From an optimization exercise on the open Yosys and OpenROAD flow, aimed at small area, a short achievable clock period and few clock cycles per item; shortcuts taken in it are not production practice. The RTL was checked by simulation tests, not by an equivalence proof against the original design. Some runs may be left out. An edit can pass the tests and still lose a function that they never use.

Figure 1. Wiring by layer (run 1).
Scale bar: 50 um. Two of the layers only.
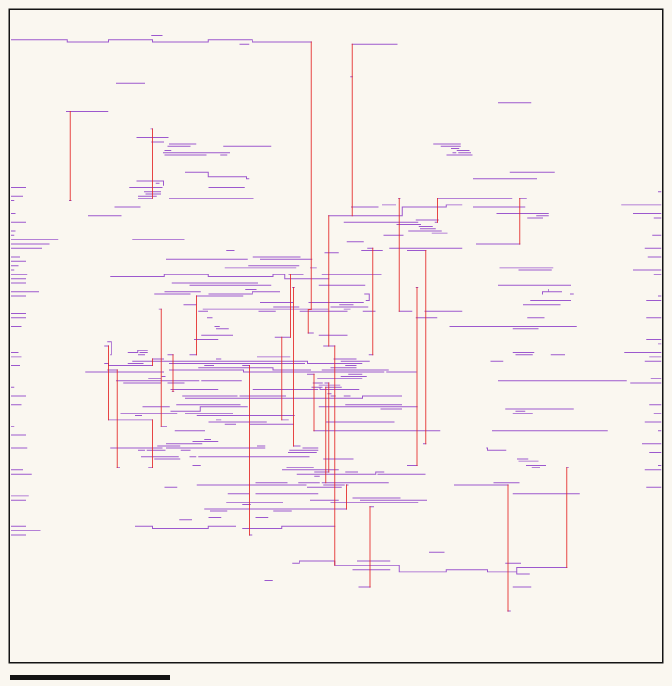
Figure 2. Clock network drawn from the DEF (run 1).
Scale bar: 50 um.
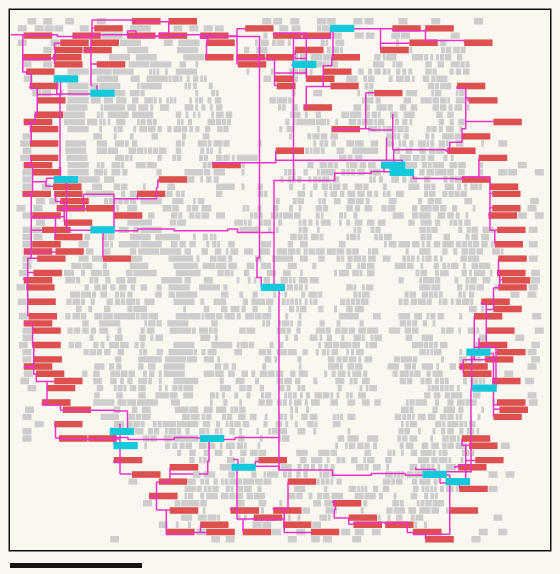
Figure 3. Congestion heat map (run 1).
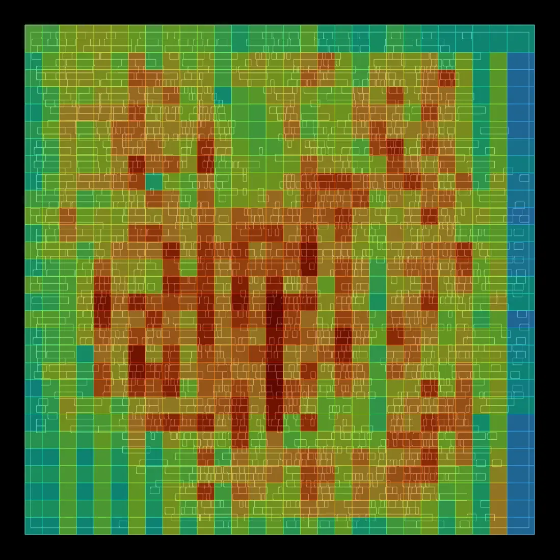
Figure 4. Cell classes on the final placement (run 1).
Scale bar: 50 um.
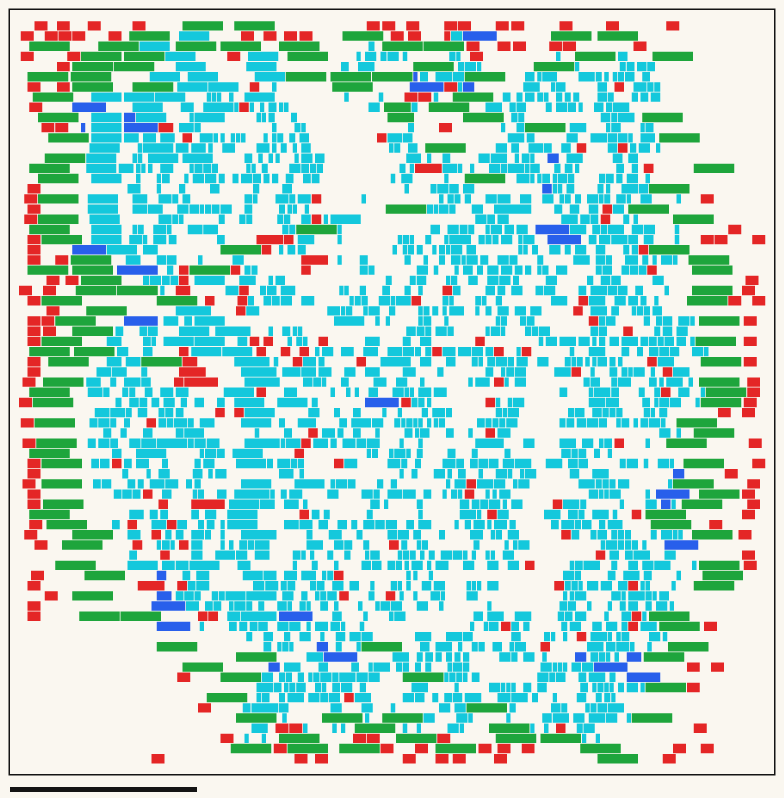
==> config.mk <==
export PLATFORM = sky130hd
export DESIGN_NAME = boothsalgo
export DESIGN_NICKNAME = boothsalgo
export VERILOG_FILES = /design/flow/design.v
export SDC_FILE = /design/flow/constraint.sdc
export NUM_CORES = 4
export LEC_CHECK = 0
export CAP_MARGIN = 20
export CORE_MARGIN = 2
export CORE_UTILIZATION = 40
export SLEW_MARGIN = 20
==> constraint.sdc <==
create_clock -name core_clock -period 6.5 [get_ports {clock}]
set_input_delay 1.3000 -clock core_clock [delete_from_list [all_inputs] [get_ports {clock}]]
set_output_delay 1.3000 -clock core_clock [all_outputs]
set_load 0.01 [all_outputs]
==> design.v <==
module boothsalgo(clock, reset, signal_in, mcand, mplier, product, done_signal, addOP, subOP);
    input clock, reset, signal_in;
    input signed [31:0] mcand;   
    input signed [31:0] mplier;  
    output reg signed [63:0] product;   
    output reg done_signal;             
    output reg [4:0] addOP;             
    output reg [4:0] subOP;             
    reg signed [31:0] mcand_q;        
    reg signed [31:0] mplier_q;       
    reg busy;                         
    reg [4:0] current_index;          
    reg previous_mplier_bit;          
    wire current_mplier_bit = mplier_q[current_index];                
    wire signed [63:0] mcand_ext = {{32{mcand_q[31]}}, mcand_q};
    wire signed [63:0] shifted_mcand = mcand_ext << current_index;     
    wire signed [32:0] temp_mplier = $signed({mplier_q[31], mplier_q}) >>> current_index;  
    wire rest_equal = current_mplier_bit ? (temp_mplier[32:1] == -32'sd1) : (temp_mplier[32:1] == 32'sd0);
    always @(posedge clock) begin
        if (reset) begin
            busy <= 1'b0;
            done_signal <= 1'b0;
        end
        else if (signal_in) begin
            mcand_q <= mcand;
            mplier_q <= mplier;
            busy <= 1'b1;
            done_signal <= 1'b0;        
            addOP <= 5'd0;              
            subOP <= 5'd0;              
            product <= 64'sd0;          
            previous_mplier_bit <= 1'b0;  
            current_index <= 5'd0;      
        end
        else if (busy) begin
            if (previous_mplier_bit != current_mplier_bit) begin
                if (current_mplier_bit != 1'b1) begin
                    product <= product + shifted_mcand;
                    addOP <= addOP + 5'd1;
                end
                else begin
                    product <= product - shifted_mcand;
                    subOP <= subOP + 5'd1;
                end
            end
            if (current_index == 5'd31 || rest_equal) begin
                done_signal <= 1'b1;
                busy <= 1'b0;
            end
            current_index <= current_index + 5'd1;
            previous_mplier_bit <= current_mplier_bit;
        end
    end
endmodule
==> run.sh <==
#!/bin/bash
# synth_recipe.tcl (not shown) runs the flow's synth.tcl, then flattens the netlist and writes it again
# the make line also repeats each setting of config.mk as NAME=value (left out here)
make -C /OpenROAD-flow-scripts/flow DESIGN_CONFIG=/design/flow/config.mk WORK_HOME=/design/flow/orfs CLKGATE_MAP_FILE= SYNTH_SCRIPT=/design/flow/synth_recipe.tcl finish
==> flow_summary.rst, run 1 <==
.. list-table::
   :header-rows: 1

   * - Metric
     - Value
   * - Result of the run
     - no timing/DRC/antenna violations
   * - Register bit total from synthesis
     - 146
   * - Worst hold slack after final layout
     - 522 ps
   * - Cell with the largest stage delay on the worst path
     - sky130_fd_sc_hd__or4_4
   * - Number of clock sinks
     - 146
   * - Gate count of the mapped netlist
     - 1,795
   * - Syn-to-layout area delta
     - 19.0%
   * - Worst Tran Pin Value
     - 1010 ps
   * - Post-CTS setup buffer count
     - 0
   * - Total Routed Length
     - 52.0 mm
   * - Bufs on Longest Clock Path
     - 2
   * - Kind of path behind the tightest hold check
     - reg -> reg
   * - Number of buffer cells added on primary ports
     - 141
   * - Overall die height
     - 204 um
   * - Post-synthesis cell area
     - 16,000 sq um
   * - Wire length of the first global-routing pass
     - 81.5 mm
   * - Number of synthesized flops with an enable pin
     - 144
   * - Maximum number of pins on one net before global-route repair
     - 82
   * - Diode count
     - 0
   * - Cell row count
     - 73
   * - Number of maximum-capacitance violations
     - 0
   * - Period Utilization, post-route
     - 0.963
   * - I/O pin total
     - 142
   * - Arrival time of data at the critical path endpoint
     - 6480 ps
   * - 1st-pass router iterations
     - 5
   * - Wirelength per Cell
     - 21.1 um
   * - Final Net Count
     - 2,069
   * - Number of distinct library cell variants in the gate-level netlist after synthesis
     - 84
   * - Critical path launch point type
     - flop
   * - Biggest cell delay along the critical path
     - 650 ps
   * - Yosys warnings
     - 1
   * - Post-CTS Hold Buffers
     - 0
   * - Highest fanout seen on the critical path
     - 28
   * - Worst-path cell chain
     - clkbuf_16 > mux4_2 > mux2i_1 > o22ai_1 > a311oi_1 > and3_1 > nand2_1 > or4_4 > o21ai_1 > xor2_1 > ha_1 > a21o_1 > a21o_1 > a21o_1 > a21oi_1 > o21bai_1 > a311o_1 > a211oi_1 > o21ai_0 > and2_1 > mux2_2
   * - Required arrival time at the worst endpoint
     - 6720 ps
   * - Clock slew at the register clock pins of the worst setup and hold paths
     - 70 ps
   * - Starting DRC count in detailed routing
     - 1,543
   * - Number of antenna violations at the first check in global routing
     - 0
   * - Top Family by Delay on Critical Path
     - compound AO/OA/AOI/OAI gates
   * - Global Route Usage Sum
     - 0.249
   * - Effective utilization at floorplan
     - 0.404
   * - H-tree depth
     - 4
   * - Post-Synthesis Net Count
     - 1,931
   * - Total number of vias
     - 15,101
   * - Setup TNS
     - 0 ps
   * - Chip width
     - 204 um
   * - FFs w/ async S/R, synth
     - 0
   * - Uppermost signal routing layer after detailed routing
     - met4
   * - Final-report hold violation count
     - 0
   * - DR vias/cell
     - 6.11
   * - Most Frequent Cell on Critical Path
     - sky130_fd_sc_hd__a21o_1
   * - Crit end category
     - flop
   * - Weighted congestion at the end of routability-driven global placement
     - 0.965
   * - Number of design rule violations left after detail routing
     - 0
   * - Count of final setup violators
     - 0
   * - Average cell area after synthesis
     - 8.93 sq um
   * - Root Buffer Master
     - sky130_fd_sc_hd__clkbuf_16
   * - Final Critical Period
     - 6260 ps
   * - Final HPWL from detailed placement
     - 40.7 mm
   * - Number of pins exceeding their max-slew limit in the final report
     - 0
   * - Most used DFF post-synth
     - sky130_fd_sc_hd__edfxtp_1
   * - Class of the most critical setup path
     - reg -> reg
   * - Routed length on met3
     - 3.46 mm
   * - Setup repair after global routing missed its margin
     - no
   * - Worst Path Buf+Inv
     - 1
   * - Routed met2 length
     - 23.5 mm
   * - Detailed-routing wirelength on met1
     - 24.0 mm
   * - Full die area
     - 41,700 sq um
   * - Final design utilization
     - 0.481
   * - Number of routed nets with antenna violations
     - 0
   * - Layout cells sized above 1
     - 0.149
   * - Number of CTS-inserted buffers
     - 17
   * - Highest Clock Rate
     - 160 MHz
   * - Count of cells resized by post-cts repair
     - 0
   * - GRT overflow
     - 0
   * - Sequential cell area fraction in the yosys report
     - 0.272
   * - Relative slew margins
     - 0.324
   * - Via count of the first global-routing pass
     - 14,432
   * - Placeable core area
     - 39,600 sq um
   * - CTS tree
     - yes
Testbench counts for the RTL of run 1, summed over its fixed seeds: cycles 54,726, mults 3,200.
About Figure 1:
| layer | colour | wire length |
|---|---|---|
| M4 | red | 976 um |
| M3 | purple | 3,460 um |

About Figure 2:
[flip-flops] red | count: 146
[clock wires] magenta | length: 2,370 um
[clock-net drivers] cyan | count: 17
flops lie: spread over the die
clock latency on the worst-skew pair: 480 ps
Worst Skew: 18.1 ps

About Figure 3:
GR Layer Usage met2: 0.388
most crowded layer after global routing: met2
GR Util met3: 0.0423

About Figure 4:
| class | colour | cells | share of their area |
|---|---|---|---|
| remaining logic cells | cyan | 1,522 | 61% |
| sequential cells | green | 146 | 24% |
| clock drivers and dummy loads | blue | 32 | 3.1% |
| remaining buffers and delay cells | red | 246 | 13% |

-- run 1: cells in the final DEF, fill, tap and decap left out, types with 25 or more instances in the layout --
cell / count
sky130_fd_sc_hd__a31oi_1: 32
sky130_fd_sc_hd__nor3_1: 41
sky130_fd_sc_hd__xor2_1: 59
sky130_fd_sc_hd__a21oi_1: 127
sky130_fd_sc_hd__xnor2_1: 63
sky130_fd_sc_hd__ha_1: 68
sky130_fd_sc_hd__nor2b_1: 34
sky130_fd_sc_hd__a21o_1: 58
sky130_fd_sc_hd__mux2i_1: 52
sky130_fd_sc_hd__inv_1: 31
sky130_fd_sc_hd__nor2_1: 181
sky130_fd_sc_hd__clkdlybuf4s50_1: 140
sky130_fd_sc_hd__mux4_2: 60
sky130_fd_sc_hd__nand2_1: 167
sky130_fd_sc_hd__mux2_2: 46
sky130_fd_sc_hd__o21ai_0: 101
sky130_fd_sc_hd__nand2b_1: 25
sky130_fd_sc_hd__nand3_1: 48
sky130_fd_sc_hd__edfxtp_1: 144
sky130_fd_sc_hd__buf_4: 95
-- run 1: flip-flops by register name, summed over array words and instances (netlist names) --
register	flops
addOP	5
busy	1
current_index	5
done_signal	1
mcand_q	32
mplier_q	32
previous_mplier_bit	1
product	64
subOP	5
-- run 1: layout make-up --
type	instances	area, sq um
fillers	3856	20600
multi-input cells	1489	11100
flip-flops and latches	146	4360
repair buffers	246	2300
well taps	525	657
clock buffers	17	425
clock inverters	15	144
inverters	33	124
-- run 1: synthesized netlist by cell type (13+ instances only) --
library cell,number,share of area
sky130_fd_sc_hd__and2_1,17,0.0066
sky130_fd_sc_hd__nand2_1,167,0.039
sky130_fd_sc_hd__a31oi_1,32,0.012
sky130_fd_sc_hd__a21oi_1,127,0.040
sky130_fd_sc_hd__nor4_1,14,0.0055
sky130_fd_sc_hd__buf_2,22,0.0069
sky130_fd_sc_hd__inv_1,32,0.0075
sky130_fd_sc_hd__o31ai_1,14,0.0066
sky130_fd_sc_hd__a211oi_1,24,0.011
sky130_fd_sc_hd__xor2_1,59,0.032
sky130_fd_sc_hd__nand4_1,24,0.0094
sky130_fd_sc_hd__clkbuf_1,74,0.017
sky130_fd_sc_hd__a211o_1,15,0.0082
sky130_fd_sc_hd__buf_1,22,0.0052
sky130_fd_sc_hd__xnor2_1,63,0.034
sky130_fd_sc_hd__mux4_2,60,0.084
sky130_fd_sc_hd__mux2i_1,55,0.034
sky130_fd_sc_hd__ha_1,68,0.053
sky130_fd_sc_hd__nand3_1,48,0.015
sky130_fd_sc_hd__nand2b_1,25,0.0098
sky130_fd_sc_hd__o21bai_1,13,0.0061
sky130_fd_sc_hd__o21ai_0,104,0.032
sky130_fd_sc_hd__nor3_1,42,0.013
sky130_fd_sc_hd__nor2b_1,34,0.013
sky130_fd_sc_hd__nor2_1,183,0.043
sky130_fd_sc_hd__o211ai_1,17,0.0080
sky130_fd_sc_hd__a21o_1,58,0.027
sky130_fd_sc_hd__mux2_2,46,0.032
sky130_fd_sc_hd__edfxtp_1,144,0.27
-- run 1: cells by family (layout without fill, tap and decap cells) --
group,Yosys count,in the layout,share of synthesized area
mux,173,173,0.169
xor+xnor,122,122,0.0667
buf+inv,160,311,0.0437
fa+ha+maj,69,69,0.0543
flops,146,146,0.272
simple gates,611,611,0.181
compound gates,514,514,0.213
-- run 1: routing by layer --
layer,vias up,global-route usage
li1,7117,-
met1,7315,0.354
met2,604,0.388
met3,65,0.0423
met4,0,0.0753
met5,-,0
-- run 1: worst paths after layout --
check                           slack [ps]  cells after the start                        end                            from
worst max-delay path                   240                     21  product[63]$_SDFFCE_PP0P_  current_index[0]$_SDFFCE_PP0P_
worst min-delay path                   520                      2   done_signal$_SDFFE_PP0P_        done_signal$_SDFFE_PP0P_
worst max register to register         240                     21  product[63]$_SDFFCE_PP0P_  current_index[0]$_SDFFCE_PP0P_
worst min register to register         520                      2   done_signal$_SDFFE_PP0P_        done_signal$_SDFFE_PP0P_
-- run 1: per-stage QoR --
stage                     instance area [sq um]  worst slack [ps]  std cells
after global placement                    18300               115       2430
after detailed placement                  18300              78.0       2430
after floorplan                           16000               322       1795
after global routing                      19100              22.7       2471
final                                     19100               242       2471
after CTS                                 18900              90.9       2462
## Run 2: files that changed since run 1, shown whole
==> design.v <==
module boothsalgo(clock, reset, signal_in, mcand, mplier, product, done_signal, addOP, subOP);
    input clock, reset, signal_in;
    input signed [31:0] mcand;
    input signed [31:0] mplier;
    output reg signed [63:0] product;
    output reg done_signal;
    output reg [4:0] addOP;
    reg m31;              
    output reg [4:0] subOP;
    reg [31:0] X;         
    reg [31:0] L;         
    reg [31:0] H;         
    reg        p;         
    reg        busy;
    reg [1:0] nch;   
    reg [1:0] idx;   
    wire mcand_fit1 = (~|mcand[31:7]) | (&mcand[31:7]);
    wire mcand_fit2 = (~|mcand[31:15]) | (&mcand[31:15]);
    wire mcand_fit3 = (~|mcand[31:23]) | (&mcand[31:23]);
    wire [1:0] n_mcand = mcand_fit1 ? 2'd0 : (mcand_fit2 ? 2'd1 : (mcand_fit3 ? 2'd2 : (3)));
    wire mplier_fit1 = (~|mplier[31:7]) | (&mplier[31:7]);
    wire mplier_fit2 = (~|mplier[31:15]) | (&mplier[31:15]);
    wire mplier_fit3 = (~|mplier[31:23]) | (&mplier[31:23]);
    wire [1:0] n_mplier = mplier_fit1 ? 2'd0 : (mplier_fit2 ? 2'd1 : (mplier_fit3 ? 2'd2 : (3)));
    wire swap = n_mcand < n_mplier;
    wire [8:0] yb = {L[7:0], p};
    wire [33:0] xe = {{2{X[31]}}, X};
    wire [33:0] x2 = {X[31], X, 1'b0};
    wire one0 = yb[0] ^ yb[1];
    wire two0 = (yb[2] & ~yb[1] & ~yb[0]) | (~yb[2] & yb[1] & yb[0]);
    wire neg0 = yb[2];
    wire [33:0] pp0 = (({34{one0}} & xe) | ({34{two0}} & x2)) ^ {34{neg0}};
    wire one1 = yb[2] ^ yb[3];
    wire two1 = (yb[4] & ~yb[3] & ~yb[2]) | (~yb[4] & yb[3] & yb[2]);
    wire neg1 = yb[4];
    wire [33:0] pp1 = (({34{one1}} & xe) | ({34{two1}} & x2)) ^ {34{neg1}};
    wire one2 = yb[4] ^ yb[5];
    wire two2 = (yb[6] & ~yb[5] & ~yb[4]) | (~yb[6] & yb[5] & yb[4]);
    wire neg2 = yb[6];
    wire [33:0] pp2 = (({34{one2}} & xe) | ({34{two2}} & x2)) ^ {34{neg2}};
    wire one3 = yb[6] ^ yb[7];
    wire two3 = (yb[8] & ~yb[7] & ~yb[6]) | (~yb[8] & yb[7] & yb[6]);
    wire neg3 = yb[8];
    wire [33:0] pp3 = (({34{one3}} & xe) | ({34{two3}} & x2)) ^ {34{neg3}};
    wire cs1;
    wire cs2;
    wire cs3;
    wire cs4;
    wire cs5;
    wire cs6;
    wire cs7;
    wire cs8;
    wire cs9;
    wire cs10;
    wire cs11;
    wire cs12;
    wire cs13;
    wire cs14;
    wire cs15;
    wire cs16;
    wire cs17;
    wire cs18;
    wire cs19;
    wire cs20;
    wire cs21;
    wire cs22;
    wire cs23;
    wire cs24;
    wire cs25;
    wire cs26;
    wire cs27;
    wire cs28;
    wire cs29;
    wire cs30;
    wire cs31;
    wire cs32;
    wire cs33;
    wire cs34;
    wire cs35;
    wire cs36;
    wire cs37;
    wire cs38;
    wire cs39;
    wire cs40;
    wire cs41;
    wire cs42;
    wire cs43;
    wire cs44;
    wire cs45;
    wire cs46;
    wire cs47;
    wire cs48;
    wire cs49;
    wire cs50;
    wire cs51;
    wire cs52;
    wire cs53;
    wire cs54;
    wire cs55;
    wire cs56;
    wire cs57;
    wire cs58;
    wire cs59;
    wire cs60;
    wire cs61;
    wire cs62;
    wire cs63;
    wire cs64;
    wire cs65;
    wire cs66;
    wire cs67;
    wire cs68;
    wire cs69;
    wire cs70;
    wire cs71;
    wire cs72;
    wire cs73;
    wire cs74;
    wire cs75;
    wire cs76;
    wire cs77;
    wire cs78;
    wire cs79;
    wire cs80;
    wire cs81;
    wire cs82;
    wire cs83;
    wire cs84;
    wire cs85;
    wire cs86;
    wire cs87;
    wire cs88;
    wire cs89;
    wire cs90;
    wire cs91;
    wire cs92;
    wire cs93;
    wire cs94;
    wire cs95;
    wire cs96;
    wire cs97;
    wire cs98;
    wire cs99;
    wire cs100;
    wire cs101;
    wire cs102;
    wire cs103;
    wire cs104;
    wire cs105;
    wire cs106;
    wire cs107;
    wire cs108;
    wire cs109;
    wire cs110;
    wire cs111;
    wire cs112;
    wire cs113;
    wire cs114;
    wire cs115;
    wire cs116;
    wire cs117;
    wire cs118;
    wire cs119;
    wire cs120;
    wire cs121;
    wire cs122;
    wire cs123;
    wire cs124;
    wire cs125;
    wire cs126;
    wire cs127;
    wire cs128;
    wire cs129;
    wire cs130;
    wire cs131;
    wire cs132;
    wire cs133;
    wire cs134;
    wire cs135;
    wire cs136;
    wire cs137;
    wire cs138;
    wire cs139;
    wire cs140;
    wire cs141;
    wire cs142;
    wire cs143;
    wire cs144;
    wire cs145;
    wire cs146;
    wire cs147;
    wire cs148;
    wire cs149;
    wire cs150;
    wire cs151;
    wire cs152;
    wire cs153;
    wire cs154;
    wire cs155;
    wire cs156;
    wire cs157;
    wire cs158;
    wire cs159;
    wire cs160;
    wire cs161;
    wire cs162;
    wire cs163;
    wire cs164;
    wire cs165;
    wire cs166;
    wire cs167;
    wire cs168;
    wire cs169;
    wire cs170;
    wire cs171;
    wire cs172;
    wire cs173;
    wire cs174;
    wire cs175;
    wire cs176;
    wire cs177;
    wire cs178;
    wire cs179;
    wire cs180;
    wire cs181;
    wire cs182;
    wire cs183;
    wire cs184;
    wire cs185;
    wire cs186;
    wire cs187;
    wire cs188;
    wire cs189;
    wire cs190;
    wire cs191;
    wire cs192;
    wire cs193;
    wire cs194;
    wire cs195;
    wire cs196;
    wire cs197;
    wire cs198;
    wire cs199;
    wire cs200;
    wire cs201;
    wire cs202;
    wire cs203;
    wire cs204;
    wire cs205;
    wire cs206;
    wire cs207;
    wire cs208;
    wire cs209;
    wire cs210;
    wire cs211;
    wire cs212;
    wire cs213;
    wire cs214;
    wire cs215;
    wire cs216;
    wire cs217;
    wire cs218;
    wire cs219;
    wire cs220;
    wire cs221;
    wire cs222;
    wire cs223;
    wire cs224;
    wire cs225;
    wire cs226;
    wire cs227;
    wire cs228;
    wire cs229;
    wire cs230;
    wire cs231;
    wire cs232;
    wire cs233;
    wire cs234;
    wire cs235;
    wire cs236;
    wire cs237;
    wire cs238;
    wire cs239;
    wire cs240;
    wire cs241;
    wire cs242;
    wire cs243;
    wire cs244;
    wire cs245;
    wire cs246;
    wire cs247;
    wire cs248;
    wire cs249;
    wire cs250;
    wire cs251;
    wire cs252;
    wire cs253;
    wire cs254;
    wire cs255;
    wire cs256;
    wire cs257;
    wire cs258;
    wire cs259;
    wire cs260;
    wire cs261;
    wire cs262;
    wire cs263;
    wire cs264;
    assign cs1 = H[4] ^ pp0[4];
    assign cs2 = H[4] & pp0[4];
    assign cs3 = H[5] ^ pp0[5];
    assign cs4 = H[5] & pp0[5];
    assign cs5 = H[6] ^ pp0[6] ^ pp1[4];
    assign cs6 = (H[6] & pp0[6]) | (H[6] & pp1[4]) | (pp0[6] & pp1[4]);
    assign cs7 = pp2[2] ^ pp3[0];
    assign cs8 = pp2[2] & pp3[0];
    assign cs9 = H[7] ^ pp0[7] ^ pp1[5];
    assign cs10 = (H[7] & pp0[7]) | (H[7] & pp1[5]) | (pp0[7] & pp1[5]);
    assign cs11 = pp2[3] ^ pp3[1];
    assign cs12 = pp2[3] & pp3[1];
    assign cs13 = H[8] ^ pp0[8] ^ pp1[6];
    assign cs14 = (H[8] & pp0[8]) | (H[8] & pp1[6]) | (pp0[8] & pp1[6]);
    assign cs15 = pp2[4] ^ pp3[2];
    assign cs16 = pp2[4] & pp3[2];
    assign cs17 = H[9] ^ pp0[9] ^ pp1[7];
    assign cs18 = (H[9] & pp0[9]) | (H[9] & pp1[7]) | (pp0[9] & pp1[7]);
    assign cs19 = pp2[5] ^ pp3[3];
    assign cs20 = pp2[5] & pp3[3];
    assign cs21 = H[10] ^ pp0[10] ^ pp1[8];
    assign cs22 = (H[10] & pp0[10]) | (H[10] & pp1[8]) | (pp0[10] & pp1[8]);
    assign cs23 = pp2[6] ^ pp3[4];
    assign cs24 = pp2[6] & pp3[4];
    assign cs25 = H[11] ^ pp0[11] ^ pp1[9];
    assign cs26 = (H[11] & pp0[11]) | (H[11] & pp1[9]) | (pp0[11] & pp1[9]);
    assign cs27 = pp2[7] ^ pp3[5];
    assign cs28 = pp2[7] & pp3[5];
    assign cs29 = H[12] ^ pp0[12] ^ pp1[10];
    assign cs30 = (H[12] & pp0[12]) | (H[12] & pp1[10]) | (pp0[12] & pp1[10]);
    assign cs31 = pp2[8] ^ pp3[6];
    assign cs32 = pp2[8] & pp3[6];
    assign cs33 = H[13] ^ pp0[13] ^ pp1[11];
    assign cs34 = (H[13] & pp0[13]) | (H[13] & pp1[11]) | (pp0[13] & pp1[11]);
    assign cs35 = pp2[9] ^ pp3[7];
    assign cs36 = pp2[9] & pp3[7];
    assign cs37 = H[14] ^ pp0[14] ^ pp1[12];
    assign cs38 = (H[14] & pp0[14]) | (H[14] & pp1[12]) | (pp0[14] & pp1[12]);
    assign cs39 = pp2[10] ^ pp3[8];
    assign cs40 = pp2[10] & pp3[8];
    assign cs41 = H[15] ^ pp0[15] ^ pp1[13];
    assign cs42 = (H[15] & pp0[15]) | (H[15] & pp1[13]) | (pp0[15] & pp1[13]);
    assign cs43 = pp2[11] ^ pp3[9];
    assign cs44 = pp2[11] & pp3[9];
    assign cs45 = H[16] ^ pp0[16] ^ pp1[14];
    assign cs46 = (H[16] & pp0[16]) | (H[16] & pp1[14]) | (pp0[16] & pp1[14]);
    assign cs47 = pp2[12] ^ pp3[10];
    assign cs48 = pp2[12] & pp3[10];
    assign cs49 = H[17] ^ pp0[17] ^ pp1[15];
    assign cs50 = (H[17] & pp0[17]) | (H[17] & pp1[15]) | (pp0[17] & pp1[15]);
    assign cs51 = pp2[13] ^ pp3[11];
    assign cs52 = pp2[13] & pp3[11];
    assign cs53 = H[18] ^ pp0[18] ^ pp1[16];
    assign cs54 = (H[18] & pp0[18]) | (H[18] & pp1[16]) | (pp0[18] & pp1[16]);
    assign cs55 = pp2[14] ^ pp3[12];
    assign cs56 = pp2[14] & pp3[12];
    assign cs57 = H[19] ^ pp0[19] ^ pp1[17];
    assign cs58 = (H[19] & pp0[19]) | (H[19] & pp1[17]) | (pp0[19] & pp1[17]);
    assign cs59 = pp2[15] ^ pp3[13];
    assign cs60 = pp2[15] & pp3[13];
    assign cs61 = H[20] ^ pp0[20] ^ pp1[18];
    assign cs62 = (H[20] & pp0[20]) | (H[20] & pp1[18]) | (pp0[20] & pp1[18]);
    assign cs63 = pp2[16] ^ pp3[14];
    assign cs64 = pp2[16] & pp3[14];
    assign cs65 = H[21] ^ pp0[21] ^ pp1[19];
    assign cs66 = (H[21] & pp0[21]) | (H[21] & pp1[19]) | (pp0[21] & pp1[19]);
    assign cs67 = pp2[17] ^ pp3[15];
    assign cs68 = pp2[17] & pp3[15];
    assign cs69 = H[22] ^ pp0[22] ^ pp1[20];
    assign cs70 = (H[22] & pp0[22]) | (H[22] & pp1[20]) | (pp0[22] & pp1[20]);
    assign cs71 = pp2[18] ^ pp3[16];
    assign cs72 = pp2[18] & pp3[16];
    assign cs73 = H[23] ^ pp0[23] ^ pp1[21];
    assign cs74 = (H[23] & pp0[23]) | (H[23] & pp1[21]) | (pp0[23] & pp1[21]);
    assign cs75 = pp2[19] ^ pp3[17];
    assign cs76 = pp2[19] & pp3[17];
    assign cs77 = H[24] ^ pp0[24] ^ pp1[22];
    assign cs78 = (H[24] & pp0[24]) | (H[24] & pp1[22]) | (pp0[24] & pp1[22]);
    assign cs79 = pp2[20] ^ pp3[18];
    assign cs80 = pp2[20] & pp3[18];
    assign cs81 = H[25] ^ pp0[25] ^ pp1[23];
    assign cs82 = (H[25] & pp0[25]) | (H[25] & pp1[23]) | (pp0[25] & pp1[23]);
    assign cs83 = pp2[21] ^ pp3[19];
    assign cs84 = pp2[21] & pp3[19];
    assign cs85 = H[26] ^ pp0[26] ^ pp1[24];
    assign cs86 = (H[26] & pp0[26]) | (H[26] & pp1[24]) | (pp0[26] & pp1[24]);
    assign cs87 = pp2[22] ^ pp3[20];
    assign cs88 = pp2[22] & pp3[20];
    assign cs89 = H[27] ^ pp0[27] ^ pp1[25];
    assign cs90 = (H[27] & pp0[27]) | (H[27] & pp1[25]) | (pp0[27] & pp1[25]);
    assign cs91 = pp2[23] ^ pp3[21];
    assign cs92 = pp2[23] & pp3[21];
    assign cs93 = H[28] ^ pp0[28] ^ pp1[26];
    assign cs94 = (H[28] & pp0[28]) | (H[28] & pp1[26]) | (pp0[28] & pp1[26]);
    assign cs95 = pp2[24] ^ pp3[22];
    assign cs96 = pp2[24] & pp3[22];
    assign cs97 = H[29] ^ pp0[29] ^ pp1[27];
    assign cs98 = (H[29] & pp0[29]) | (H[29] & pp1[27]) | (pp0[29] & pp1[27]);
    assign cs99 = pp2[25] ^ pp3[23];
    assign cs100 = pp2[25] & pp3[23];
    assign cs101 = H[30] ^ pp0[30] ^ pp1[28];
    assign cs102 = (H[30] & pp0[30]) | (H[30] & pp1[28]) | (pp0[30] & pp1[28]);
    assign cs103 = pp2[26] ^ pp3[24];
    assign cs104 = pp2[26] & pp3[24];
    assign cs105 = ~H[31] ^ pp0[31] ^ pp1[29];
    assign cs106 = (~H[31] & pp0[31]) | (~H[31] & pp1[29]) | (pp0[31] & pp1[29]);
    assign cs107 = pp2[27] ^ pp3[25] ^ 1'b1;
    assign cs108 = (pp2[27] & pp3[25]) | (pp2[27] & 1'b1) | (pp3[25] & 1'b1);
    assign cs109 = pp0[32] ^ pp1[30] ^ pp2[28];
    assign cs110 = (pp0[32] & pp1[30]) | (pp0[32] & pp2[28]) | (pp1[30] & pp2[28]);
    assign cs111 = pp3[26] ^ 1'b1;
    assign cs112 = pp3[26] & 1'b1;
    assign cs113 = ~pp0[33] ^ pp1[31] ^ pp2[29];
    assign cs114 = (~pp0[33] & pp1[31]) | (~pp0[33] & pp2[29]) | (pp1[31] & pp2[29]);
    assign cs115 = pp1[32] ^ pp2[30];
    assign cs116 = pp1[32] & pp2[30];
    assign cs117 = H[2] ^ pp0[2];
    assign cs118 = H[2] & pp0[2];
    assign cs119 = H[3] ^ pp0[3];
    assign cs120 = H[3] & pp0[3];
    assign cs121 = cs1 ^ pp1[2] ^ pp2[0];
    assign cs122 = (cs1 & pp1[2]) | (cs1 & pp2[0]) | (pp1[2] & pp2[0]);
    assign cs123 = cs2 ^ cs3 ^ pp1[3];
    assign cs124 = (cs2 & cs3) | (cs2 & pp1[3]) | (cs3 & pp1[3]);
    assign cs125 = cs4 ^ cs5 ^ cs7;
    assign cs126 = (cs4 & cs5) | (cs4 & cs7) | (cs5 & cs7);
    assign cs127 = cs6 ^ cs8 ^ cs9;
    assign cs128 = (cs6 & cs8) | (cs6 & cs9) | (cs8 & cs9);
    assign cs129 = cs10 ^ cs12 ^ cs13;
    assign cs130 = (cs10 & cs12) | (cs10 & cs13) | (cs12 & cs13);
    assign cs131 = cs14 ^ cs16 ^ cs17;
    assign cs132 = (cs14 & cs16) | (cs14 & cs17) | (cs16 & cs17);
    assign cs133 = cs18 ^ cs20 ^ cs21;
    assign cs134 = (cs18 & cs20) | (cs18 & cs21) | (cs20 & cs21);
    assign cs135 = cs22 ^ cs24 ^ cs25;
    assign cs136 = (cs22 & cs24) | (cs22 & cs25) | (cs24 & cs25);
    assign cs137 = cs26 ^ cs28 ^ cs29;
    assign cs138 = (cs26 & cs28) | (cs26 & cs29) | (cs28 & cs29);
    assign cs139 = cs30 ^ cs32 ^ cs33;
    assign cs140 = (cs30 & cs32) | (cs30 & cs33) | (cs32 & cs33);
    assign cs141 = cs34 ^ cs36 ^ cs37;
    assign cs142 = (cs34 & cs36) | (cs34 & cs37) | (cs36 & cs37);
    assign cs143 = cs38 ^ cs40 ^ cs41;
    assign cs144 = (cs38 & cs40) | (cs38 & cs41) | (cs40 & cs41);
    assign cs145 = cs42 ^ cs44 ^ cs45;
    assign cs146 = (cs42 & cs44) | (cs42 & cs45) | (cs44 & cs45);
    assign cs147 = cs46 ^ cs48 ^ cs49;
    assign cs148 = (cs46 & cs48) | (cs46 & cs49) | (cs48 & cs49);
    assign cs149 = cs50 ^ cs52 ^ cs53;
    assign cs150 = (cs50 & cs52) | (cs50 & cs53) | (cs52 & cs53);
    assign cs151 = cs54 ^ cs56 ^ cs57;
    assign cs152 = (cs54 & cs56) | (cs54 & cs57) | (cs56 & cs57);
    assign cs153 = cs58 ^ cs60 ^ cs61;
    assign cs154 = (cs58 & cs60) | (cs58 & cs61) | (cs60 & cs61);
    assign cs155 = cs62 ^ cs64 ^ cs65;
    assign cs156 = (cs62 & cs64) | (cs62 & cs65) | (cs64 & cs65);
    assign cs157 = cs66 ^ cs68 ^ cs69;
    assign cs158 = (cs66 & cs68) | (cs66 & cs69) | (cs68 & cs69);
    assign cs159 = cs70 ^ cs72 ^ cs73;
    assign cs160 = (cs70 & cs72) | (cs70 & cs73) | (cs72 & cs73);
    assign cs161 = cs74 ^ cs76 ^ cs77;
    assign cs162 = (cs74 & cs76) | (cs74 & cs77) | (cs76 & cs77);
    assign cs163 = cs78 ^ cs80 ^ cs81;
    assign cs164 = (cs78 & cs80) | (cs78 & cs81) | (cs80 & cs81);
    assign cs165 = cs82 ^ cs84 ^ cs85;
    assign cs166 = (cs82 & cs84) | (cs82 & cs85) | (cs84 & cs85);
    assign cs167 = cs86 ^ cs88 ^ cs89;
    assign cs168 = (cs86 & cs88) | (cs86 & cs89) | (cs88 & cs89);
    assign cs169 = cs90 ^ cs92 ^ cs93;
    assign cs170 = (cs90 & cs92) | (cs90 & cs93) | (cs92 & cs93);
    assign cs171 = cs94 ^ cs96 ^ cs97;
    assign cs172 = (cs94 & cs96) | (cs94 & cs97) | (cs96 & cs97);
    assign cs173 = cs98 ^ cs100 ^ cs101;
    assign cs174 = (cs98 & cs100) | (cs98 & cs101) | (cs100 & cs101);
    assign cs175 = cs102 ^ cs104 ^ cs105;
    assign cs176 = (cs102 & cs104) | (cs102 & cs105) | (cs104 & cs105);
    assign cs177 = cs106 ^ cs108 ^ cs109;
    assign cs178 = (cs106 & cs108) | (cs106 & cs109) | (cs108 & cs109);
    assign cs179 = cs110 ^ cs112 ^ cs113;
    assign cs180 = (cs110 & cs112) | (cs110 & cs113) | (cs112 & cs113);
    assign cs181 = cs114 ^ cs115 ^ pp3[28];
    assign cs182 = (cs114 & cs115) | (cs114 & pp3[28]) | (cs115 & pp3[28]);
    assign cs183 = cs116 ^ ~pp1[33] ^ pp2[31];
    assign cs184 = (cs116 & ~pp1[33]) | (cs116 & pp2[31]) | (~pp1[33] & pp2[31]);
    assign cs185 = pp2[32] ^ pp3[30];
    assign cs186 = pp2[32] & pp3[30];
    assign cs187 = H[0] ^ pp0[0];
    assign cs188 = H[0] & pp0[0];
    assign cs189 = H[1] ^ pp0[1];
    assign cs190 = H[1] & pp0[1];
    assign cs191 = cs117 ^ pp1[0] ^ neg1;
    assign cs192 = (cs117 & pp1[0]) | (cs117 & neg1) | (pp1[0] & neg1);
    assign cs193 = cs118 ^ cs119 ^ pp1[1];
    assign cs194 = (cs118 & cs119) | (cs118 & pp1[1]) | (cs119 & pp1[1]);
    assign cs195 = cs120 ^ cs121 ^ neg2;
    assign cs196 = (cs120 & cs121) | (cs120 & neg2) | (cs121 & neg2);
    assign cs197 = cs122 ^ cs123 ^ pp2[1];
    assign cs198 = (cs122 & cs123) | (cs122 & pp2[1]) | (cs123 & pp2[1]);
    assign cs199 = cs124 ^ cs125 ^ neg3;
    assign cs200 = (cs124 & cs125) | (cs124 & neg3) | (cs125 & neg3);
    assign cs201 = cs126 ^ cs127 ^ cs11;
    assign cs202 = (cs126 & cs127) | (cs126 & cs11) | (cs127 & cs11);
    assign cs203 = cs128 ^ cs129 ^ cs15;
    assign cs204 = (cs128 & cs129) | (cs128 & cs15) | (cs129 & cs15);
    assign cs205 = cs130 ^ cs131 ^ cs19;
    assign cs206 = (cs130 & cs131) | (cs130 & cs19) | (cs131 & cs19);
    assign cs207 = cs132 ^ cs133 ^ cs23;
    assign cs208 = (cs132 & cs133) | (cs132 & cs23) | (cs133 & cs23);
    assign cs209 = cs134 ^ cs135 ^ cs27;
    assign cs210 = (cs134 & cs135) | (cs134 & cs27) | (cs135 & cs27);
    assign cs211 = cs136 ^ cs137 ^ cs31;
    assign cs212 = (cs136 & cs137) | (cs136 & cs31) | (cs137 & cs31);
    assign cs213 = cs138 ^ cs139 ^ cs35;
    assign cs214 = (cs138 & cs139) | (cs138 & cs35) | (cs139 & cs35);
    assign cs215 = cs140 ^ cs141 ^ cs39;
    assign cs216 = (cs140 & cs141) | (cs140 & cs39) | (cs141 & cs39);
    assign cs217 = cs142 ^ cs143 ^ cs43;
    assign cs218 = (cs142 & cs143) | (cs142 & cs43) | (cs143 & cs43);
    assign cs219 = cs144 ^ cs145 ^ cs47;
    assign cs220 = (cs144 & cs145) | (cs144 & cs47) | (cs145 & cs47);
    assign cs221 = cs146 ^ cs147 ^ cs51;
    assign cs222 = (cs146 & cs147) | (cs146 & cs51) | (cs147 & cs51);
    assign cs223 = cs148 ^ cs149 ^ cs55;
    assign cs224 = (cs148 & cs149) | (cs148 & cs55) | (cs149 & cs55);
    assign cs225 = cs150 ^ cs151 ^ cs59;
    assign cs226 = (cs150 & cs151) | (cs150 & cs59) | (cs151 & cs59);
    assign cs227 = cs152 ^ cs153 ^ cs63;
    assign cs228 = (cs152 & cs153) | (cs152 & cs63) | (cs153 & cs63);
    assign cs229 = cs154 ^ cs155 ^ cs67;
    assign cs230 = (cs154 & cs155) | (cs154 & cs67) | (cs155 & cs67);
    assign cs231 = cs156 ^ cs157 ^ cs71;
    assign cs232 = (cs156 & cs157) | (cs156 & cs71) | (cs157 & cs71);
    assign cs233 = cs158 ^ cs159 ^ cs75;
    assign cs234 = (cs158 & cs159) | (cs158 & cs75) | (cs159 & cs75);
    assign cs235 = cs160 ^ cs161 ^ cs79;
    assign cs236 = (cs160 & cs161) | (cs160 & cs79) | (cs161 & cs79);
    assign cs237 = cs162 ^ cs163 ^ cs83;
    assign cs238 = (cs162 & cs163) | (cs162 & cs83) | (cs163 & cs83);
    assign cs239 = cs164 ^ cs165 ^ cs87;
    assign cs240 = (cs164 & cs165) | (cs164 & cs87) | (cs165 & cs87);
    assign cs241 = cs166 ^ cs167 ^ cs91;
    assign cs242 = (cs166 & cs167) | (cs166 & cs91) | (cs167 & cs91);
    assign cs243 = cs168 ^ cs169 ^ cs95;
    assign cs244 = (cs168 & cs169) | (cs168 & cs95) | (cs169 & cs95);
    assign cs245 = cs170 ^ cs171 ^ cs99;
    assign cs246 = (cs170 & cs171) | (cs170 & cs99) | (cs171 & cs99);
    assign cs247 = cs172 ^ cs173 ^ cs103;
    assign cs248 = (cs172 & cs173) | (cs172 & cs103) | (cs173 & cs103);
    assign cs249 = cs174 ^ cs175 ^ cs107;
    assign cs250 = (cs174 & cs175) | (cs174 & cs107) | (cs175 & cs107);
    assign cs251 = cs176 ^ cs177 ^ cs111;
    assign cs252 = (cs176 & cs177) | (cs176 & cs111) | (cs177 & cs111);
    assign cs253 = cs178 ^ cs179 ^ pp3[27];
    assign cs254 = (cs178 & cs179) | (cs178 & pp3[27]) | (cs179 & pp3[27]);
    assign cs255 = cs180 ^ cs181 ^ 1'b1;
    assign cs256 = (cs180 & cs181) | (cs180 & 1'b1) | (cs181 & 1'b1);
    assign cs257 = cs182 ^ cs183 ^ pp3[29];
    assign cs258 = (cs182 & cs183) | (cs182 & pp3[29]) | (cs183 & pp3[29]);
    assign cs259 = cs184 ^ cs185 ^ 1'b1;
    assign cs260 = (cs184 & cs185) | (cs184 & 1'b1) | (cs185 & 1'b1);
    assign cs261 = cs186 ^ ~pp2[33] ^ pp3[31];
    assign cs262 = (cs186 & ~pp2[33]) | (cs186 & pp3[31]) | (~pp2[33] & pp3[31]);
    assign cs263 = pp3[32] ^ 1'b1;
    assign cs264 = pp3[32] & 1'b1;
    wire [39:0] sum = {cs264, cs262, cs260, cs258, cs256, cs254, cs252, cs250, cs248, cs246, cs244, cs242, cs240, cs238, cs236, cs234, cs232, cs230, cs228, cs226, cs224, cs222, cs220, cs218, cs216, cs214, cs212, cs210, cs208, cs206, cs204, cs202, cs200, cs198, cs196, cs194, cs192, cs190, cs188, cs187} + {~pp3[33], cs263, cs261, cs259, cs257, cs255, cs253, cs251, cs249, cs247, cs245, cs243, cs241, cs239, cs237, cs235, cs233, cs231, cs229, cs227, cs225, cs223, cs221, cs219, cs217, cs215, cs213, cs211, cs209, cs207, cs205, cs203, cs201, cs199, cs197, cs195, cs193, cs191, cs189, neg0};
    wire [31:0] rises = mplier & ~{mplier[30:0], 1'b0};
    wire gp0a = rises[0] | rises[1];
    wire gp0b = rises[2] | rises[3];
    wire gs0 = gp0a ^ gp0b;
    wire gc0 = gp0a & gp0b;
    wire gp1a = rises[4] | rises[5];
    wire gp1b = rises[6] | rises[7];
    wire gs1 = gp1a ^ gp1b;
    wire gc1 = gp1a & gp1b;
    wire gp2a = rises[8] | rises[9];
    wire gp2b = rises[10] | rises[11];
    wire gs2 = gp2a ^ gp2b;
    wire gc2 = gp2a & gp2b;
    wire gp3a = rises[12] | rises[13];
    wire gp3b = rises[14] | rises[15];
    wire gs3 = gp3a ^ gp3b;
    wire gc3 = gp3a & gp3b;
    wire gp4a = rises[16] | rises[17];
    wire gp4b = rises[18] | rises[19];
    wire gs4 = gp4a ^ gp4b;
    wire gc4 = gp4a & gp4b;
    wire gp5a = rises[20] | rises[21];
    wire gp5b = rises[22] | rises[23];
    wire gs5 = gp5a ^ gp5b;
    wire gc5 = gp5a & gp5b;
    wire gp6a = rises[24] | rises[25];
    wire gp6b = rises[26] | rises[27];
    wire gs6 = gp6a ^ gp6b;
    wire gc6 = gp6a & gp6b;
    wire gp7a = rises[28] | rises[29];
    wire gp7b = rises[30] | rises[31];
    wire gs7 = gp7a ^ gp7b;
    wire gc7 = gp7a & gp7b;
    wire pc1;
    wire pc2;
    wire pc3;
    wire pc4;
    wire pc5;
    wire pc6;
    wire pc7;
    wire pc8;
    wire pc9;
    wire pc10;
    wire pc11;
    wire pc12;
    wire pc13;
    wire pc14;
    wire pc15;
    wire pc16;
    wire pc17;
    wire pc18;
    wire pc19;
    wire pc20;
    wire pc21;
    wire pc22;
    wire pc23;
    wire pc24;
    assign pc1 = gs0 ^ gs1 ^ gs2;
    assign pc2 = (gs0 & gs1) | (gs0 & gs2) | (gs1 & gs2);
    assign pc3 = gc0 ^ gc1 ^ gc2;
    assign pc4 = (gc0 & gc1) | (gc0 & gc2) | (gc1 & gc2);
    assign pc5 = gc3 ^ gc4;
    assign pc6 = gc3 & gc4;
    assign pc7 = pc1 ^ gs3 ^ gs4;
    assign pc8 = (pc1 & gs3) | (pc1 & gs4) | (gs3 & gs4);
    assign pc9 = pc2 ^ pc3 ^ pc5;
    assign pc10 = (pc2 & pc3) | (pc2 & pc5) | (pc3 & pc5);
    assign pc11 = gc5 ^ gc6;
    assign pc12 = gc5 & gc6;
    assign pc13 = pc7 ^ gs5;
    assign pc14 = pc7 & gs5;
    assign pc15 = pc8 ^ pc9 ^ pc11;
    assign pc16 = (pc8 & pc9) | (pc8 & pc11) | (pc9 & pc11);
    assign pc17 = pc10 ^ pc12 ^ pc4;
    assign pc18 = (pc10 & pc12) | (pc10 & pc4) | (pc12 & pc4);
    assign pc19 = pc13 ^ gs6;
    assign pc20 = pc13 & gs6;
    assign pc21 = pc14 ^ pc15 ^ gc7;
    assign pc22 = (pc14 & pc15) | (pc14 & gc7) | (pc15 & gc7);
    assign pc23 = pc16 ^ pc17 ^ pc6;
    assign pc24 = (pc16 & pc17) | (pc16 & pc6) | (pc17 & pc6);
    wire [4:0] nsub = {1'b0, pc24, pc22, pc20, pc19} + {1'b0, pc18, pc23, pc21, gs7};
    always @(posedge clock) begin
        if (reset) begin
            busy <= 1'b0;
            done_signal <= 1'b0;
        end else if (signal_in) begin
            X <= swap ? mplier : mcand;
            L <= swap ? mcand : mplier;
            nch <= swap ? n_mcand : n_mplier;
            H <= 32'd0;
            p <= 1'b0;
            idx <= 2'd0;
            busy <= 1'b1;
            done_signal <= 1'b0;
            subOP <= nsub;
            m31 <= mplier[31];
        end else if (busy) begin
            H <= sum[39:8];
            L <= {sum[7:0], L[31:8]};
            p <= L[7];
            idx <= idx + 1'b1;
            if (idx == nch) begin
                busy <= 1'b0;
                done_signal <= 1'b1;
            end
        end
    end
    always @(*) begin
        addOP = subOP - {4'd0, m31};
        case (nch)
            2'd0: product = $signed({H, L}) >>> 24;
            2'd1: product = $signed({H, L}) >>> 16;
            2'd2: product = $signed({H, L}) >>> 8;
            2'd3: product = $signed({H, L}) >>> 0;
            default: product = 64'sd0;
        endcase
    end
endmodule
==> config.mk <==
export PLATFORM = sky130hd
export DESIGN_NAME = boothsalgo
export DESIGN_NICKNAME = boothsalgo
export VERILOG_FILES = /design/flow/design.v
export SDC_FILE = /design/flow/constraint.sdc
export NUM_CORES = 4
export LEC_CHECK = 0
export ABC_AREA = 0
export CAP_MARGIN = 20
export CORE_MARGIN = 2
export CORE_UTILIZATION = 40
export SETUP_SLACK_MARGIN = 2.0
export SLEW_MARGIN = 20
==> flow_summary.rst, run 2 <==
.. list-table::
   :header-rows: 1

   * - Metric
     - Value
   * - Most frequent standard cell in the layout excluding fill and tap cells
     - sky130_fd_sc_hd__nor2_1
   * - Clock slew at the register clock pins of the worst setup and hold paths
     - 90 ps
   * - Most used standard cells in the synthesized netlist
     - sky130_fd_sc_hd__inv_1, sky130_fd_sc_hd__nor2_1, sky130_fd_sc_hd__a21oi_1
   * - Start of the worst register-to-register path
     - L[1]$_DFFE_PP_
   * - Number of clock sinks
     - 109
   * - GRT overflow
     - 0
   * - Layout cells sized above 1
     - 0.217
   * - Setup TNS
     - 0 ps
   * - Register bit total from synthesis
     - 109
   * - Number of pins exceeding their max-slew limit in the final report
     - 0
   * - Average cell area after synthesis
     - 8.09 sq um
   * - Class of the most critical setup path
     - reg -> reg
   * - DR vias/cell
     - 6.20
   * - Synthesized-area fraction occupied by adder cells
     - 0.195
   * - Final Critical Period
     - 5390 ps
   * - Number of buffer cells added on primary ports
     - 141
   * - Result of the run
     - no timing/DRC/antenna violations
   * - Chip width
     - 208 um
   * - Arrival time of data at the critical path endpoint
     - 5520 ps
   * - Maximum number of pins on one net before global-route repair
     - 81
   * - FF-to-FF End
     - H[22]$_SDFFCE_PP0P_
   * - Min setup slack post-route
     - 1110 ps
   * - Required arrival time at the worst endpoint
     - 6630 ps
   * - Most Frequent Cell on Critical Path
     - sky130_fd_sc_hd__buf_6
   * - Proportion of netlist area held by the largest area contributor
     - 0.193
   * - Global Route Usage Sum
     - 0.304
   * - Post-synthesis share of cell area spent on xor and xnor gates
     - 0.0216
   * - Most crowded layer after global routing
     - met2
   * - Final HPWL from detailed placement
     - 48.0 mm
   * - Highest fanout seen on the critical path
     - 5
   * - Full die area
     - 43,200 sq um
   * - Top-count cell post-synth
     - sky130_fd_sc_hd__inv_1
   * - Worst Tran Pin Value
     - 943 ps
   * - FFs w/ async S/R, synth
     - 0
   * - GR Layer Usage met2
     - 0.467
   * - Dominant combinational cell family by area after synthesis
     - compound AO/OA/AOI/OAI gates
   * - Weighted congestion at the end of routability-driven global placement
     - 0.970
   * - Share of the synthesized area in compound gates (AO/OA/AOI/OAI)
     - 0.233
   * - CTS tree
     - yes
   * - Root Buffer Master
     - sky130_fd_sc_hd__clkbuf_16
   * - Number of CTS-inserted buffers
     - 9
   * - Number of maximum-capacitance violations
     - 0
   * - Count of cell instances traversed by the critical path
     - 24
   * - Final Net Count
     - 2,441
   * - Worst hold path startpoint
     - done_signal$_SDFFE_PP0P_
   * - Number of synthesized flops with an enable pin
     - 107
   * - Register-to-Register Path Depth
     - 24
   * - Gate count of the mapped netlist
     - 2,053
   * - Worst Setup SP
     - L[1]$_DFFE_PP_
   * - Cell taking the most area after synthesis
     - sky130_fd_sc_hd__edfxtp_1
   * - WHS Path Cells
     - 2
   * - Effective utilization at floorplan
     - 0.406
   * - Starting DRC count in detailed routing
     - 2,418
   * - H-tree depth
     - 3
   * - Number of routed nets with antenna violations
     - 0
   * - Critical path launch point type
     - flop
Testbench counts for the RTL of run 2, summed over its fixed seeds: cycles 8,914, mults 3,200.
==> run 2: cell count changes after synthesis, moves of 43 or more <==
cell / delta
sky130_fd_sc_hd__inv_1: +230
sky130_fd_sc_hd__fa_1: +100
sky130_fd_sc_hd__clkbuf_1: +96
sky130_fd_sc_hd__o22ai_1: +88
sky130_fd_sc_hd__a21oi_1: +86
sky130_fd_sc_hd__nor2_1: +77
sky130_fd_sc_hd__a221oi_1: +66
sky130_fd_sc_hd__nand2_1: -57
sky130_fd_sc_hd__a22oi_1: +49
sky130_fd_sc_hd__xnor2_1: -43
==> run 2: layer usage <==
metal	vias up	share of wire
met4	0	0.049
met2	993	0.44
met3	204	0.10
li1	7488	-
met5	-	0
met1	8144	0.41
==> run 2: stage by stage <==
step	std cells	util	hold WS, ps	instance area (sq um)
3_3_place_gp	2570	0.450	518	18400
2_1_floorplan	2053	-	489	16800
5_1_grt	2713	0.513	581	21000
6_report	2714	0.513	530	21000
4_1_cts	2664	0.490	532	20100
3_5_place_dp	2570	0.450	516	18400
==> run 2: repair_timing <==
item / CTS / global route
gates cloned: 5 / 5
resized for setup: 210 / 142
endpoints found under the setup margin: 45 / 34
pin swaps: 56 / 90
buffers inserted: 73 / 44
==> run 2: worst max-delay path by stage <==
stage / end / slack, ps
6_report: H[22]$_SDFFCE_PP0P_ / 1110
5_1_grt: H[24]$_SDFFCE_PP0P_ / 950
4_1_cts: H[29]$_SDFFCE_PP0P_ / 1230
3_5_place_dp: H[24]$_SDFFCE_PP0P_ / 650
3_3_place_gp: H[24]$_SDFFCE_PP0P_ / 720
2_1_floorplan: H[27]$_SDFFCE_PP0P_ / 1350
==> run 2: area by class of cell <==
type / count / area [sq um]
Multi-Input combinational cell: 1478 / 12700
Clock buffer: 9 / 225
Tap cell: 532 / 666
Fill cell: 3812 / 19900
Sequential cell: 109 / 3250
Clock inverter: 7 / 78.8
Inverter: 263 / 987
Timing Repair Buffer: 315 / 3130
Antenna cell: 1 / 2.50
==> run 2: kinds of logic after synthesis <==
kind of cell / after synthesis
AOI/OAI and AO/OA: 616
and+or+nand+nor: 471
buffers and inverters: 468
adders and majority gates: 199
muxes: 149
DFF: 109
xor gates and xnor gates: 41
==> run 2: worst register-to-register path, stage by stage, from the launching register on <==
cell and delay [ps]:
sky130_fd_sc_hd__edfxtp_1 450, sky130_fd_sc_hd__buf_6 130, sky130_fd_sc_hd__buf_6 100, sky130_fd_sc_hd__buf_6 100
sky130_fd_sc_hd__nor2_4 50, sky130_fd_sc_hd__buf_12 130, sky130_fd_sc_hd__a22oi_2 200, sky130_fd_sc_hd__o21ai_2 140
sky130_fd_sc_hd__fa_1 550, sky130_fd_sc_hd__inv_2 40, sky130_fd_sc_hd__fa_1 470, sky130_fd_sc_hd__inv_1 50
sky130_fd_sc_hd__fa_1 530, sky130_fd_sc_hd__inv_2 60, sky130_fd_sc_hd__ha_4 300, sky130_fd_sc_hd__o2111ai_4 130
sky130_fd_sc_hd__or2_4 260, sky130_fd_sc_hd__o211ai_1 320, sky130_fd_sc_hd__buf_4 190, sky130_fd_sc_hd__o41a_1 150
sky130_fd_sc_hd__buf_6 140, sky130_fd_sc_hd__o211ai_1 160, sky130_fd_sc_hd__a21oi_2 270, sky130_fd_sc_hd__o21a_1 180
sky130_fd_sc_hd__nor3_2 40
Figure 5. The routed nets (run 2).
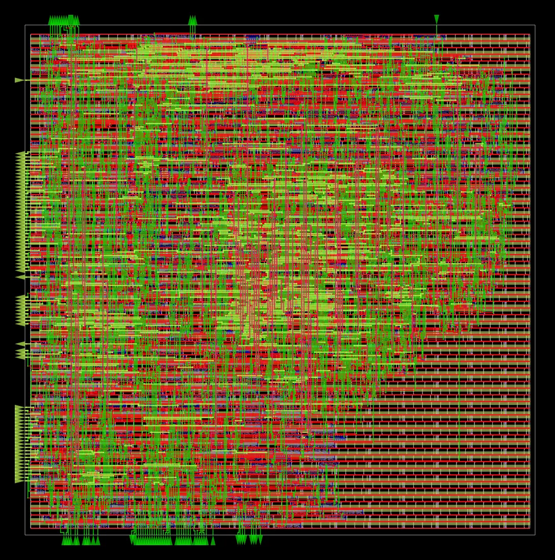
Routed met2 length: 30.0 mm
Total Routed Length: 68.2 mm

Figure 6. Cell classes on the final placement (run 2).
Scale bar: 50 um.
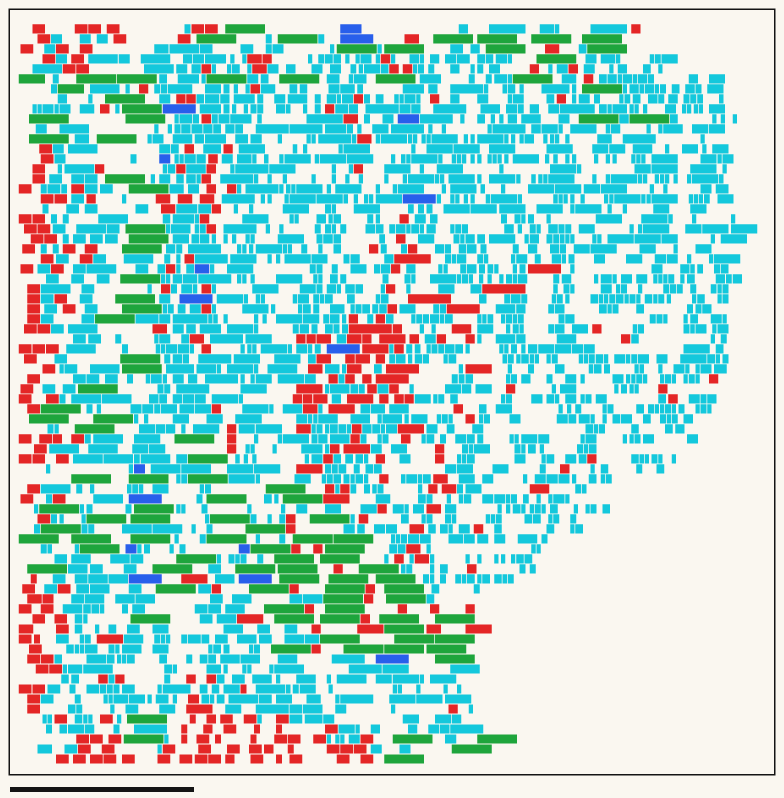
| class | colour | cells | share of their area |
|---|---|---|---|
| remaining logic cells | cyan | 1,741 | 67% |
| clock drivers and dummy loads | blue | 16 | 1.5% |
| sequential cells | green | 109 | 16% |
| remaining buffers and delay cells | red | 315 | 15% |
cell row count: 74
post-route design area: 21,000 sq um
placeable core area: 40,900 sq um

Figure 7. Wiring by layer (run 2).
Scale bar: 50 um. Two of the layers only.
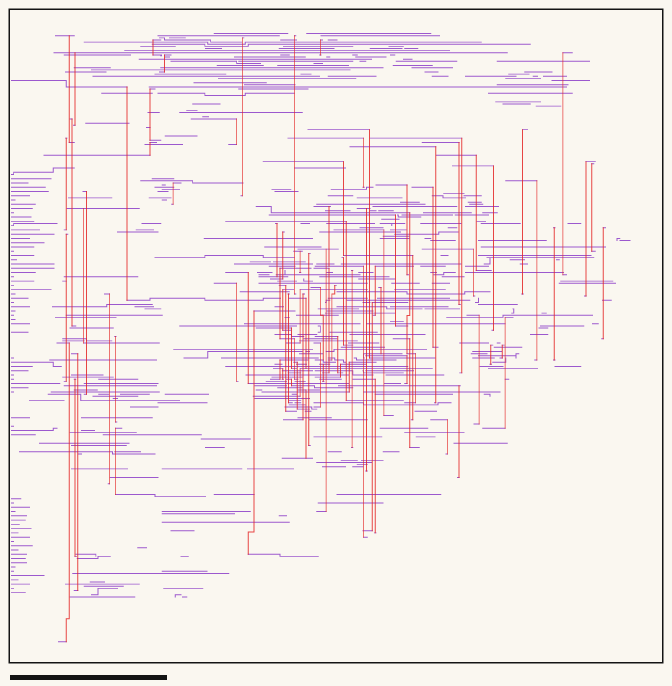
| layer | colour | wire length |
|---|---|---|
| M3 | purple | 7,160 um |
| M4 | red | 3,330 um |

Figure 8. Congestion heat map (run 2).
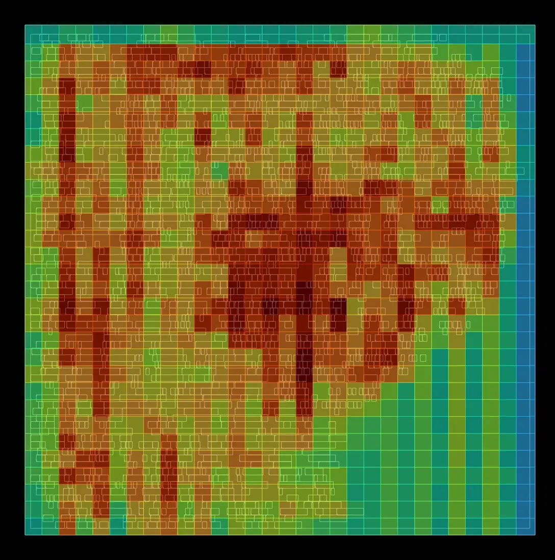
GR Util met3: 0.0687
global-route met1 utilization: 0.413

==> run 3: changes to the inputs <==
--- a/config.mk
+++ b/config.mk
@@ -5,7 +5,7 @@
 export SDC_FILE = /design/flow/constraint.sdc
 export NUM_CORES = 4
 export LEC_CHECK = 0
-export ABC_AREA = 0
+export ABC_AREA = 1
 export CAP_MARGIN = 20
 export CORE_MARGIN = 2
 export CORE_UTILIZATION = 40
==> flow_summary.rst, run 3 <==
.. list-table::
   :header-rows: 1

   * - Metric
     - Value
   * - Result of the run
     - no timing/DRC/antenna violations
   * - Final HPWL from detailed placement
     - 48.9 mm
   * - Cell taking the most area after synthesis
     - sky130_fd_sc_hd__edfxtp_1
   * - 1st-pass router iterations
     - 19
   * - Global Route Usage Sum
     - 0.331
   * - Top-count cell post-synth
     - sky130_fd_sc_hd__inv_1
   * - Number of buffer cells added on primary ports
     - 141
   * - Worst reg2reg setup slack
     - 1640 ps
   * - Full die area
     - 39,000 sq um
   * - Number of design rule violations left after detail routing
     - 0
   * - Final Net Count
     - 2,501
   * - H-tree depth
     - 3
   * - Post-Synthesis Net Count
     - 2,316
   * - Biggest cell delay along the critical path
     - 550 ps
   * - GRT overflow
     - 0
   * - Worst Skew
     - 21.1 ps
   * - Cell row count
     - 70
   * - Post-CTS Hold Buffers
     - 0
   * - Final std cells w/o fill
     - 2,711
   * - Cell types occupying the most area after synthesis
     - sky130_fd_sc_hd__edfxtp_1, sky130_fd_sc_hd__fa_1, sky130_fd_sc_hd__inv_1, sky130_fd_sc_hd__nand2_1, sky130_fd_sc_hd__ha_1
   * - CTS tree
     - yes
   * - Worst Tran Pin Value
     - 1010 ps
   * - Cell with the largest stage delay on the worst path
     - sky130_fd_sc_hd__fa_1
   * - Chip width
     - 197 um
   * - Number of distinct library cell variants in the gate-level netlist after synthesis
     - 45
   * - Worst Path Buf+Inv
     - 7
   * - Registers with the most flip-flops
     - H: 32 flops, L: 32 flops, X: 32 flops
   * - Register bit total from synthesis
     - 109
   * - Worst hold slack after final layout
     - 470 ps
   * - Proportion of netlist area held by the largest area contributor
     - 0.215
   * - Setup TNS
     - 0 ps
   * - Average cell area after synthesis
     - 7.30 sq um
   * - Most Frequent Cell on Critical Path
     - sky130_fd_sc_hd__fa_1
   * - Kind of path behind the tightest hold check
     - reg -> reg
   * - Arrival time of data at the critical path endpoint
     - 5020 ps
   * - Bufs on Longest Clock Path
     - 2
   * - Total number of vias
     - 15,675
   * - Crit end category
     - flop
   * - Top Family by Delay on Critical Path
     - adder cells
   * - Maximum number of pins on one net before global-route repair
     - 66
   * - Number of antenna violations at the first check in global routing
     - 1
   * - DR vias/cell
     - 5.78
   * - Most frequent cells in the layout
     - sky130_fd_sc_hd__inv_1, sky130_fd_sc_hd__nand2_1, sky130_fd_sc_hd__xor2_1
   * - Post-synthesis cell area
     - 15,000 sq um
   * - Yosys warnings
     - 1
   * - Number of maximum-capacitance violations
     - 0
   * - Placed cell count
     - 2,604
   * - Layout cells sized above 1
     - 0.207
   * - Number of routed nets with antenna violations
     - 0
   * - Relative slew margins
     - 0.327
   * - Critical path launch point type
     - flop
   * - Number of clock sinks
     - 109
   * - Final Critical Period
     - 4860 ps
   * - Overall die height
     - 197 um
   * - Effective utilization at floorplan
     - 0.408
   * - Via count of the first global-routing pass
     - 15,580
   * - Clock slew at the register clock pins of the worst setup and hold paths
     - 90 ps
   * - Number of CTS-inserted buffers
     - 9
   * - Number of synthesized flops with an enable pin
     - 107
   * - Final-report hold violation count
     - 0
   * - FFs w/ async S/R, synth
     - 0
   * - Count of final setup violators
     - 0
   * - Root Buffer Master
     - sky130_fd_sc_hd__clkbuf_16
   * - Syn-to-layout area delta
     - 32.0%
   * - Highest Clock Rate
     - 206 MHz
   * - Gate count of the mapped netlist
     - 2,051
   * - Period Utilization, post-route
     - 0.748
   * - Starting DRC count in detailed routing
     - 1,623
## run 3: cell type report
class                   instances  area (sq um)
diodes                          2          5.00
clock buffers                   9           225
clock inverters                 7          90.1
fillers                      3517         16900
inverters                     411          1560
multi-input cells            1449         11600
flip-flops and latches        109          3250
well taps                     468           586
repair buffers                255          2420
repair inverters                1          5.00
## run 3: what timing repair did
item | in CTS | in global routing
gates cloned | 7 | 0
setup buffers | 55 | 27
resized for setup | 391 | 106
pin swaps | 82 | 74
setup endpoints to repair | 49 | 43
## run 3: layer usage
| metal | routed length (um) | vias up | track usage |
|---|---|---|---|
| li1 | - | 7112 | - |
| met1 | 25200 | 7653 | 0.419 |
| met2 | 29900 | 775 | 0.546 |
| met3 | 6020 | 135 | 0.0721 |
| met4 | 2650 | 0 | 0.143 |
| met5 | 0 | - | 0 |
## run 3: worst paths after layout
check	cells after the start	to	from
min	2	done_signal$_SDFFE_PP0P_	done_signal$_SDFFE_PP0P_
min reg2reg	2	done_signal$_SDFFE_PP0P_	done_signal$_SDFFE_PP0P_
max reg2reg	24	H[26]$_SDFFCE_PP0P_	L[1]$_DFFE_PP_
max	24	H[26]$_SDFFCE_PP0P_	L[1]$_DFFE_PP_
## run 3: logic make-up (layout without fill, tap and decap cells)
kind of cell / Yosys count / count (layout) / synth area share
AND/OR/NAND/NOR: 669 / 669 / 0.183
buffers and inverters: 496 / 683 / 0.128
AO/OA/AOI/OAI: 438 / 441 / 0.173
adder cells (fa/ha/maj): 200 / 200 / 0.218
XOR/XNOR: 139 / 139 / 0.0813
flip-flops: 109 / 109 / 0.217
other: 0 / 2 / 0
## run 3: worst register-to-register path: cells and delay by family (launching register included)
kind / cells / cell delay [ps]
AO/OA/AOI/OAI: 1 / 190
XOR/XNOR: 1 / 100
adder cells (fa/ha/maj): 4 / 1900
buffers and inverters: 7 / 730
flip-flops: 1 / 440
AND/OR/NAND/NOR: 11 / 1250
## run 3: per-stage QoR
stage | worst slack (ps) | area (sq um)
2_1_floorplan | 2000 | 15000
3_3_place_gp | 860 | 16900
3_5_place_dp | 818 | 16900
4_1_cts | 1740 | 19300
5_1_grt | 1480 | 19800
6_report | 1640 | 19800
Figure 9. The routed nets (run 3).
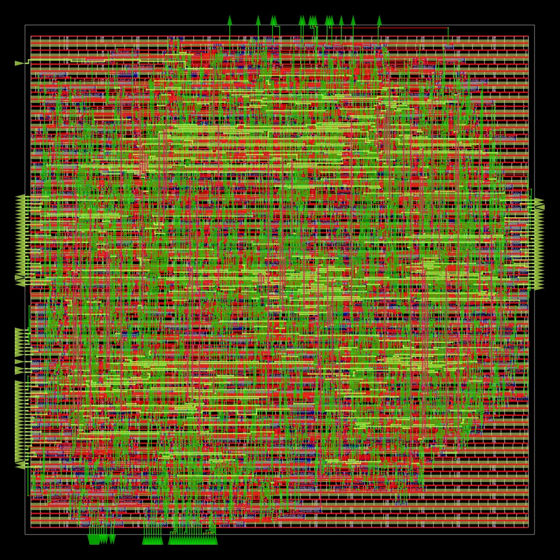
Routed met2 length: 29.9 mm
Total Routed Length: 63.8 mm
routed length on met3: 6.02 mm
Wirelength per Cell: 23.5 um

Figure 10. Floorplan with the power grid (run 3).
Scale bar: 50 um. Pins as bars on the die edge.
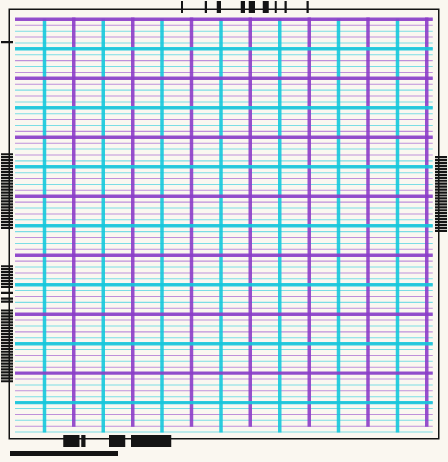
| net | colour |
|---|---|
| VSS | cyan |
| VDD | purple |
met5 straps: 14
met1 rails: 71
met4 straps: 14
rows: 70
signal pins: 142

Figure 11. Cell classes on the final placement (run 3).
Scale bar: 50 um.
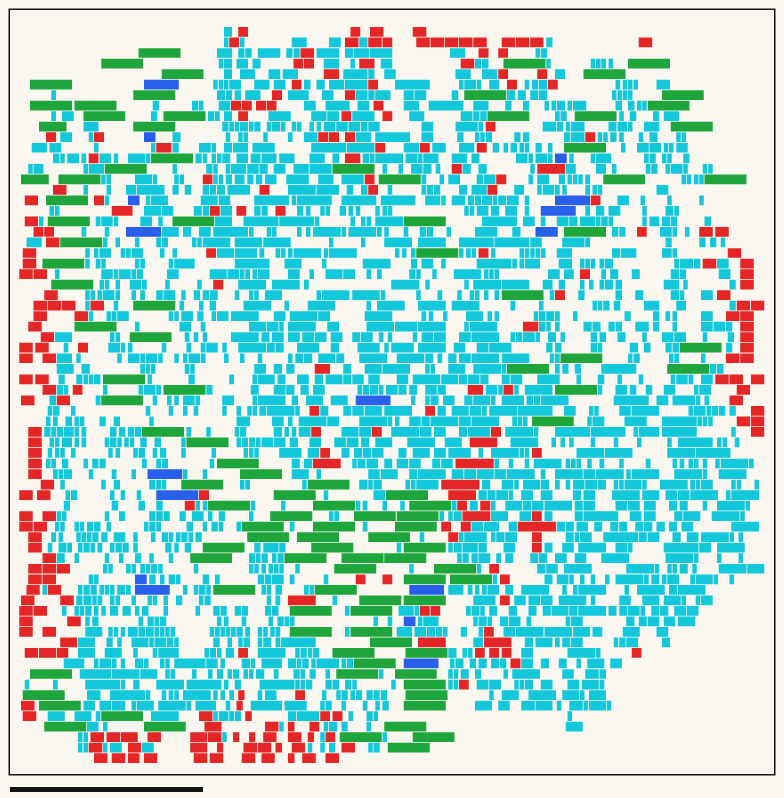
| class | colour | cells | share of their area |
|---|---|---|---|
| remaining buffers and delay cells | red | 255 | 13% |
| sequential cells | green | 109 | 17% |
| remaining logic cells | cyan | 1,861 | 69% |
| clock drivers and dummy loads | blue | 16 | 1.6% |
placeable core area: 36,700 sq um
final design utilization: 0.538
post-route design area: 19,800 sq um
sequential portion of the cell area: 0.165

Figure 12. Wiring by layer (run 3).
Scale bar: 50 um. Two of the layers only.
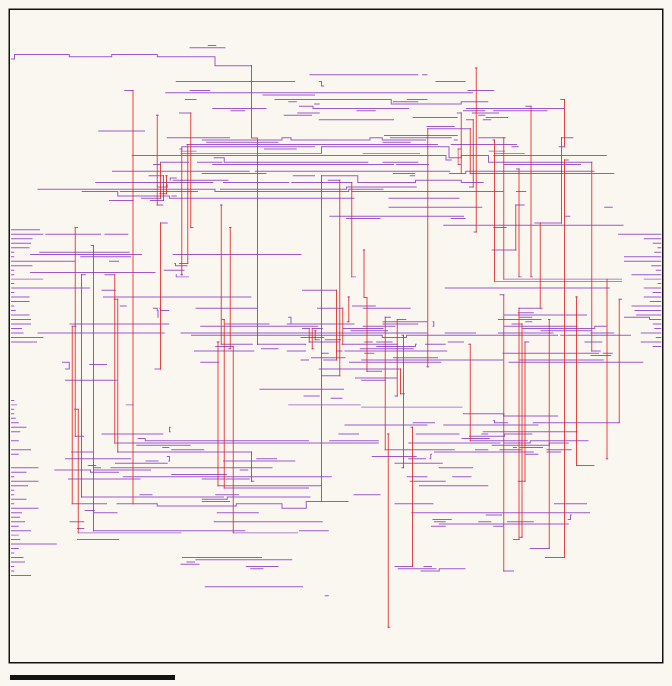
| layer | colour | wire length |
|---|---|---|
| M3 | purple | 6,020 um |
| M4 | red | 2,650 um |

==> run 4: changes to the inputs <==
--- a/config.mk
+++ b/config.mk
@@ -9,5 +9,4 @@
 export CAP_MARGIN = 20
 export CORE_MARGIN = 2
 export CORE_UTILIZATION = 40
-export SETUP_SLACK_MARGIN = 2.0
 export SLEW_MARGIN = 20
==> flow_summary.rst, run 4 <==
.. list-table::
   :header-rows: 1

   * - Metric
     - Value
   * - WHS Endpoint
     - done_signal$_SDFFE_PP0P_
   * - Total Routed Length
     - 59.1 mm
   * - Area used by multi-input combinational logic
     - 9840 sq um
   * - Top-count cell post-synth
     - sky130_fd_sc_hd__inv_1
   * - Post-CTS setup buffer count
     - 0
   * - Chip width
     - 197 um
   * - Most frequent cells in the layout
     - sky130_fd_sc_hd__inv_1, sky130_fd_sc_hd__nand2_1, sky130_fd_sc_hd__clkdlybuf4s50_1
   * - CTS tree
     - yes
   * - Class of the most critical setup path
     - reg -> reg
   * - Number of filler cells placed in the layout
     - 3,736
   * - Number of antenna violations at the first check in global routing
     - 1
   * - Maximum number of pins on one net before global-route repair
     - 67
   * - Number of maximum-capacitance violations
     - 0
   * - Global Route Usage Sum
     - 0.309
   * - Placeable core area
     - 36,700 sq um
   * - Relative slew margins
     - 0.242
   * - Worst Path Buf+Inv
     - 4
   * - Via count of the first global-routing pass
     - 14,589
   * - Gate count of the mapped netlist
     - 2,051
   * - Most used standard cells in the synthesized netlist
     - sky130_fd_sc_hd__inv_1, sky130_fd_sc_hd__nand2_1, sky130_fd_sc_hd__nor2_1
   * - Diode count
     - 0
   * - Highest Clock Rate
     - 159 MHz
   * - Proportion of netlist area held by the largest area contributor
     - 0.215
   * - Placed cell areas
     - 16,900 sq um
   * - Kind of path behind the tightest hold check
     - reg -> reg
   * - 1st-pass router iterations
     - 6
   * - Full die area
     - 39,000 sq um
   * - Average cell area after synthesis
     - 7.30 sq um
   * - Post-Synthesis Net Count
     - 2,316
   * - Crit end category
     - flop
   * - Number of CTS-inserted buffers
     - 9
   * - Worst Tran Pin Value
     - 1140 ps
   * - Final-report hold violation count
     - 0
   * - H-tree depth
     - 3
   * - Worst-path cell chain
     - nor2_1 > o21ai_2 > buf_4 > o22ai_1 > xor2_1 > fa_1 > inv_1 > fa_1 > inv_1 > fa_1 > inv_1 > ha_1 > a21oi_1 > o21ai_0 > a21oi_1 > nand3_1 > a21boi_0 > nand2_1 > nand2_1 > nor2_1
   * - Cell taking the most area after synthesis
     - sky130_fd_sc_hd__edfxtp_1
   * - Bufs on Longest Clock Path
     - 2
   * - Number of synthesized flops with an enable pin
     - 107
   * - Syn-to-layout area delta
     - 14.7%
   * - Most used DFF post-synth
     - sky130_fd_sc_hd__edfxtp_1
   * - Area taken by flip-flops and latches
     - 3250 sq um
   * - Post-CTS Hold Buffers
     - 0
   * - Cell types occupying the most area after synthesis
     - sky130_fd_sc_hd__edfxtp_1, sky130_fd_sc_hd__fa_1, sky130_fd_sc_hd__inv_1, sky130_fd_sc_hd__nand2_1, sky130_fd_sc_hd__ha_1
   * - Post-route design area
     - 17,200 sq um
   * - Highest fanout seen on the critical path
     - 19
   * - Root Buffer Master
     - sky130_fd_sc_hd__clkbuf_16
   * - Wire length of the first global-routing pass
     - 89.4 mm
   * - Top Family by Delay on Critical Path
     - compound AO/OA/AOI/OAI gates
   * - I/O pin total
     - 142
   * - Arrival time of data at the critical path endpoint
     - 6470 ps
   * - Number of distinct library cell variants in the gate-level netlist after synthesis
     - 45
   * - Period Utilization, post-route
     - 0.970
   * - Registers with the most flip-flops
     - H: 32 flops, L: 32 flops, X: 32 flops
   * - Yosys warnings
     - 1
   * - Cell with the largest stage delay on the worst path
     - sky130_fd_sc_hd__o21ai_2
   * - Required arrival time at the worst endpoint
     - 6660 ps
   * - Weighted congestion at the end of routability-driven global placement
     - 1.04
   * - Most frequent standard cell in the layout excluding fill and tap cells
     - sky130_fd_sc_hd__inv_1
   * - Count of cells resized by post-cts repair
     - 0
   * - Start of the worst register-to-register path
     - L[1]$_DFFE_PP_
   * - WHS Path Cells
     - 2
   * - GRT overflow
     - 0
   * - Worst reg2reg setup slack
     - 190 ps
   * - Number of routed nets with antenna violations
     - 0
   * - Count of final setup violators
     - 0
   * - Result of the run
     - no timing/DRC/antenna violations
   * - Final Critical Period
     - 6310 ps
   * - Overall die height
     - 197 um
   * - Worst hold path startpoint
     - done_signal$_SDFFE_PP0P_
   * - Number of design rule violations left after detail routing
     - 0
   * - Critical path launch point type
     - flop
   * - Sequential cell area fraction in the yosys report
     - 0.217
   * - Effective utilization at floorplan
     - 0.408
   * - Register bit total from synthesis
     - 109
   * - Starting DRC count in detailed routing
     - 1,737
   * - FFs w/ async S/R, synth
     - 0
   * - Cell row count
     - 70
   * - Post-synthesis cell area
     - 15,000 sq um
   * - Number of clock sinks
     - 109
   * - Final Net Count
     - 2,410
   * - DR vias/cell
     - 5.73
   * - Clock slew at the register clock pins of the worst setup and hold paths
     - 90 ps
   * - Final HPWL from detailed placement
     - 48.5 mm
   * - Total number of vias
     - 14,994
   * - Register-to-Register Path Depth
     - 20
   * - Layout cells sized above 1
     - 0.0307
   * - Biggest cell delay along the critical path
     - 790 ps
   * - FF-to-FF End
     - H[20]$_SDFFCE_PP0P_
   * - Number of pins exceeding their max-slew limit in the final report
     - 0
   * - Setup repair after global routing missed its margin
     - yes
   * - Number of buffer cells added on primary ports
     - 141
-- run 4: cell counts after synthesis --
Identical to the previous run, type by type.
-- run 4: metrics by stage --
step / setup slack [ps] / hold WS [ps] / std cells / setup TNS [ps]
finish: 193 / 464 / 2618 / 0
global route: -54.7 / 505 / 2618 / -54.7
CTS: 266 / 470 / 2618 / 0
detailed placement: 288 / 456 / 2602 / 0
global placement: 444 / 453 / 2602 / 0
floorplan: 1350 / 457 / 2051 / 0
-- run 4: cells by family (layout without fill, tap and decap cells) --
logic type,count (synthesis),after routing,share of synthesized area
xor gates and xnor gates,139,139,0.0813
AOI/OAI and AO/OA,438,438,0.173
adders and majority gates,200,200,0.218
buffers and inverters,496,595,0.128
and+or+nand+nor,669,669,0.183
DFF,109,109,0.217
-- run 4: worst max-delay path by stage --
stage | start | endpoint | slack (ps) | depth (start not counted)
after detailed placement | L[1]$_DFFE_PP_ | H[20]$_SDFFCE_PP0P_ | 290 | 20
after CTS | L[1]$_DFFE_PP_ | H[20]$_SDFFCE_PP0P_ | 270 | 20
after floorplan | signal_in | H[0]$_SDFFCE_PP0P_ | 1350 | 4
after global placement | L[1]$_DFFE_PP_ | H[20]$_SDFFCE_PP0P_ | 440 | 20
final | L[1]$_DFFE_PP_ | H[20]$_SDFFCE_PP0P_ | 190 | 20
after global routing | L[1]$_DFFE_PP_ | H[20]$_SDFFCE_PP0P_ | -50 | 20
-- run 4: cell type report --
cell class,instances,area share
Sequential cell,109,0.190
Clock inverter,7,0.00430
Multi-Input combinational cell,1446,0.573
Inverter,411,0.0899
Clock buffer,9,0.0131
Timing Repair Buffer,168,0.0955
Tap cell,468,0.0341
-- run 4: worst register-to-register path: stages, from the launching register on --
cell and delay, ps:
sky130_fd_sc_hd__edfxtp_1 710, sky130_fd_sc_hd__nor2_1 170, sky130_fd_sc_hd__o21ai_2 790, sky130_fd_sc_hd__buf_4 350
sky130_fd_sc_hd__o22ai_1 120, sky130_fd_sc_hd__xor2_1 210, sky130_fd_sc_hd__fa_1 530, sky130_fd_sc_hd__inv_1 70
sky130_fd_sc_hd__fa_1 530, sky130_fd_sc_hd__inv_1 50, sky130_fd_sc_hd__fa_1 510, sky130_fd_sc_hd__inv_1 50
sky130_fd_sc_hd__ha_1 410, sky130_fd_sc_hd__a21oi_1 360, sky130_fd_sc_hd__o21ai_0 300, sky130_fd_sc_hd__a21oi_1 210
sky130_fd_sc_hd__nand3_1 220, sky130_fd_sc_hd__a21boi_0 290, sky130_fd_sc_hd__nand2_1 80, sky130_fd_sc_hd__nand2_1 60
sky130_fd_sc_hd__nor2_1 40
-- run 4: metal layers --
layer	wire length (um)	global-route usage	vias up
met1	24800	0.412	7103
met4	2980	0.147	2
met3	5350	0.0606	161
met5	13	0	-
met2	25900	0.482	818
li1	-	-	6910
Figure 13. Wiring by layer (run 4).
Scale bar: 50 um. Two of the layers only.
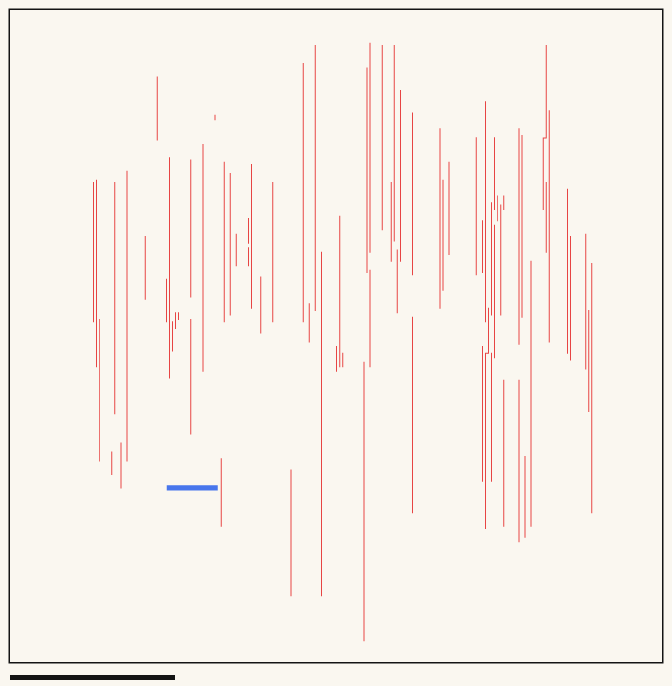
| layer | colour | wire length |
|---|---|---|
| M5 | blue | 13.8 um |
| M4 | red | 2,980 um |

Figure 14. Floorplan with the power grid (run 4).
Scale bar: 50 um. Pins as bars on the die edge.
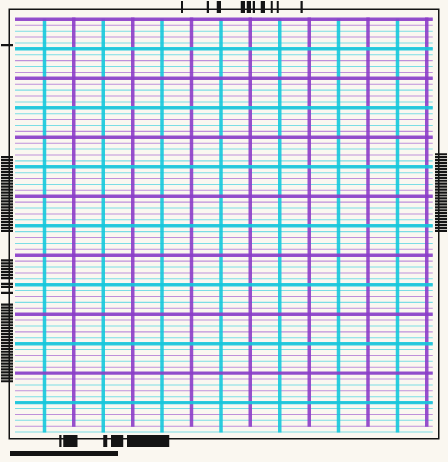
| net | colour |
|---|---|
| VDD | purple |
| VSS | cyan |
met5 straps: 14
rows: 70
signal pins: 142
met4 straps: 14

Figure 15. Congestion heat map (run 4).
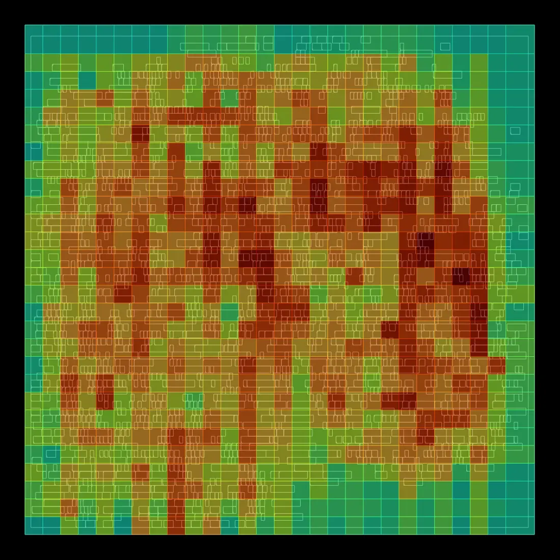
final design utilization: 0.468
Wirelength per Cell: 22.6 um

Figure 16. Clock network drawn from the DEF (run 4).
Scale bar: 50 um.
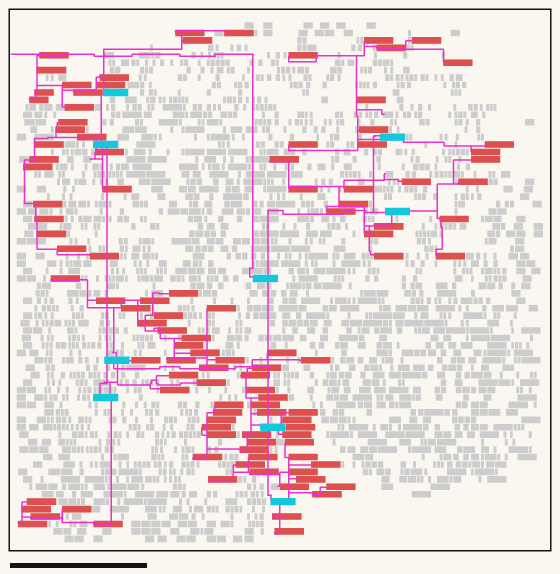
[clock wires] magenta | length: 1,830 um
[clock-net drivers] cyan | count: 9
[flip-flops] red | count: 109
flops lie: spread over the die
clock latency on the worst-skew pair: 400 ps
Worst Skew: 16.3 ps

==> run 5: changes to the inputs <==
--- a/design.v
+++ b/design.v
@@ -10,7 +10,6 @@
     reg [31:0] X;         
     reg [31:0] L;         
     reg [31:0] H;         
-    reg        p;         
     reg        busy;
     reg [1:0] nch;   
     reg [1:0] idx;   
@@ -23,25 +22,48 @@
     wire mplier_fit3 = (~|mplier[31:23]) | (&mplier[31:23]);
     wire [1:0] n_mplier = mplier_fit1 ? 2'd0 : (mplier_fit2 ? 2'd1 : (mplier_fit3 ? 2'd2 : (3)));
     wire swap = n_mcand < n_mplier;
-    wire [8:0] yb = {L[7:0], p};
+    wire [8:0] ys = {swap ? mcand[7:0] : mplier[7:0], 1'b0};
+    wire [8:0] yn = L[15:7];
     wire [33:0] xe = {{2{X[31]}}, X};
     wire [33:0] x2 = {X[31], X, 1'b0};
-    wire one0 = yb[0] ^ yb[1];
-    wire two0 = (yb[2] & ~yb[1] & ~yb[0]) | (~yb[2] & yb[1] & yb[0]);
-    wire neg0 = yb[2];
+    reg one0, two0, neg0;
+    wire ones0 = ys[0] ^ ys[1];
+    wire twos0 = (ys[2] & ~ys[1] & ~ys[0]) | (~ys[2] & ys[1] & ys[0]);
+    wire onen0 = yn[0] ^ yn[1];
+    wire twon0 = (yn[2] & ~yn[1] & ~yn[0]) | (~yn[2] & yn[1] & yn[0]);
     wire [33:0] pp0 = (({34{one0}} & xe) | ({34{two0}} & x2)) ^ {34{neg0}};
-    wire one1 = yb[2] ^ yb[3];
-    wire two1 = (yb[4] & ~yb[3] & ~yb[2]) | (~yb[4] & yb[3] & yb[2]);
-    wire neg1 = yb[4];
+    reg one1, two1, neg1;
+    wire ones1 = ys[2] ^ ys[3];
+    wire twos1 = (ys[4] & ~ys[3] & ~ys[2]) | (~ys[4] & ys[3] & ys[2]);
+    wire onen1 = yn[2] ^ yn[3];
+    wire twon1 = (yn[4] & ~yn[3] & ~yn[2]) | (~yn[4] & yn[3] & yn[2]);
     wire [33:0] pp1 = (({34{one1}} & xe) | ({34{two1}} & x2)) ^ {34{neg1}};
-    wire one2 = yb[4] ^ yb[5];
-    wire two2 = (yb[6] & ~yb[5] & ~yb[4]) | (~yb[6] & yb[5] & yb[4]);
-    wire neg2 = yb[6];
+    reg one2, two2, neg2;
+    wire ones2 = ys[4] ^ ys[5];
+    wire twos2 = (ys[6] & ~ys[5] & ~ys[4]) | (~ys[6] & ys[5] & ys[4]);
+    wire onen2 = yn[4] ^ yn[5];
+    wire twon2 = (yn[6] & ~yn[5] & ~yn[4]) | (~yn[6] & yn[5] & yn[4]);
     wire [33:0] pp2 = (({34{one2}} & xe) | ({34{two2}} & x2)) ^ {34{neg2}};
-    wire one3 = yb[6] ^ yb[7];
-    wire two3 = (yb[8] & ~yb[7] & ~yb[6]) | (~yb[8] & yb[7] & yb[6]);
-    wire neg3 = yb[8];
+    reg one3, two3, neg3;
+    wire ones3 = ys[6] ^ ys[7];
+    wire twos3 = (ys[8] & ~ys[7] & ~ys[6]) | (~ys[8] & ys[7] & ys[6]);
+    wire onen3 = yn[6] ^ yn[7];
+    wire twon3 = (yn[8] & ~yn[7] & ~yn[6]) | (~yn[8] & yn[7] & yn[6]);
     wire [33:0] pp3 = (({34{one3}} & xe) | ({34{two3}} & x2)) ^ {34{neg3}};
+    always @(posedge clock) begin
+        one0 <= signal_in ? ones0 : onen0;
+        two0 <= signal_in ? twos0 : twon0;
+        neg0 <= signal_in ? ys[2] : yn[2];
+        one1 <= signal_in ? ones1 : onen1;
+        two1 <= signal_in ? twos1 : twon1;
+        neg1 <= signal_in ? ys[4] : yn[4];
+        one2 <= signal_in ? ones2 : onen2;
+        two2 <= signal_in ? twos2 : twon2;
+        neg2 <= signal_in ? ys[6] : yn[6];
+        one3 <= signal_in ? ones3 : onen3;
+        two3 <= signal_in ? twos3 : twon3;
+        neg3 <= signal_in ? ys[8] : yn[8];
+    end
     wire cs1;
     wire cs2;
     wire cs3;
@@ -572,38 +594,48 @@
     assign cs264 = pp3[32] & 1'b1;
     wire [39:0] sum = {cs264, cs262, cs260, cs258, cs256, cs254, cs252, cs250, cs248, cs246, cs244, cs242, cs240, cs238, cs236, cs234, cs232, cs230, cs228, cs226, cs224, cs222, cs220, cs218, cs216, cs214, cs212, cs210, cs208, cs206, cs204, cs202, cs200, cs198, cs196, cs194, cs192, cs190, cs188, cs187} + {~pp3[33], cs263, cs261, cs259, cs257, cs255, cs253, cs251, cs249, cs247, cs245, cs243, cs241, cs239, cs237, cs235, cs233, cs231, cs229, cs227, cs225, cs223, cs221, cs219, cs217, cs215, cs213, cs211, cs209, cs207, cs205, cs203, cs201, cs199, cs197, cs195, cs193, cs191, cs189, neg0};
     wire [31:0] rises = mplier & ~{mplier[30:0], 1'b0};
-    wire gp0a = rises[0] | rises[1];
-    wire gp0b = rises[2] | rises[3];
-    wire gs0 = gp0a ^ gp0b;
-    wire gc0 = gp0a & gp0b;
-    wire gp1a = rises[4] | rises[5];
-    wire gp1b = rises[6] | rises[7];
-    wire gs1 = gp1a ^ gp1b;
-    wire gc1 = gp1a & gp1b;
-    wire gp2a = rises[8] | rises[9];
-    wire gp2b = rises[10] | rises[11];
-    wire gs2 = gp2a ^ gp2b;
-    wire gc2 = gp2a & gp2b;
-    wire gp3a = rises[12] | rises[13];
-    wire gp3b = rises[14] | rises[15];
-    wire gs3 = gp3a ^ gp3b;
-    wire gc3 = gp3a & gp3b;
-    wire gp4a = rises[16] | rises[17];
-    wire gp4b = rises[18] | rises[19];
-    wire gs4 = gp4a ^ gp4b;
-    wire gc4 = gp4a & gp4b;
-    wire gp5a = rises[20] | rises[21];
-    wire gp5b = rises[22] | rises[23];
-    wire gs5 = gp5a ^ gp5b;
-    wire gc5 = gp5a & gp5b;
-    wire gp6a = rises[24] | rises[25];
-    wire gp6b = rises[26] | rises[27];
-    wire gs6 = gp6a ^ gp6b;
-    wire gc6 = gp6a & gp6b;
-    wire gp7a = rises[28] | rises[29];
-    wire gp7b = rises[30] | rises[31];
-    wire gs7 = gp7a ^ gp7b;
-    wire gc7 = gp7a & gp7b;
+    reg [11:0] gcnt;      
+    wire [2:0] gn0;
+    wire [2:0] gn1;
+    wire [2:0] gn2;
+    wire [2:0] gn3;
+    wire gq1;
+    wire gq2;
+    wire gq3;
+    wire gq4;
+    wire gq5;
+    wire gq6;
+    wire gq7;
+    wire gq8;
+    wire gq9;
+    wire gq10;
+    wire gq11;
+    wire gq12;
+    wire gq13;
+    wire gq14;
+    wire gq15;
+    wire gq16;
+    assign gq1 = (rises[0] | rises[1]) ^ (rises[2] | rises[3]);
+    assign gq2 = (rises[0] | rises[1]) & (rises[2] | rises[3]);
+    assign gq3 = gq1 ^ (rises[4] | rises[5]);
+    assign gq4 = gq1 & (rises[4] | rises[5]);
+    assign gn0 = {1'b0, gq4, gq3} + {1'b0, gq2, (rises[6] | rises[7])};
+    assign gq5 = (rises[8] | rises[9]) ^ (rises[10] | rises[11]);
+    assign gq6 = (rises[8] | rises[9]) & (rises[10] | rises[11]);
+    assign gq7 = gq5 ^ (rises[12] | rises[13]);
+    assign gq8 = gq5 & (rises[12] | rises[13]);
+    assign gn1 = {1'b0, gq8, gq7} + {1'b0, gq6, (rises[14] | rises[15])};
+    assign gq9 = (rises[16] | rises[17]) ^ (rises[18] | rises[19]);
+    assign gq10 = (rises[16] | rises[17]) & (rises[18] | rises[19]);
+    assign gq11 = gq9 ^ (rises[20] | rises[21]);
+    assign gq12 = gq9 & (rises[20] | rises[21]);
+    assign gn2 = {1'b0, gq12, gq11} + {1'b0, gq10, (rises[22] | rises[23])};
+    assign gq13 = (rises[24] | rises[25]) ^ (rises[26] | rises[27]);
+    assign gq14 = (rises[24] | rises[25]) & (rises[26] | rises[27]);
+    assign gq15 = gq13 ^ (rises[28] | rises[29]);
+    assign gq16 = gq13 & (rises[28] | rises[29]);
+    assign gn3 = {1'b0, gq16, gq15} + {1'b0, gq14, (rises[30] | rises[31])};
+    always @(posedge clock) gcnt <= {gn3, gn2, gn1, gn0};
     wire pc1;
     wire pc2;
     wire pc3;
@@ -616,43 +648,19 @@
     wire pc10;
     wire pc11;
     wire pc12;
-    wire pc13;
-    wire pc14;
-    wire pc15;
-    wire pc16;
-    wire pc17;
-    wire pc18;
-    wire pc19;
-    wire pc20;
-    wire pc21;
-    wire pc22;
-    wire pc23;
-    wire pc24;
-    assign pc1 = gs0 ^ gs1 ^ gs2;
-    assign pc2 = (gs0 & gs1) | (gs0 & gs2) | (gs1 & gs2);
-    assign pc3 = gc0 ^ gc1 ^ gc2;
-    assign pc4 = (gc0 & gc1) | (gc0 & gc2) | (gc1 & gc2);
-    assign pc5 = gc3 ^ gc4;
-    assign pc6 = gc3 & gc4;
-    assign pc7 = pc1 ^ gs3 ^ gs4;
-    assign pc8 = (pc1 & gs3) | (pc1 & gs4) | (gs3 & gs4);
-    assign pc9 = pc2 ^ pc3 ^ pc5;
-    assign pc10 = (pc2 & pc3) | (pc2 & pc5) | (pc3 & pc5);
-    assign pc11 = gc5 ^ gc6;
-    assign pc12 = gc5 & gc6;
-    assign pc13 = pc7 ^ gs5;
-    assign pc14 = pc7 & gs5;
-    assign pc15 = pc8 ^ pc9 ^ pc11;
-    assign pc16 = (pc8 & pc9) | (pc8 & pc11) | (pc9 & pc11);
-    assign pc17 = pc10 ^ pc12 ^ pc4;
-    assign pc18 = (pc10 & pc12) | (pc10 & pc4) | (pc12 & pc4);
-    assign pc19 = pc13 ^ gs6;
-    assign pc20 = pc13 & gs6;
-    assign pc21 = pc14 ^ pc15 ^ gc7;
-    assign pc22 = (pc14 & pc15) | (pc14 & gc7) | (pc15 & gc7);
-    assign pc23 = pc16 ^ pc17 ^ pc6;
-    assign pc24 = (pc16 & pc17) | (pc16 & pc6) | (pc17 & pc6);
-    wire [4:0] nsub = {1'b0, pc24, pc22, pc20, pc19} + {1'b0, pc18, pc23, pc21, gs7};
+    assign pc1 = gcnt[0] ^ gcnt[3];
+    assign pc2 = gcnt[0] & gcnt[3];
+    assign pc3 = gcnt[1] ^ gcnt[4] ^ gcnt[7];
+    assign pc4 = (gcnt[1] & gcnt[4]) | (gcnt[1] & gcnt[7]) | (gcnt[4] & gcnt[7]);
+    assign pc5 = gcnt[2] ^ gcnt[5] ^ gcnt[8];
+    assign pc6 = (gcnt[2] & gcnt[5]) | (gcnt[2] & gcnt[8]) | (gcnt[5] & gcnt[8]);
+    assign pc7 = pc1 ^ gcnt[6];
+    assign pc8 = pc1 & gcnt[6];
+    assign pc9 = pc2 ^ pc3 ^ gcnt[10];
+    assign pc10 = (pc2 & pc3) | (pc2 & gcnt[10]) | (pc3 & gcnt[10]);
+    assign pc11 = pc4 ^ pc5 ^ gcnt[11];
+    assign pc12 = (pc4 & pc5) | (pc4 & gcnt[11]) | (pc5 & gcnt[11]);
+    wire [4:0] nsub = {1'b0, pc12, pc10, pc8, pc7} + {1'b0, pc6, pc11, pc9, gcnt[9]};
     always @(posedge clock) begin
         if (reset) begin
             busy <= 1'b0;
@@ -662,16 +670,14 @@
             L <= swap ? mcand : mplier;
             nch <= swap ? n_mcand : n_mplier;
             H <= 32'd0;
-            p <= 1'b0;
             idx <= 2'd0;
             busy <= 1'b1;
             done_signal <= 1'b0;
-            subOP <= nsub;
             m31 <= mplier[31];
         end else if (busy) begin
+            if (idx == 2'd0) subOP <= nsub;
             H <= sum[39:8];
             L <= {sum[7:0], L[31:8]};
-            p <= L[7];
             idx <= idx + 1'b1;
             if (idx == nch) begin
                 busy <= 1'b0;
--- a/config.mk
+++ b/config.mk
@@ -9,4 +9,5 @@
 export CAP_MARGIN = 20
 export CORE_MARGIN = 2
 export CORE_UTILIZATION = 40
+export SETUP_SLACK_MARGIN = 3.0
 export SLEW_MARGIN = 20
==> flow_summary.rst, run 5 <==
.. list-table::
   :header-rows: 1

   * - Metric
     - Value
   * - Setup repair after global routing missed its margin
     - yes
   * - Number of design rule violations left after detail routing
     - 0
   * - Root Buffer Master
     - sky130_fd_sc_hd__clkbuf_16
   * - Synthesized-area fraction occupied by and/or/nand/nor cells
     - 0.154
   * - Chip width
     - 202 um
   * - Worst reg2reg setup slack
     - 1930 ps
   * - Number of buffer cells added on primary ports
     - 141
   * - Via count of the first global-routing pass
     - 16,155
   * - Number of distinct library cell variants in the gate-level netlist after synthesis
     - 47
   * - Post-synthesis share of cell area spent on xor and xnor gates
     - 0.0790
   * - I/O pin total
     - 142
   * - Critical path launch point type
     - flop
   * - Full die area
     - 41,000 sq um
   * - Clock slew at the register clock pins of the worst setup and hold paths
     - 70 ps
   * - WHS Endpoint
     - done_signal$_SDFFE_PN0P_
   * - Layout cells sized above 1
     - 0.322
   * - Post-CTS Hold Buffers
     - 0
   * - Diode count
     - 0
   * - Period Utilization, post-route
     - 0.704
   * - Cell row count
     - 72
   * - Cell taking the most area after synthesis
     - sky130_fd_sc_hd__edfxtp_1
   * - Bufs on Longest Clock Path
     - 2
   * - Final-report hold violation count
     - 0
   * - Weighted congestion at the end of routability-driven global placement
     - 1.01
   * - Final HPWL from detailed placement
     - 51.8 mm
   * - Effective utilization at floorplan
     - 0.407
   * - Proportion of netlist area held by the largest area contributor
     - 0.202
   * - Post-Synthesis Net Count
     - 2,386
   * - Highest fanout seen on the critical path
     - 6
   * - Number of synthesized flops with an enable pin
     - 106
   * - Syn-to-layout area delta
     - 43.3%
   * - Maximum number of pins on one net before global-route repair
     - 68
   * - Worst Skew
     - 15.0 ps
   * - Cell types occupying the most area after synthesis
     - sky130_fd_sc_hd__edfxtp_1, sky130_fd_sc_hd__fa_1, sky130_fd_sc_hd__inv_1, sky130_fd_sc_hd__nand2_1, sky130_fd_sc_hd__ha_1
   * - Class of the most critical setup path
     - reg -> reg
   * - Placed cell areas
     - 18,300 sq um
   * - Most used DFF post-synth
     - sky130_fd_sc_hd__edfxtp_1
   * - Result of the run
     - no timing/DRC/antenna violations
   * - Post-synthesis cell area
     - 15,800 sq um
   * - Worst hold slack after final layout
     - 521 ps
   * - Registers with the most flip-flops
     - H: 32 flops, L: 32 flops, X: 32 flops
   * - Relative slew margins
     - 0.322
   * - Highest Clock Rate
     - 219 MHz
   * - Kind of path behind the tightest hold check
     - reg -> reg
   * - Most used standard cells in the synthesized netlist
     - sky130_fd_sc_hd__inv_1, sky130_fd_sc_hd__nand2_1, sky130_fd_sc_hd__nor2_1
   * - Number of antenna violations at the first check in global routing
     - 0
   * - Starting DRC count in detailed routing
     - 2,139
   * - Number of pins exceeding their max-slew limit in the final report
     - 0
   * - Register bit total from synthesis
     - 132
   * - Gate count of the mapped netlist
     - 2,114
   * - Worst hold path startpoint
     - done_signal$_SDFFE_PN0P_
   * - Final Critical Period
     - 4570 ps
   * - Number of maximum-capacitance violations
     - 0
   * - Setup TNS
     - 0 ps
   * - Wirelength per Cell
     - 24.5 um
   * - Yosys warnings
     - 1
   * - Sequential cell area fraction in the yosys report
     - 0.235
   * - Top-count cell post-synth
     - sky130_fd_sc_hd__inv_1
   * - Share of the synthesized area in compound gates (AO/OA/AOI/OAI)
     - 0.194
   * - Average cell area after synthesis
     - 7.45 sq um
   * - 1st-pass router iterations
     - 6
   * - Most frequent standard cell in the layout excluding fill and tap cells
     - sky130_fd_sc_hd__inv_1
   * - Placeable core area
     - 38,700 sq um
   * - Post-route design area
     - 22,600 sq um
   * - Count of final setup violators
     - 0
   * - Synthesized-area fraction occupied by adder cells
     - 0.214
   * - Overall die height
     - 202 um
   * - FFs w/ async S/R, synth
     - 0
   * - GRT overflow
     - 0
   * - H-tree depth
     - 4
   * - Start of the worst register-to-register path
     - two0$_DFF_P_
   * - Crit end category
     - flop
   * - Arrival time of data at the critical path endpoint
     - 4820 ps
   * - Number of clock sinks
     - 132
   * - Number of CTS-inserted buffers
     - 17
   * - Worst Tran Pin Value
     - 1020 ps
   * - Clock latency on the worst-skew pair
     - 440 ps
   * - Wire length of the first global-routing pass
     - 103 mm
   * - Final Net Count
     - 2,681
   * - CTS tree
     - yes
Testbench counts for the RTL of run 5, summed over its fixed seeds: cycles 8,914, mults 3,200.
run 5: worst max-delay path by stage:
stage                     cells after the start                  end         start  slack, ps
after floorplan                              18  H[24]$_SDFFCE_PP0P_  neg1$_DFF_P_       2610
after global placement                       19  H[22]$_SDFFCE_PP0P_  two0$_DFF_P_       1310
after detailed placement                     19  H[22]$_SDFFCE_PP0P_  two0$_DFF_P_       1390
after CTS                                    20  H[26]$_SDFFCE_PP0P_  two0$_DFF_P_       2060
after global routing                         21  H[20]$_SDFFCE_PP0P_  two0$_DFF_P_       1860
final                                        20  H[16]$_SDFFCE_PP0P_  two0$_DFF_P_       1930
run 5: cell families after synthesis:
logic type               Yosys count
AND/OR/NAND/NOR                  604
adder cells (fa/ha/maj)          206
AO/OA/AOI/OAI                    524
buffers and inverters            506
XOR/XNOR                         142
flip-flops                       132
run 5: critical path: stages (launching register included):
cell and delay, ps:
sky130_fd_sc_hd__dfxtp_4 380, sky130_fd_sc_hd__clkinvlp_4 230, sky130_fd_sc_hd__buf_4 210, sky130_fd_sc_hd__o22ai_2 120
sky130_fd_sc_hd__xor2_1 100, sky130_fd_sc_hd__fa_1 490, sky130_fd_sc_hd__inv_1 50, sky130_fd_sc_hd__fa_1 550
sky130_fd_sc_hd__inv_1 50, sky130_fd_sc_hd__fa_1 510, sky130_fd_sc_hd__inv_2 60, sky130_fd_sc_hd__ha_4 250
sky130_fd_sc_hd__inv_2 120, sky130_fd_sc_hd__o21bai_4 90, sky130_fd_sc_hd__nor2_2 140, sky130_fd_sc_hd__nand2_1 110
sky130_fd_sc_hd__a21oi_2 220, sky130_fd_sc_hd__o21ai_2 110, sky130_fd_sc_hd__a21oi_2 220, sky130_fd_sc_hd__o21ai_1 100
sky130_fd_sc_hd__a21oi_2 270
run 5: metrics by stage:
step | utilization | worst slack, ps | std cells
finish | 0.583 | 1930 | 2940
floorplan | - | 2610 | 2114
global placement | 0.472 | 1310 | 2707
global route | 0.583 | 1860 | 2940
detailed placement | 0.472 | 1390 | 2707
CTS | 0.544 | 2060 | 2875
run 5: layout make-up:
| cell class | instances | area, sq um |
|---|---|---|
| fillers | 3509 | 16200 |
| repair buffers | 345 | 3160 |
| flip-flops and latches | 132 | 3730 |
| clock buffers | 17 | 425 |
| inverters | 422 | 1750 |
| clock inverters | 15 | 175 |
| repair inverters | 12 | 98.8 |
| well taps | 518 | 648 |
| multi-input cells | 1479 | 12600 |
run 5: repair_timing:
action | 4_1_cts | 5_1_grt
gates cloned | 14 | 7
resized for setup | 514 | 330
endpoints found under the setup margin | 165 | 162
buffers inserted | 122 | 57
pin swaps | 115 | 89
run 5: per-layer routing:
metal,global-route usage,share of wire,wire [um]
met1,0.493,0.42,30400
met2,0.501,0.42,30400
met3,0.0677,0.11,7990
met4,0.113,0.046,3300
met5,0,0,0
Figure 17. Congestion heat map (run 5).
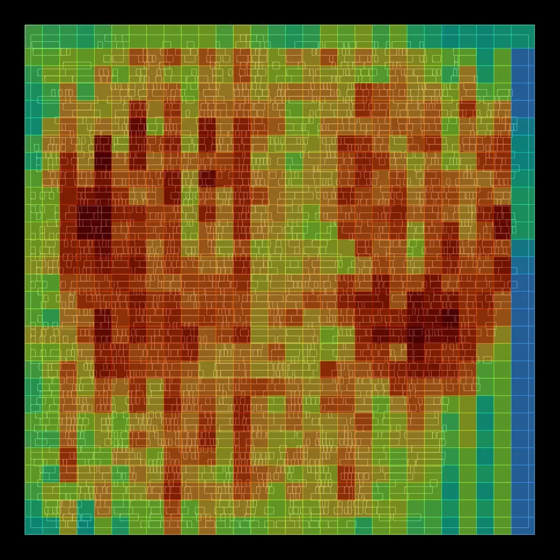
GR Layer Usage met2: 0.501
Global Route Usage Sum: 0.339
final design utilization: 0.583

Figure 18. The routed nets (run 5).
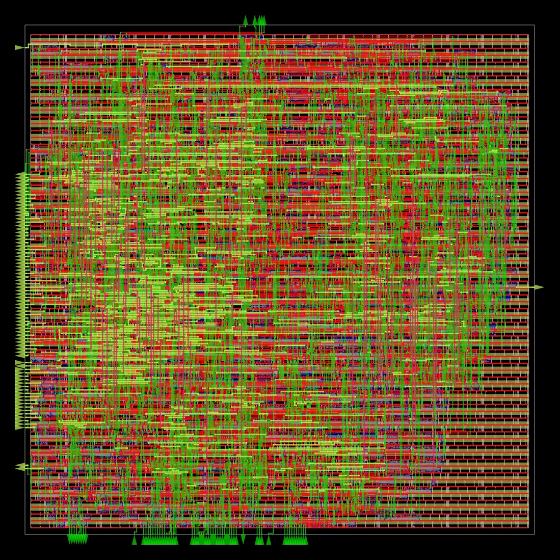
Total Routed Length: 72.1 mm
uppermost signal routing layer after detailed routing: met4
total number of vias: 17,352

Figure 19. Cell classes on the final placement (run 5).
Scale bar: 50 um.
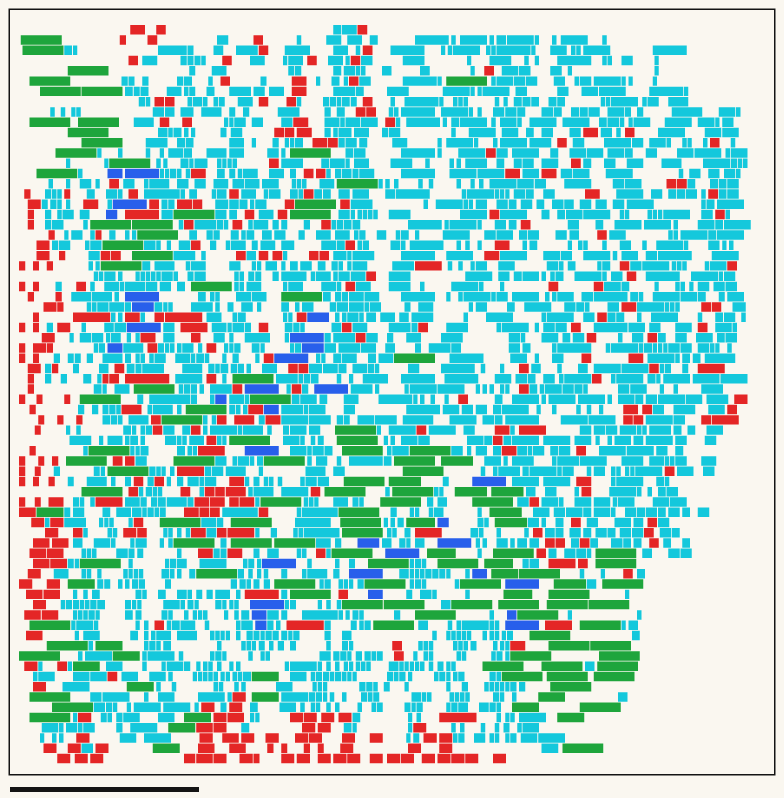
| class | colour | cells | share of their area |
|---|---|---|---|
| clock drivers and dummy loads | blue | 32 | 2.7% |
| sequential cells | green | 132 | 17% |
| remaining buffers and delay cells | red | 345 | 14% |
| remaining logic cells | cyan | 1,913 | 66% |

Figure 20. Clock network drawn from the DEF (run 5).
Scale bar: 50 um.
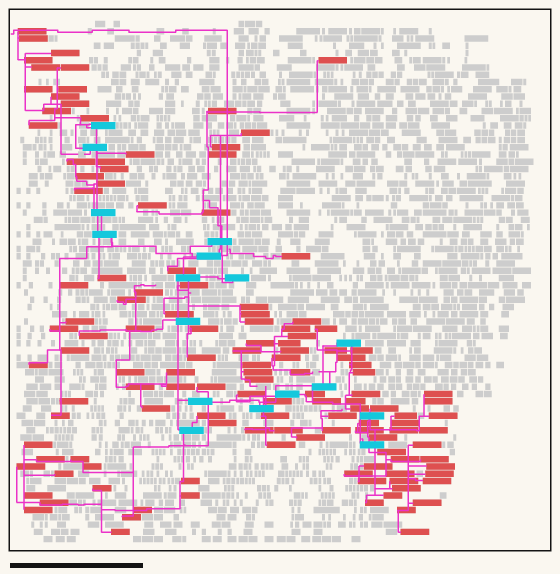
[clock wires] magenta | length: 2,280 um
[clock-net drivers] cyan | count: 17
[flip-flops] red | count: 132
routed clock nets: 18

==> run 6: changes to the inputs <==
--- a/config.mk
+++ b/config.mk
@@ -9,5 +9,5 @@
 export CAP_MARGIN = 20
 export CORE_MARGIN = 2
 export CORE_UTILIZATION = 40
-export SETUP_SLACK_MARGIN = 3.0
+export SETUP_SLACK_MARGIN = 1.3
 export SLEW_MARGIN = 20
Figure 21. Wiring by layer (run 6).
Scale bar: 50 um. Two of the layers only.
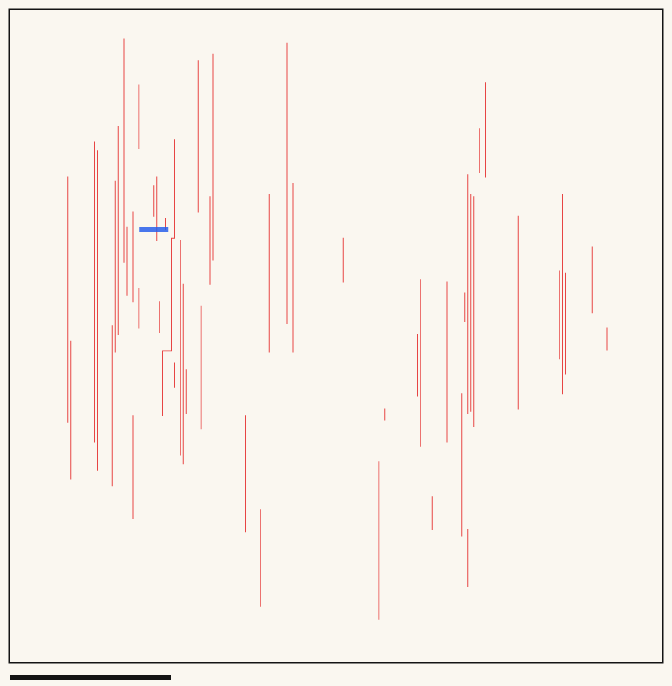
| layer | colour | wire length |
|---|---|---|
| M4 | red | 2,100 um |
| M5 | blue | 7.40 um |

Figure 22. The routed nets (run 6).
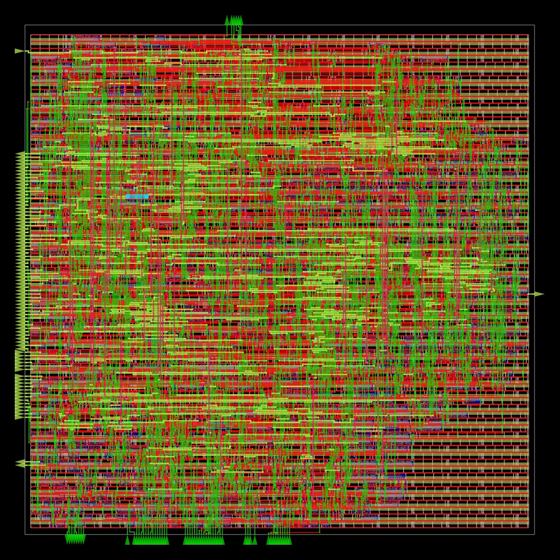
total number of vias: 15,806
uppermost signal routing layer after detailed routing: met5
detailed-routing wirelength on met1: 29.4 mm
Global Route Usage Sum: 0.320
Wirelength per Cell: 23.8 um

Figure 23. Clock network drawn from the DEF (run 6).
Scale bar: 50 um.
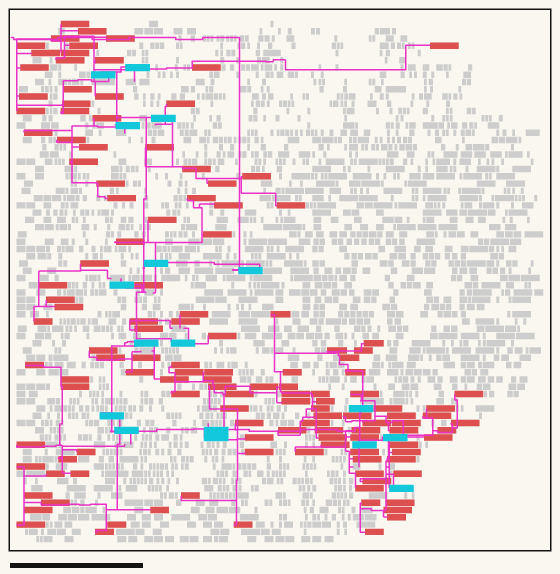
[clock-net drivers] cyan | count: 17
[flip-flops] red | count: 132
[clock wires] magenta | length: 2,290 um
flops lie: spread over the die
Worst Skew: 21.4 ps
clock latency on the worst-skew pair: 460 ps

Figure 24. Congestion heat map (run 6).
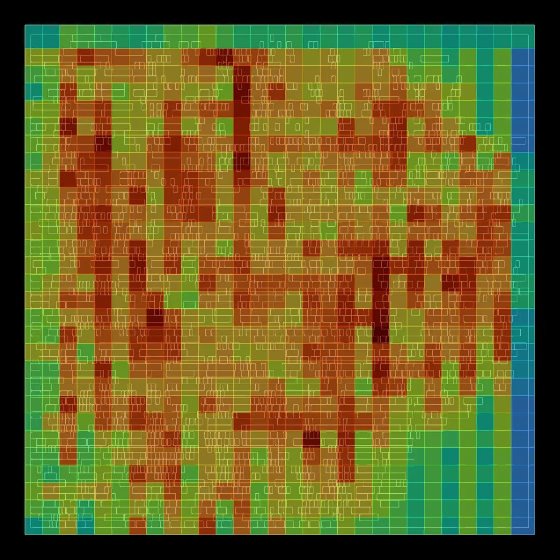
global-route met1 utilization: 0.466
GR Layer Usage met2: 0.470
GR Util met3: 0.0724
final design utilization: 0.480

==> flow_summary.rst, run 6 <==
.. list-table::
   :header-rows: 1

   * - Metric
     - Value
   * - Min setup slack post-route
     - 1320 ps
   * - Overall die height
     - 202 um
   * - Chip width
     - 202 um
   * - Weighted congestion at the end of routability-driven global placement
     - 1.00
   * - Cell row count
     - 72
   * - Worst Tran Pin Value
     - 1090 ps
   * - Gate count of the mapped netlist
     - 2,114
   * - Final Critical Period
     - 5180 ps
   * - Final-report hold violation count
     - 0
   * - Average cell area after synthesis
     - 7.45 sq um
   * - Bufs on Longest Clock Path
     - 2
   * - Number of synthesized flops with an enable pin
     - 106
   * - Yosys warnings
     - 1
   * - Most frequent standard cell in the layout excluding fill and tap cells
     - sky130_fd_sc_hd__inv_1
   * - Arrival time of data at the critical path endpoint
     - 5350 ps
   * - Final std cells w/o fill
     - 2,761
   * - Number of design rule violations left after detail routing
     - 0
   * - Syn-to-layout area delta
     - 17.9%
   * - Via count of the first global-routing pass
     - 15,273
   * - 1st-pass router iterations
     - 7
   * - GRT overflow
     - 0
   * - Sequential cell area fraction in the yosys report
     - 0.235
   * - Total Routed Length
     - 65.7 mm
   * - Setup TNS
     - 0 ps
   * - H-tree depth
     - 4
   * - CTS tree
     - yes
   * - Full die area
     - 41,000 sq um
   * - Highest Clock Rate
     - 193 MHz
   * - Registers with the most flip-flops
     - H: 32 flops, L: 32 flops, X: 32 flops
   * - Relative slew margins
     - 0.270
   * - Period Utilization, post-route
     - 0.797
   * - Number of routed nets with antenna violations
     - 0
   * - DR vias/cell
     - 5.72
   * - Post-synthesis cell area
     - 15,800 sq um
   * - Result of the run
     - no timing/DRC/antenna violations
   * - Final HPWL from detailed placement
     - 53.0 mm
   * - Required arrival time at the worst endpoint
     - 6670 ps
   * - Number of antenna violations at the first check in global routing
     - 4
   * - I/O pin total
     - 142
   * - Count of final setup violators
     - 0
   * - Post-Synthesis Net Count
     - 2,386
   * - Clock slew at the register clock pins of the worst setup and hold paths
     - 80 ps
   * - Class of the most critical setup path
     - reg -> reg
   * - Number of distinct library cell variants in the gate-level netlist after synthesis
     - 47
   * - Starting DRC count in detailed routing
     - 2,038
   * - Cell taking the most area after synthesis
     - sky130_fd_sc_hd__edfxtp_1
   * - Layout cells sized above 1
     - 0.0593
   * - Most used standard cells in the synthesized netlist
     - sky130_fd_sc_hd__inv_1, sky130_fd_sc_hd__nand2_1, sky130_fd_sc_hd__nor2_1
   * - Number of buffer cells added on primary ports
     - 141
   * - Most frequent cells in the layout
     - sky130_fd_sc_hd__inv_1, sky130_fd_sc_hd__nand2_1, sky130_fd_sc_hd__nor2_1
   * - Top-count cell post-synth
     - sky130_fd_sc_hd__inv_1
   * - Number of pins exceeding their max-slew limit in the final report
     - 0
   * - FFs w/ async S/R, synth
     - 0
   * - Placeable core area
     - 38,700 sq um
   * - Kind of path behind the tightest hold check
     - reg -> reg
   * - Final Net Count
     - 2,501
   * - Proportion of netlist area held by the largest area contributor
     - 0.202
   * - Maximum number of pins on one net before global-route repair
     - 59
   * - Critical path launch point type
     - flop
   * - Root Buffer Master
     - sky130_fd_sc_hd__clkbuf_16
   * - Cell types occupying the most area after synthesis
     - sky130_fd_sc_hd__edfxtp_1, sky130_fd_sc_hd__fa_1, sky130_fd_sc_hd__inv_1, sky130_fd_sc_hd__nand2_1, sky130_fd_sc_hd__ha_1
   * - Effective utilization at floorplan
     - 0.407
   * - Highest fanout seen on the critical path
     - 7
   * - Crit end category
     - flop
   * - Pre-CTS setup slack
     - 700 ps
   * - Number of clock sinks
     - 132
   * - Most used DFF post-synth
     - sky130_fd_sc_hd__edfxtp_1
   * - Number of CTS-inserted buffers
     - 17
   * - Placed cell count
     - 2,717
   * - Setup repair after global routing missed its margin
     - yes
   * - Wire length of the first global-routing pass
     - 96.6 mm
   * - Number of maximum-capacitance violations
     - 0
   * - Register bit total from synthesis
     - 132
## run 6: timing repair
action                     CTS  global route
pin swaps                    1             1
setup buffers                6             2
setup endpoints to repair   17            23
gates cloned                 2             1
gates resized for setup     26            36
hold buffers                 0             0
## run 6: logic make-up after synthesis
family	after synthesis	share of synthesized area
and+or+nand+nor	604	0.154
AOI/OAI and AO/OA	524	0.194
adders and majority gates	206	0.214
DFF	132	0.235
xor gates and xnor gates	142	0.0790
buffers and inverters	506	0.124
## run 6: path summary, 6_finish.rpt
path / to / startpoint / slack (ps) / cells past startpoint
max: H[15]$_SDFFCE_PP0P_ / two0$_DFF_P_ / 1320 / 18
max reg2reg: H[15]$_SDFFCE_PP0P_ / two0$_DFF_P_ / 1320 / 18
min reg2reg: done_signal$_SDFFE_PN0P_ / done_signal$_SDFFE_PN0P_ / 530 / 2
min: done_signal$_SDFFE_PN0P_ / done_signal$_SDFFE_PN0P_ / 530 / 2
## run 6: routing by layer
layer | up-vias | global-route usage | wire, um
met5 | - | 0 | 7
met4 | 2 | 0.0991 | 2100
met3 | 111 | 0.0724 | 6890
met2 | 904 | 0.470 | 27300
met1 | 7625 | 0.466 | 29400
li1 | 7164 | - | -
## run 6: through the flow
stage	cell area, sq um	hold slack, ps
floorplan	15800	503
global placement	17700	506
detailed placement	17700	503
CTS	18400	525
global route	18600	599
finish	18600	528
## run 6: area by class of cell
cell class,count,area (sq um)
Sequential cell,132,3710
Timing Repair inverter,3,22.5
Timing Repair Buffer,177,1690
Clock buffer,19,475
Antenna cell,1,2.50
Tap cell,518,648
Fill cell,3898,20200
Clock inverter,13,149
Inverter,422,1610
Multi-Input combinational cell,1476,10300
## run 6: worst max-delay path, stage by stage, from the launching register on
cell and delay, ps:
sky130_fd_sc_hd__dfxtp_2 410, sky130_fd_sc_hd__clkinvlp_4 200, sky130_fd_sc_hd__buf_4 190, sky130_fd_sc_hd__o22ai_1 170
sky130_fd_sc_hd__xor2_1 220, sky130_fd_sc_hd__fa_1 470, sky130_fd_sc_hd__fa_1 510, sky130_fd_sc_hd__fa_1 530
sky130_fd_sc_hd__ha_1 400, sky130_fd_sc_hd__nand2_1 210, sky130_fd_sc_hd__nor2_1 80, sky130_fd_sc_hd__nor2_1 270
sky130_fd_sc_hd__nand2_1 210, sky130_fd_sc_hd__nand2_1 110, sky130_fd_sc_hd__nand2_1 140, sky130_fd_sc_hd__a21oi_1 290
sky130_fd_sc_hd__inv_1 120, sky130_fd_sc_hd__o21ai_0 220, sky130_fd_sc_hd__a21oi_2 130

separate check: timing with driven ports:
In the flow no input, the clock included, has a driving cell. The finished layouts below were timed again as built, in two steps. Step 1, drivers: a clkbuf_16 drives clock and a buf_2 each remaining input, both assumed. Step 2 moves the port delays by t, midway between the first and last clock arrival at a register: inputs arrive t later, outputs are due t later. That takes back most of the time a late clock gives input paths. Three values: no drivers, after step 1, after step 2; two values: the first two.
| run | shift t [ns] | setup slack, ns | worst setup path after step 2 | latest minus earliest clock arrival (ns) | worst slew at a driven data input, ns |
|---|---|---|---|---|---|
| run 1 | 0.521 | 0.242 / 0.242 / 0.242 | register to register | 0.018 / 0.018 | 0.05 |
| run 2 | 0.441 | 1.112 / 1.112 / 1.112 | register to register | 0.014 / 0.014 | 0.04 |
| run 3 | 0.449 | 1.640 / 1.640 / 1.640 | register to register | 0.021 / 0.021 | 0.05 |
| run 4 | 0.441 | 0.193 / 0.193 / 0.193 | register to register | 0.017 / 0.016 | 0.05 |
| run 5 | 0.492 | 1.927 / 1.927 / 1.927 | register to register | 0.015 / 0.016 | 0.05 |
| run 6 | 0.508 | 1.320 / 1.320 / 1.320 | register to register | 0.024 / 0.024 | 0.04 |
After both steps setup and hold are still met in every run listed.
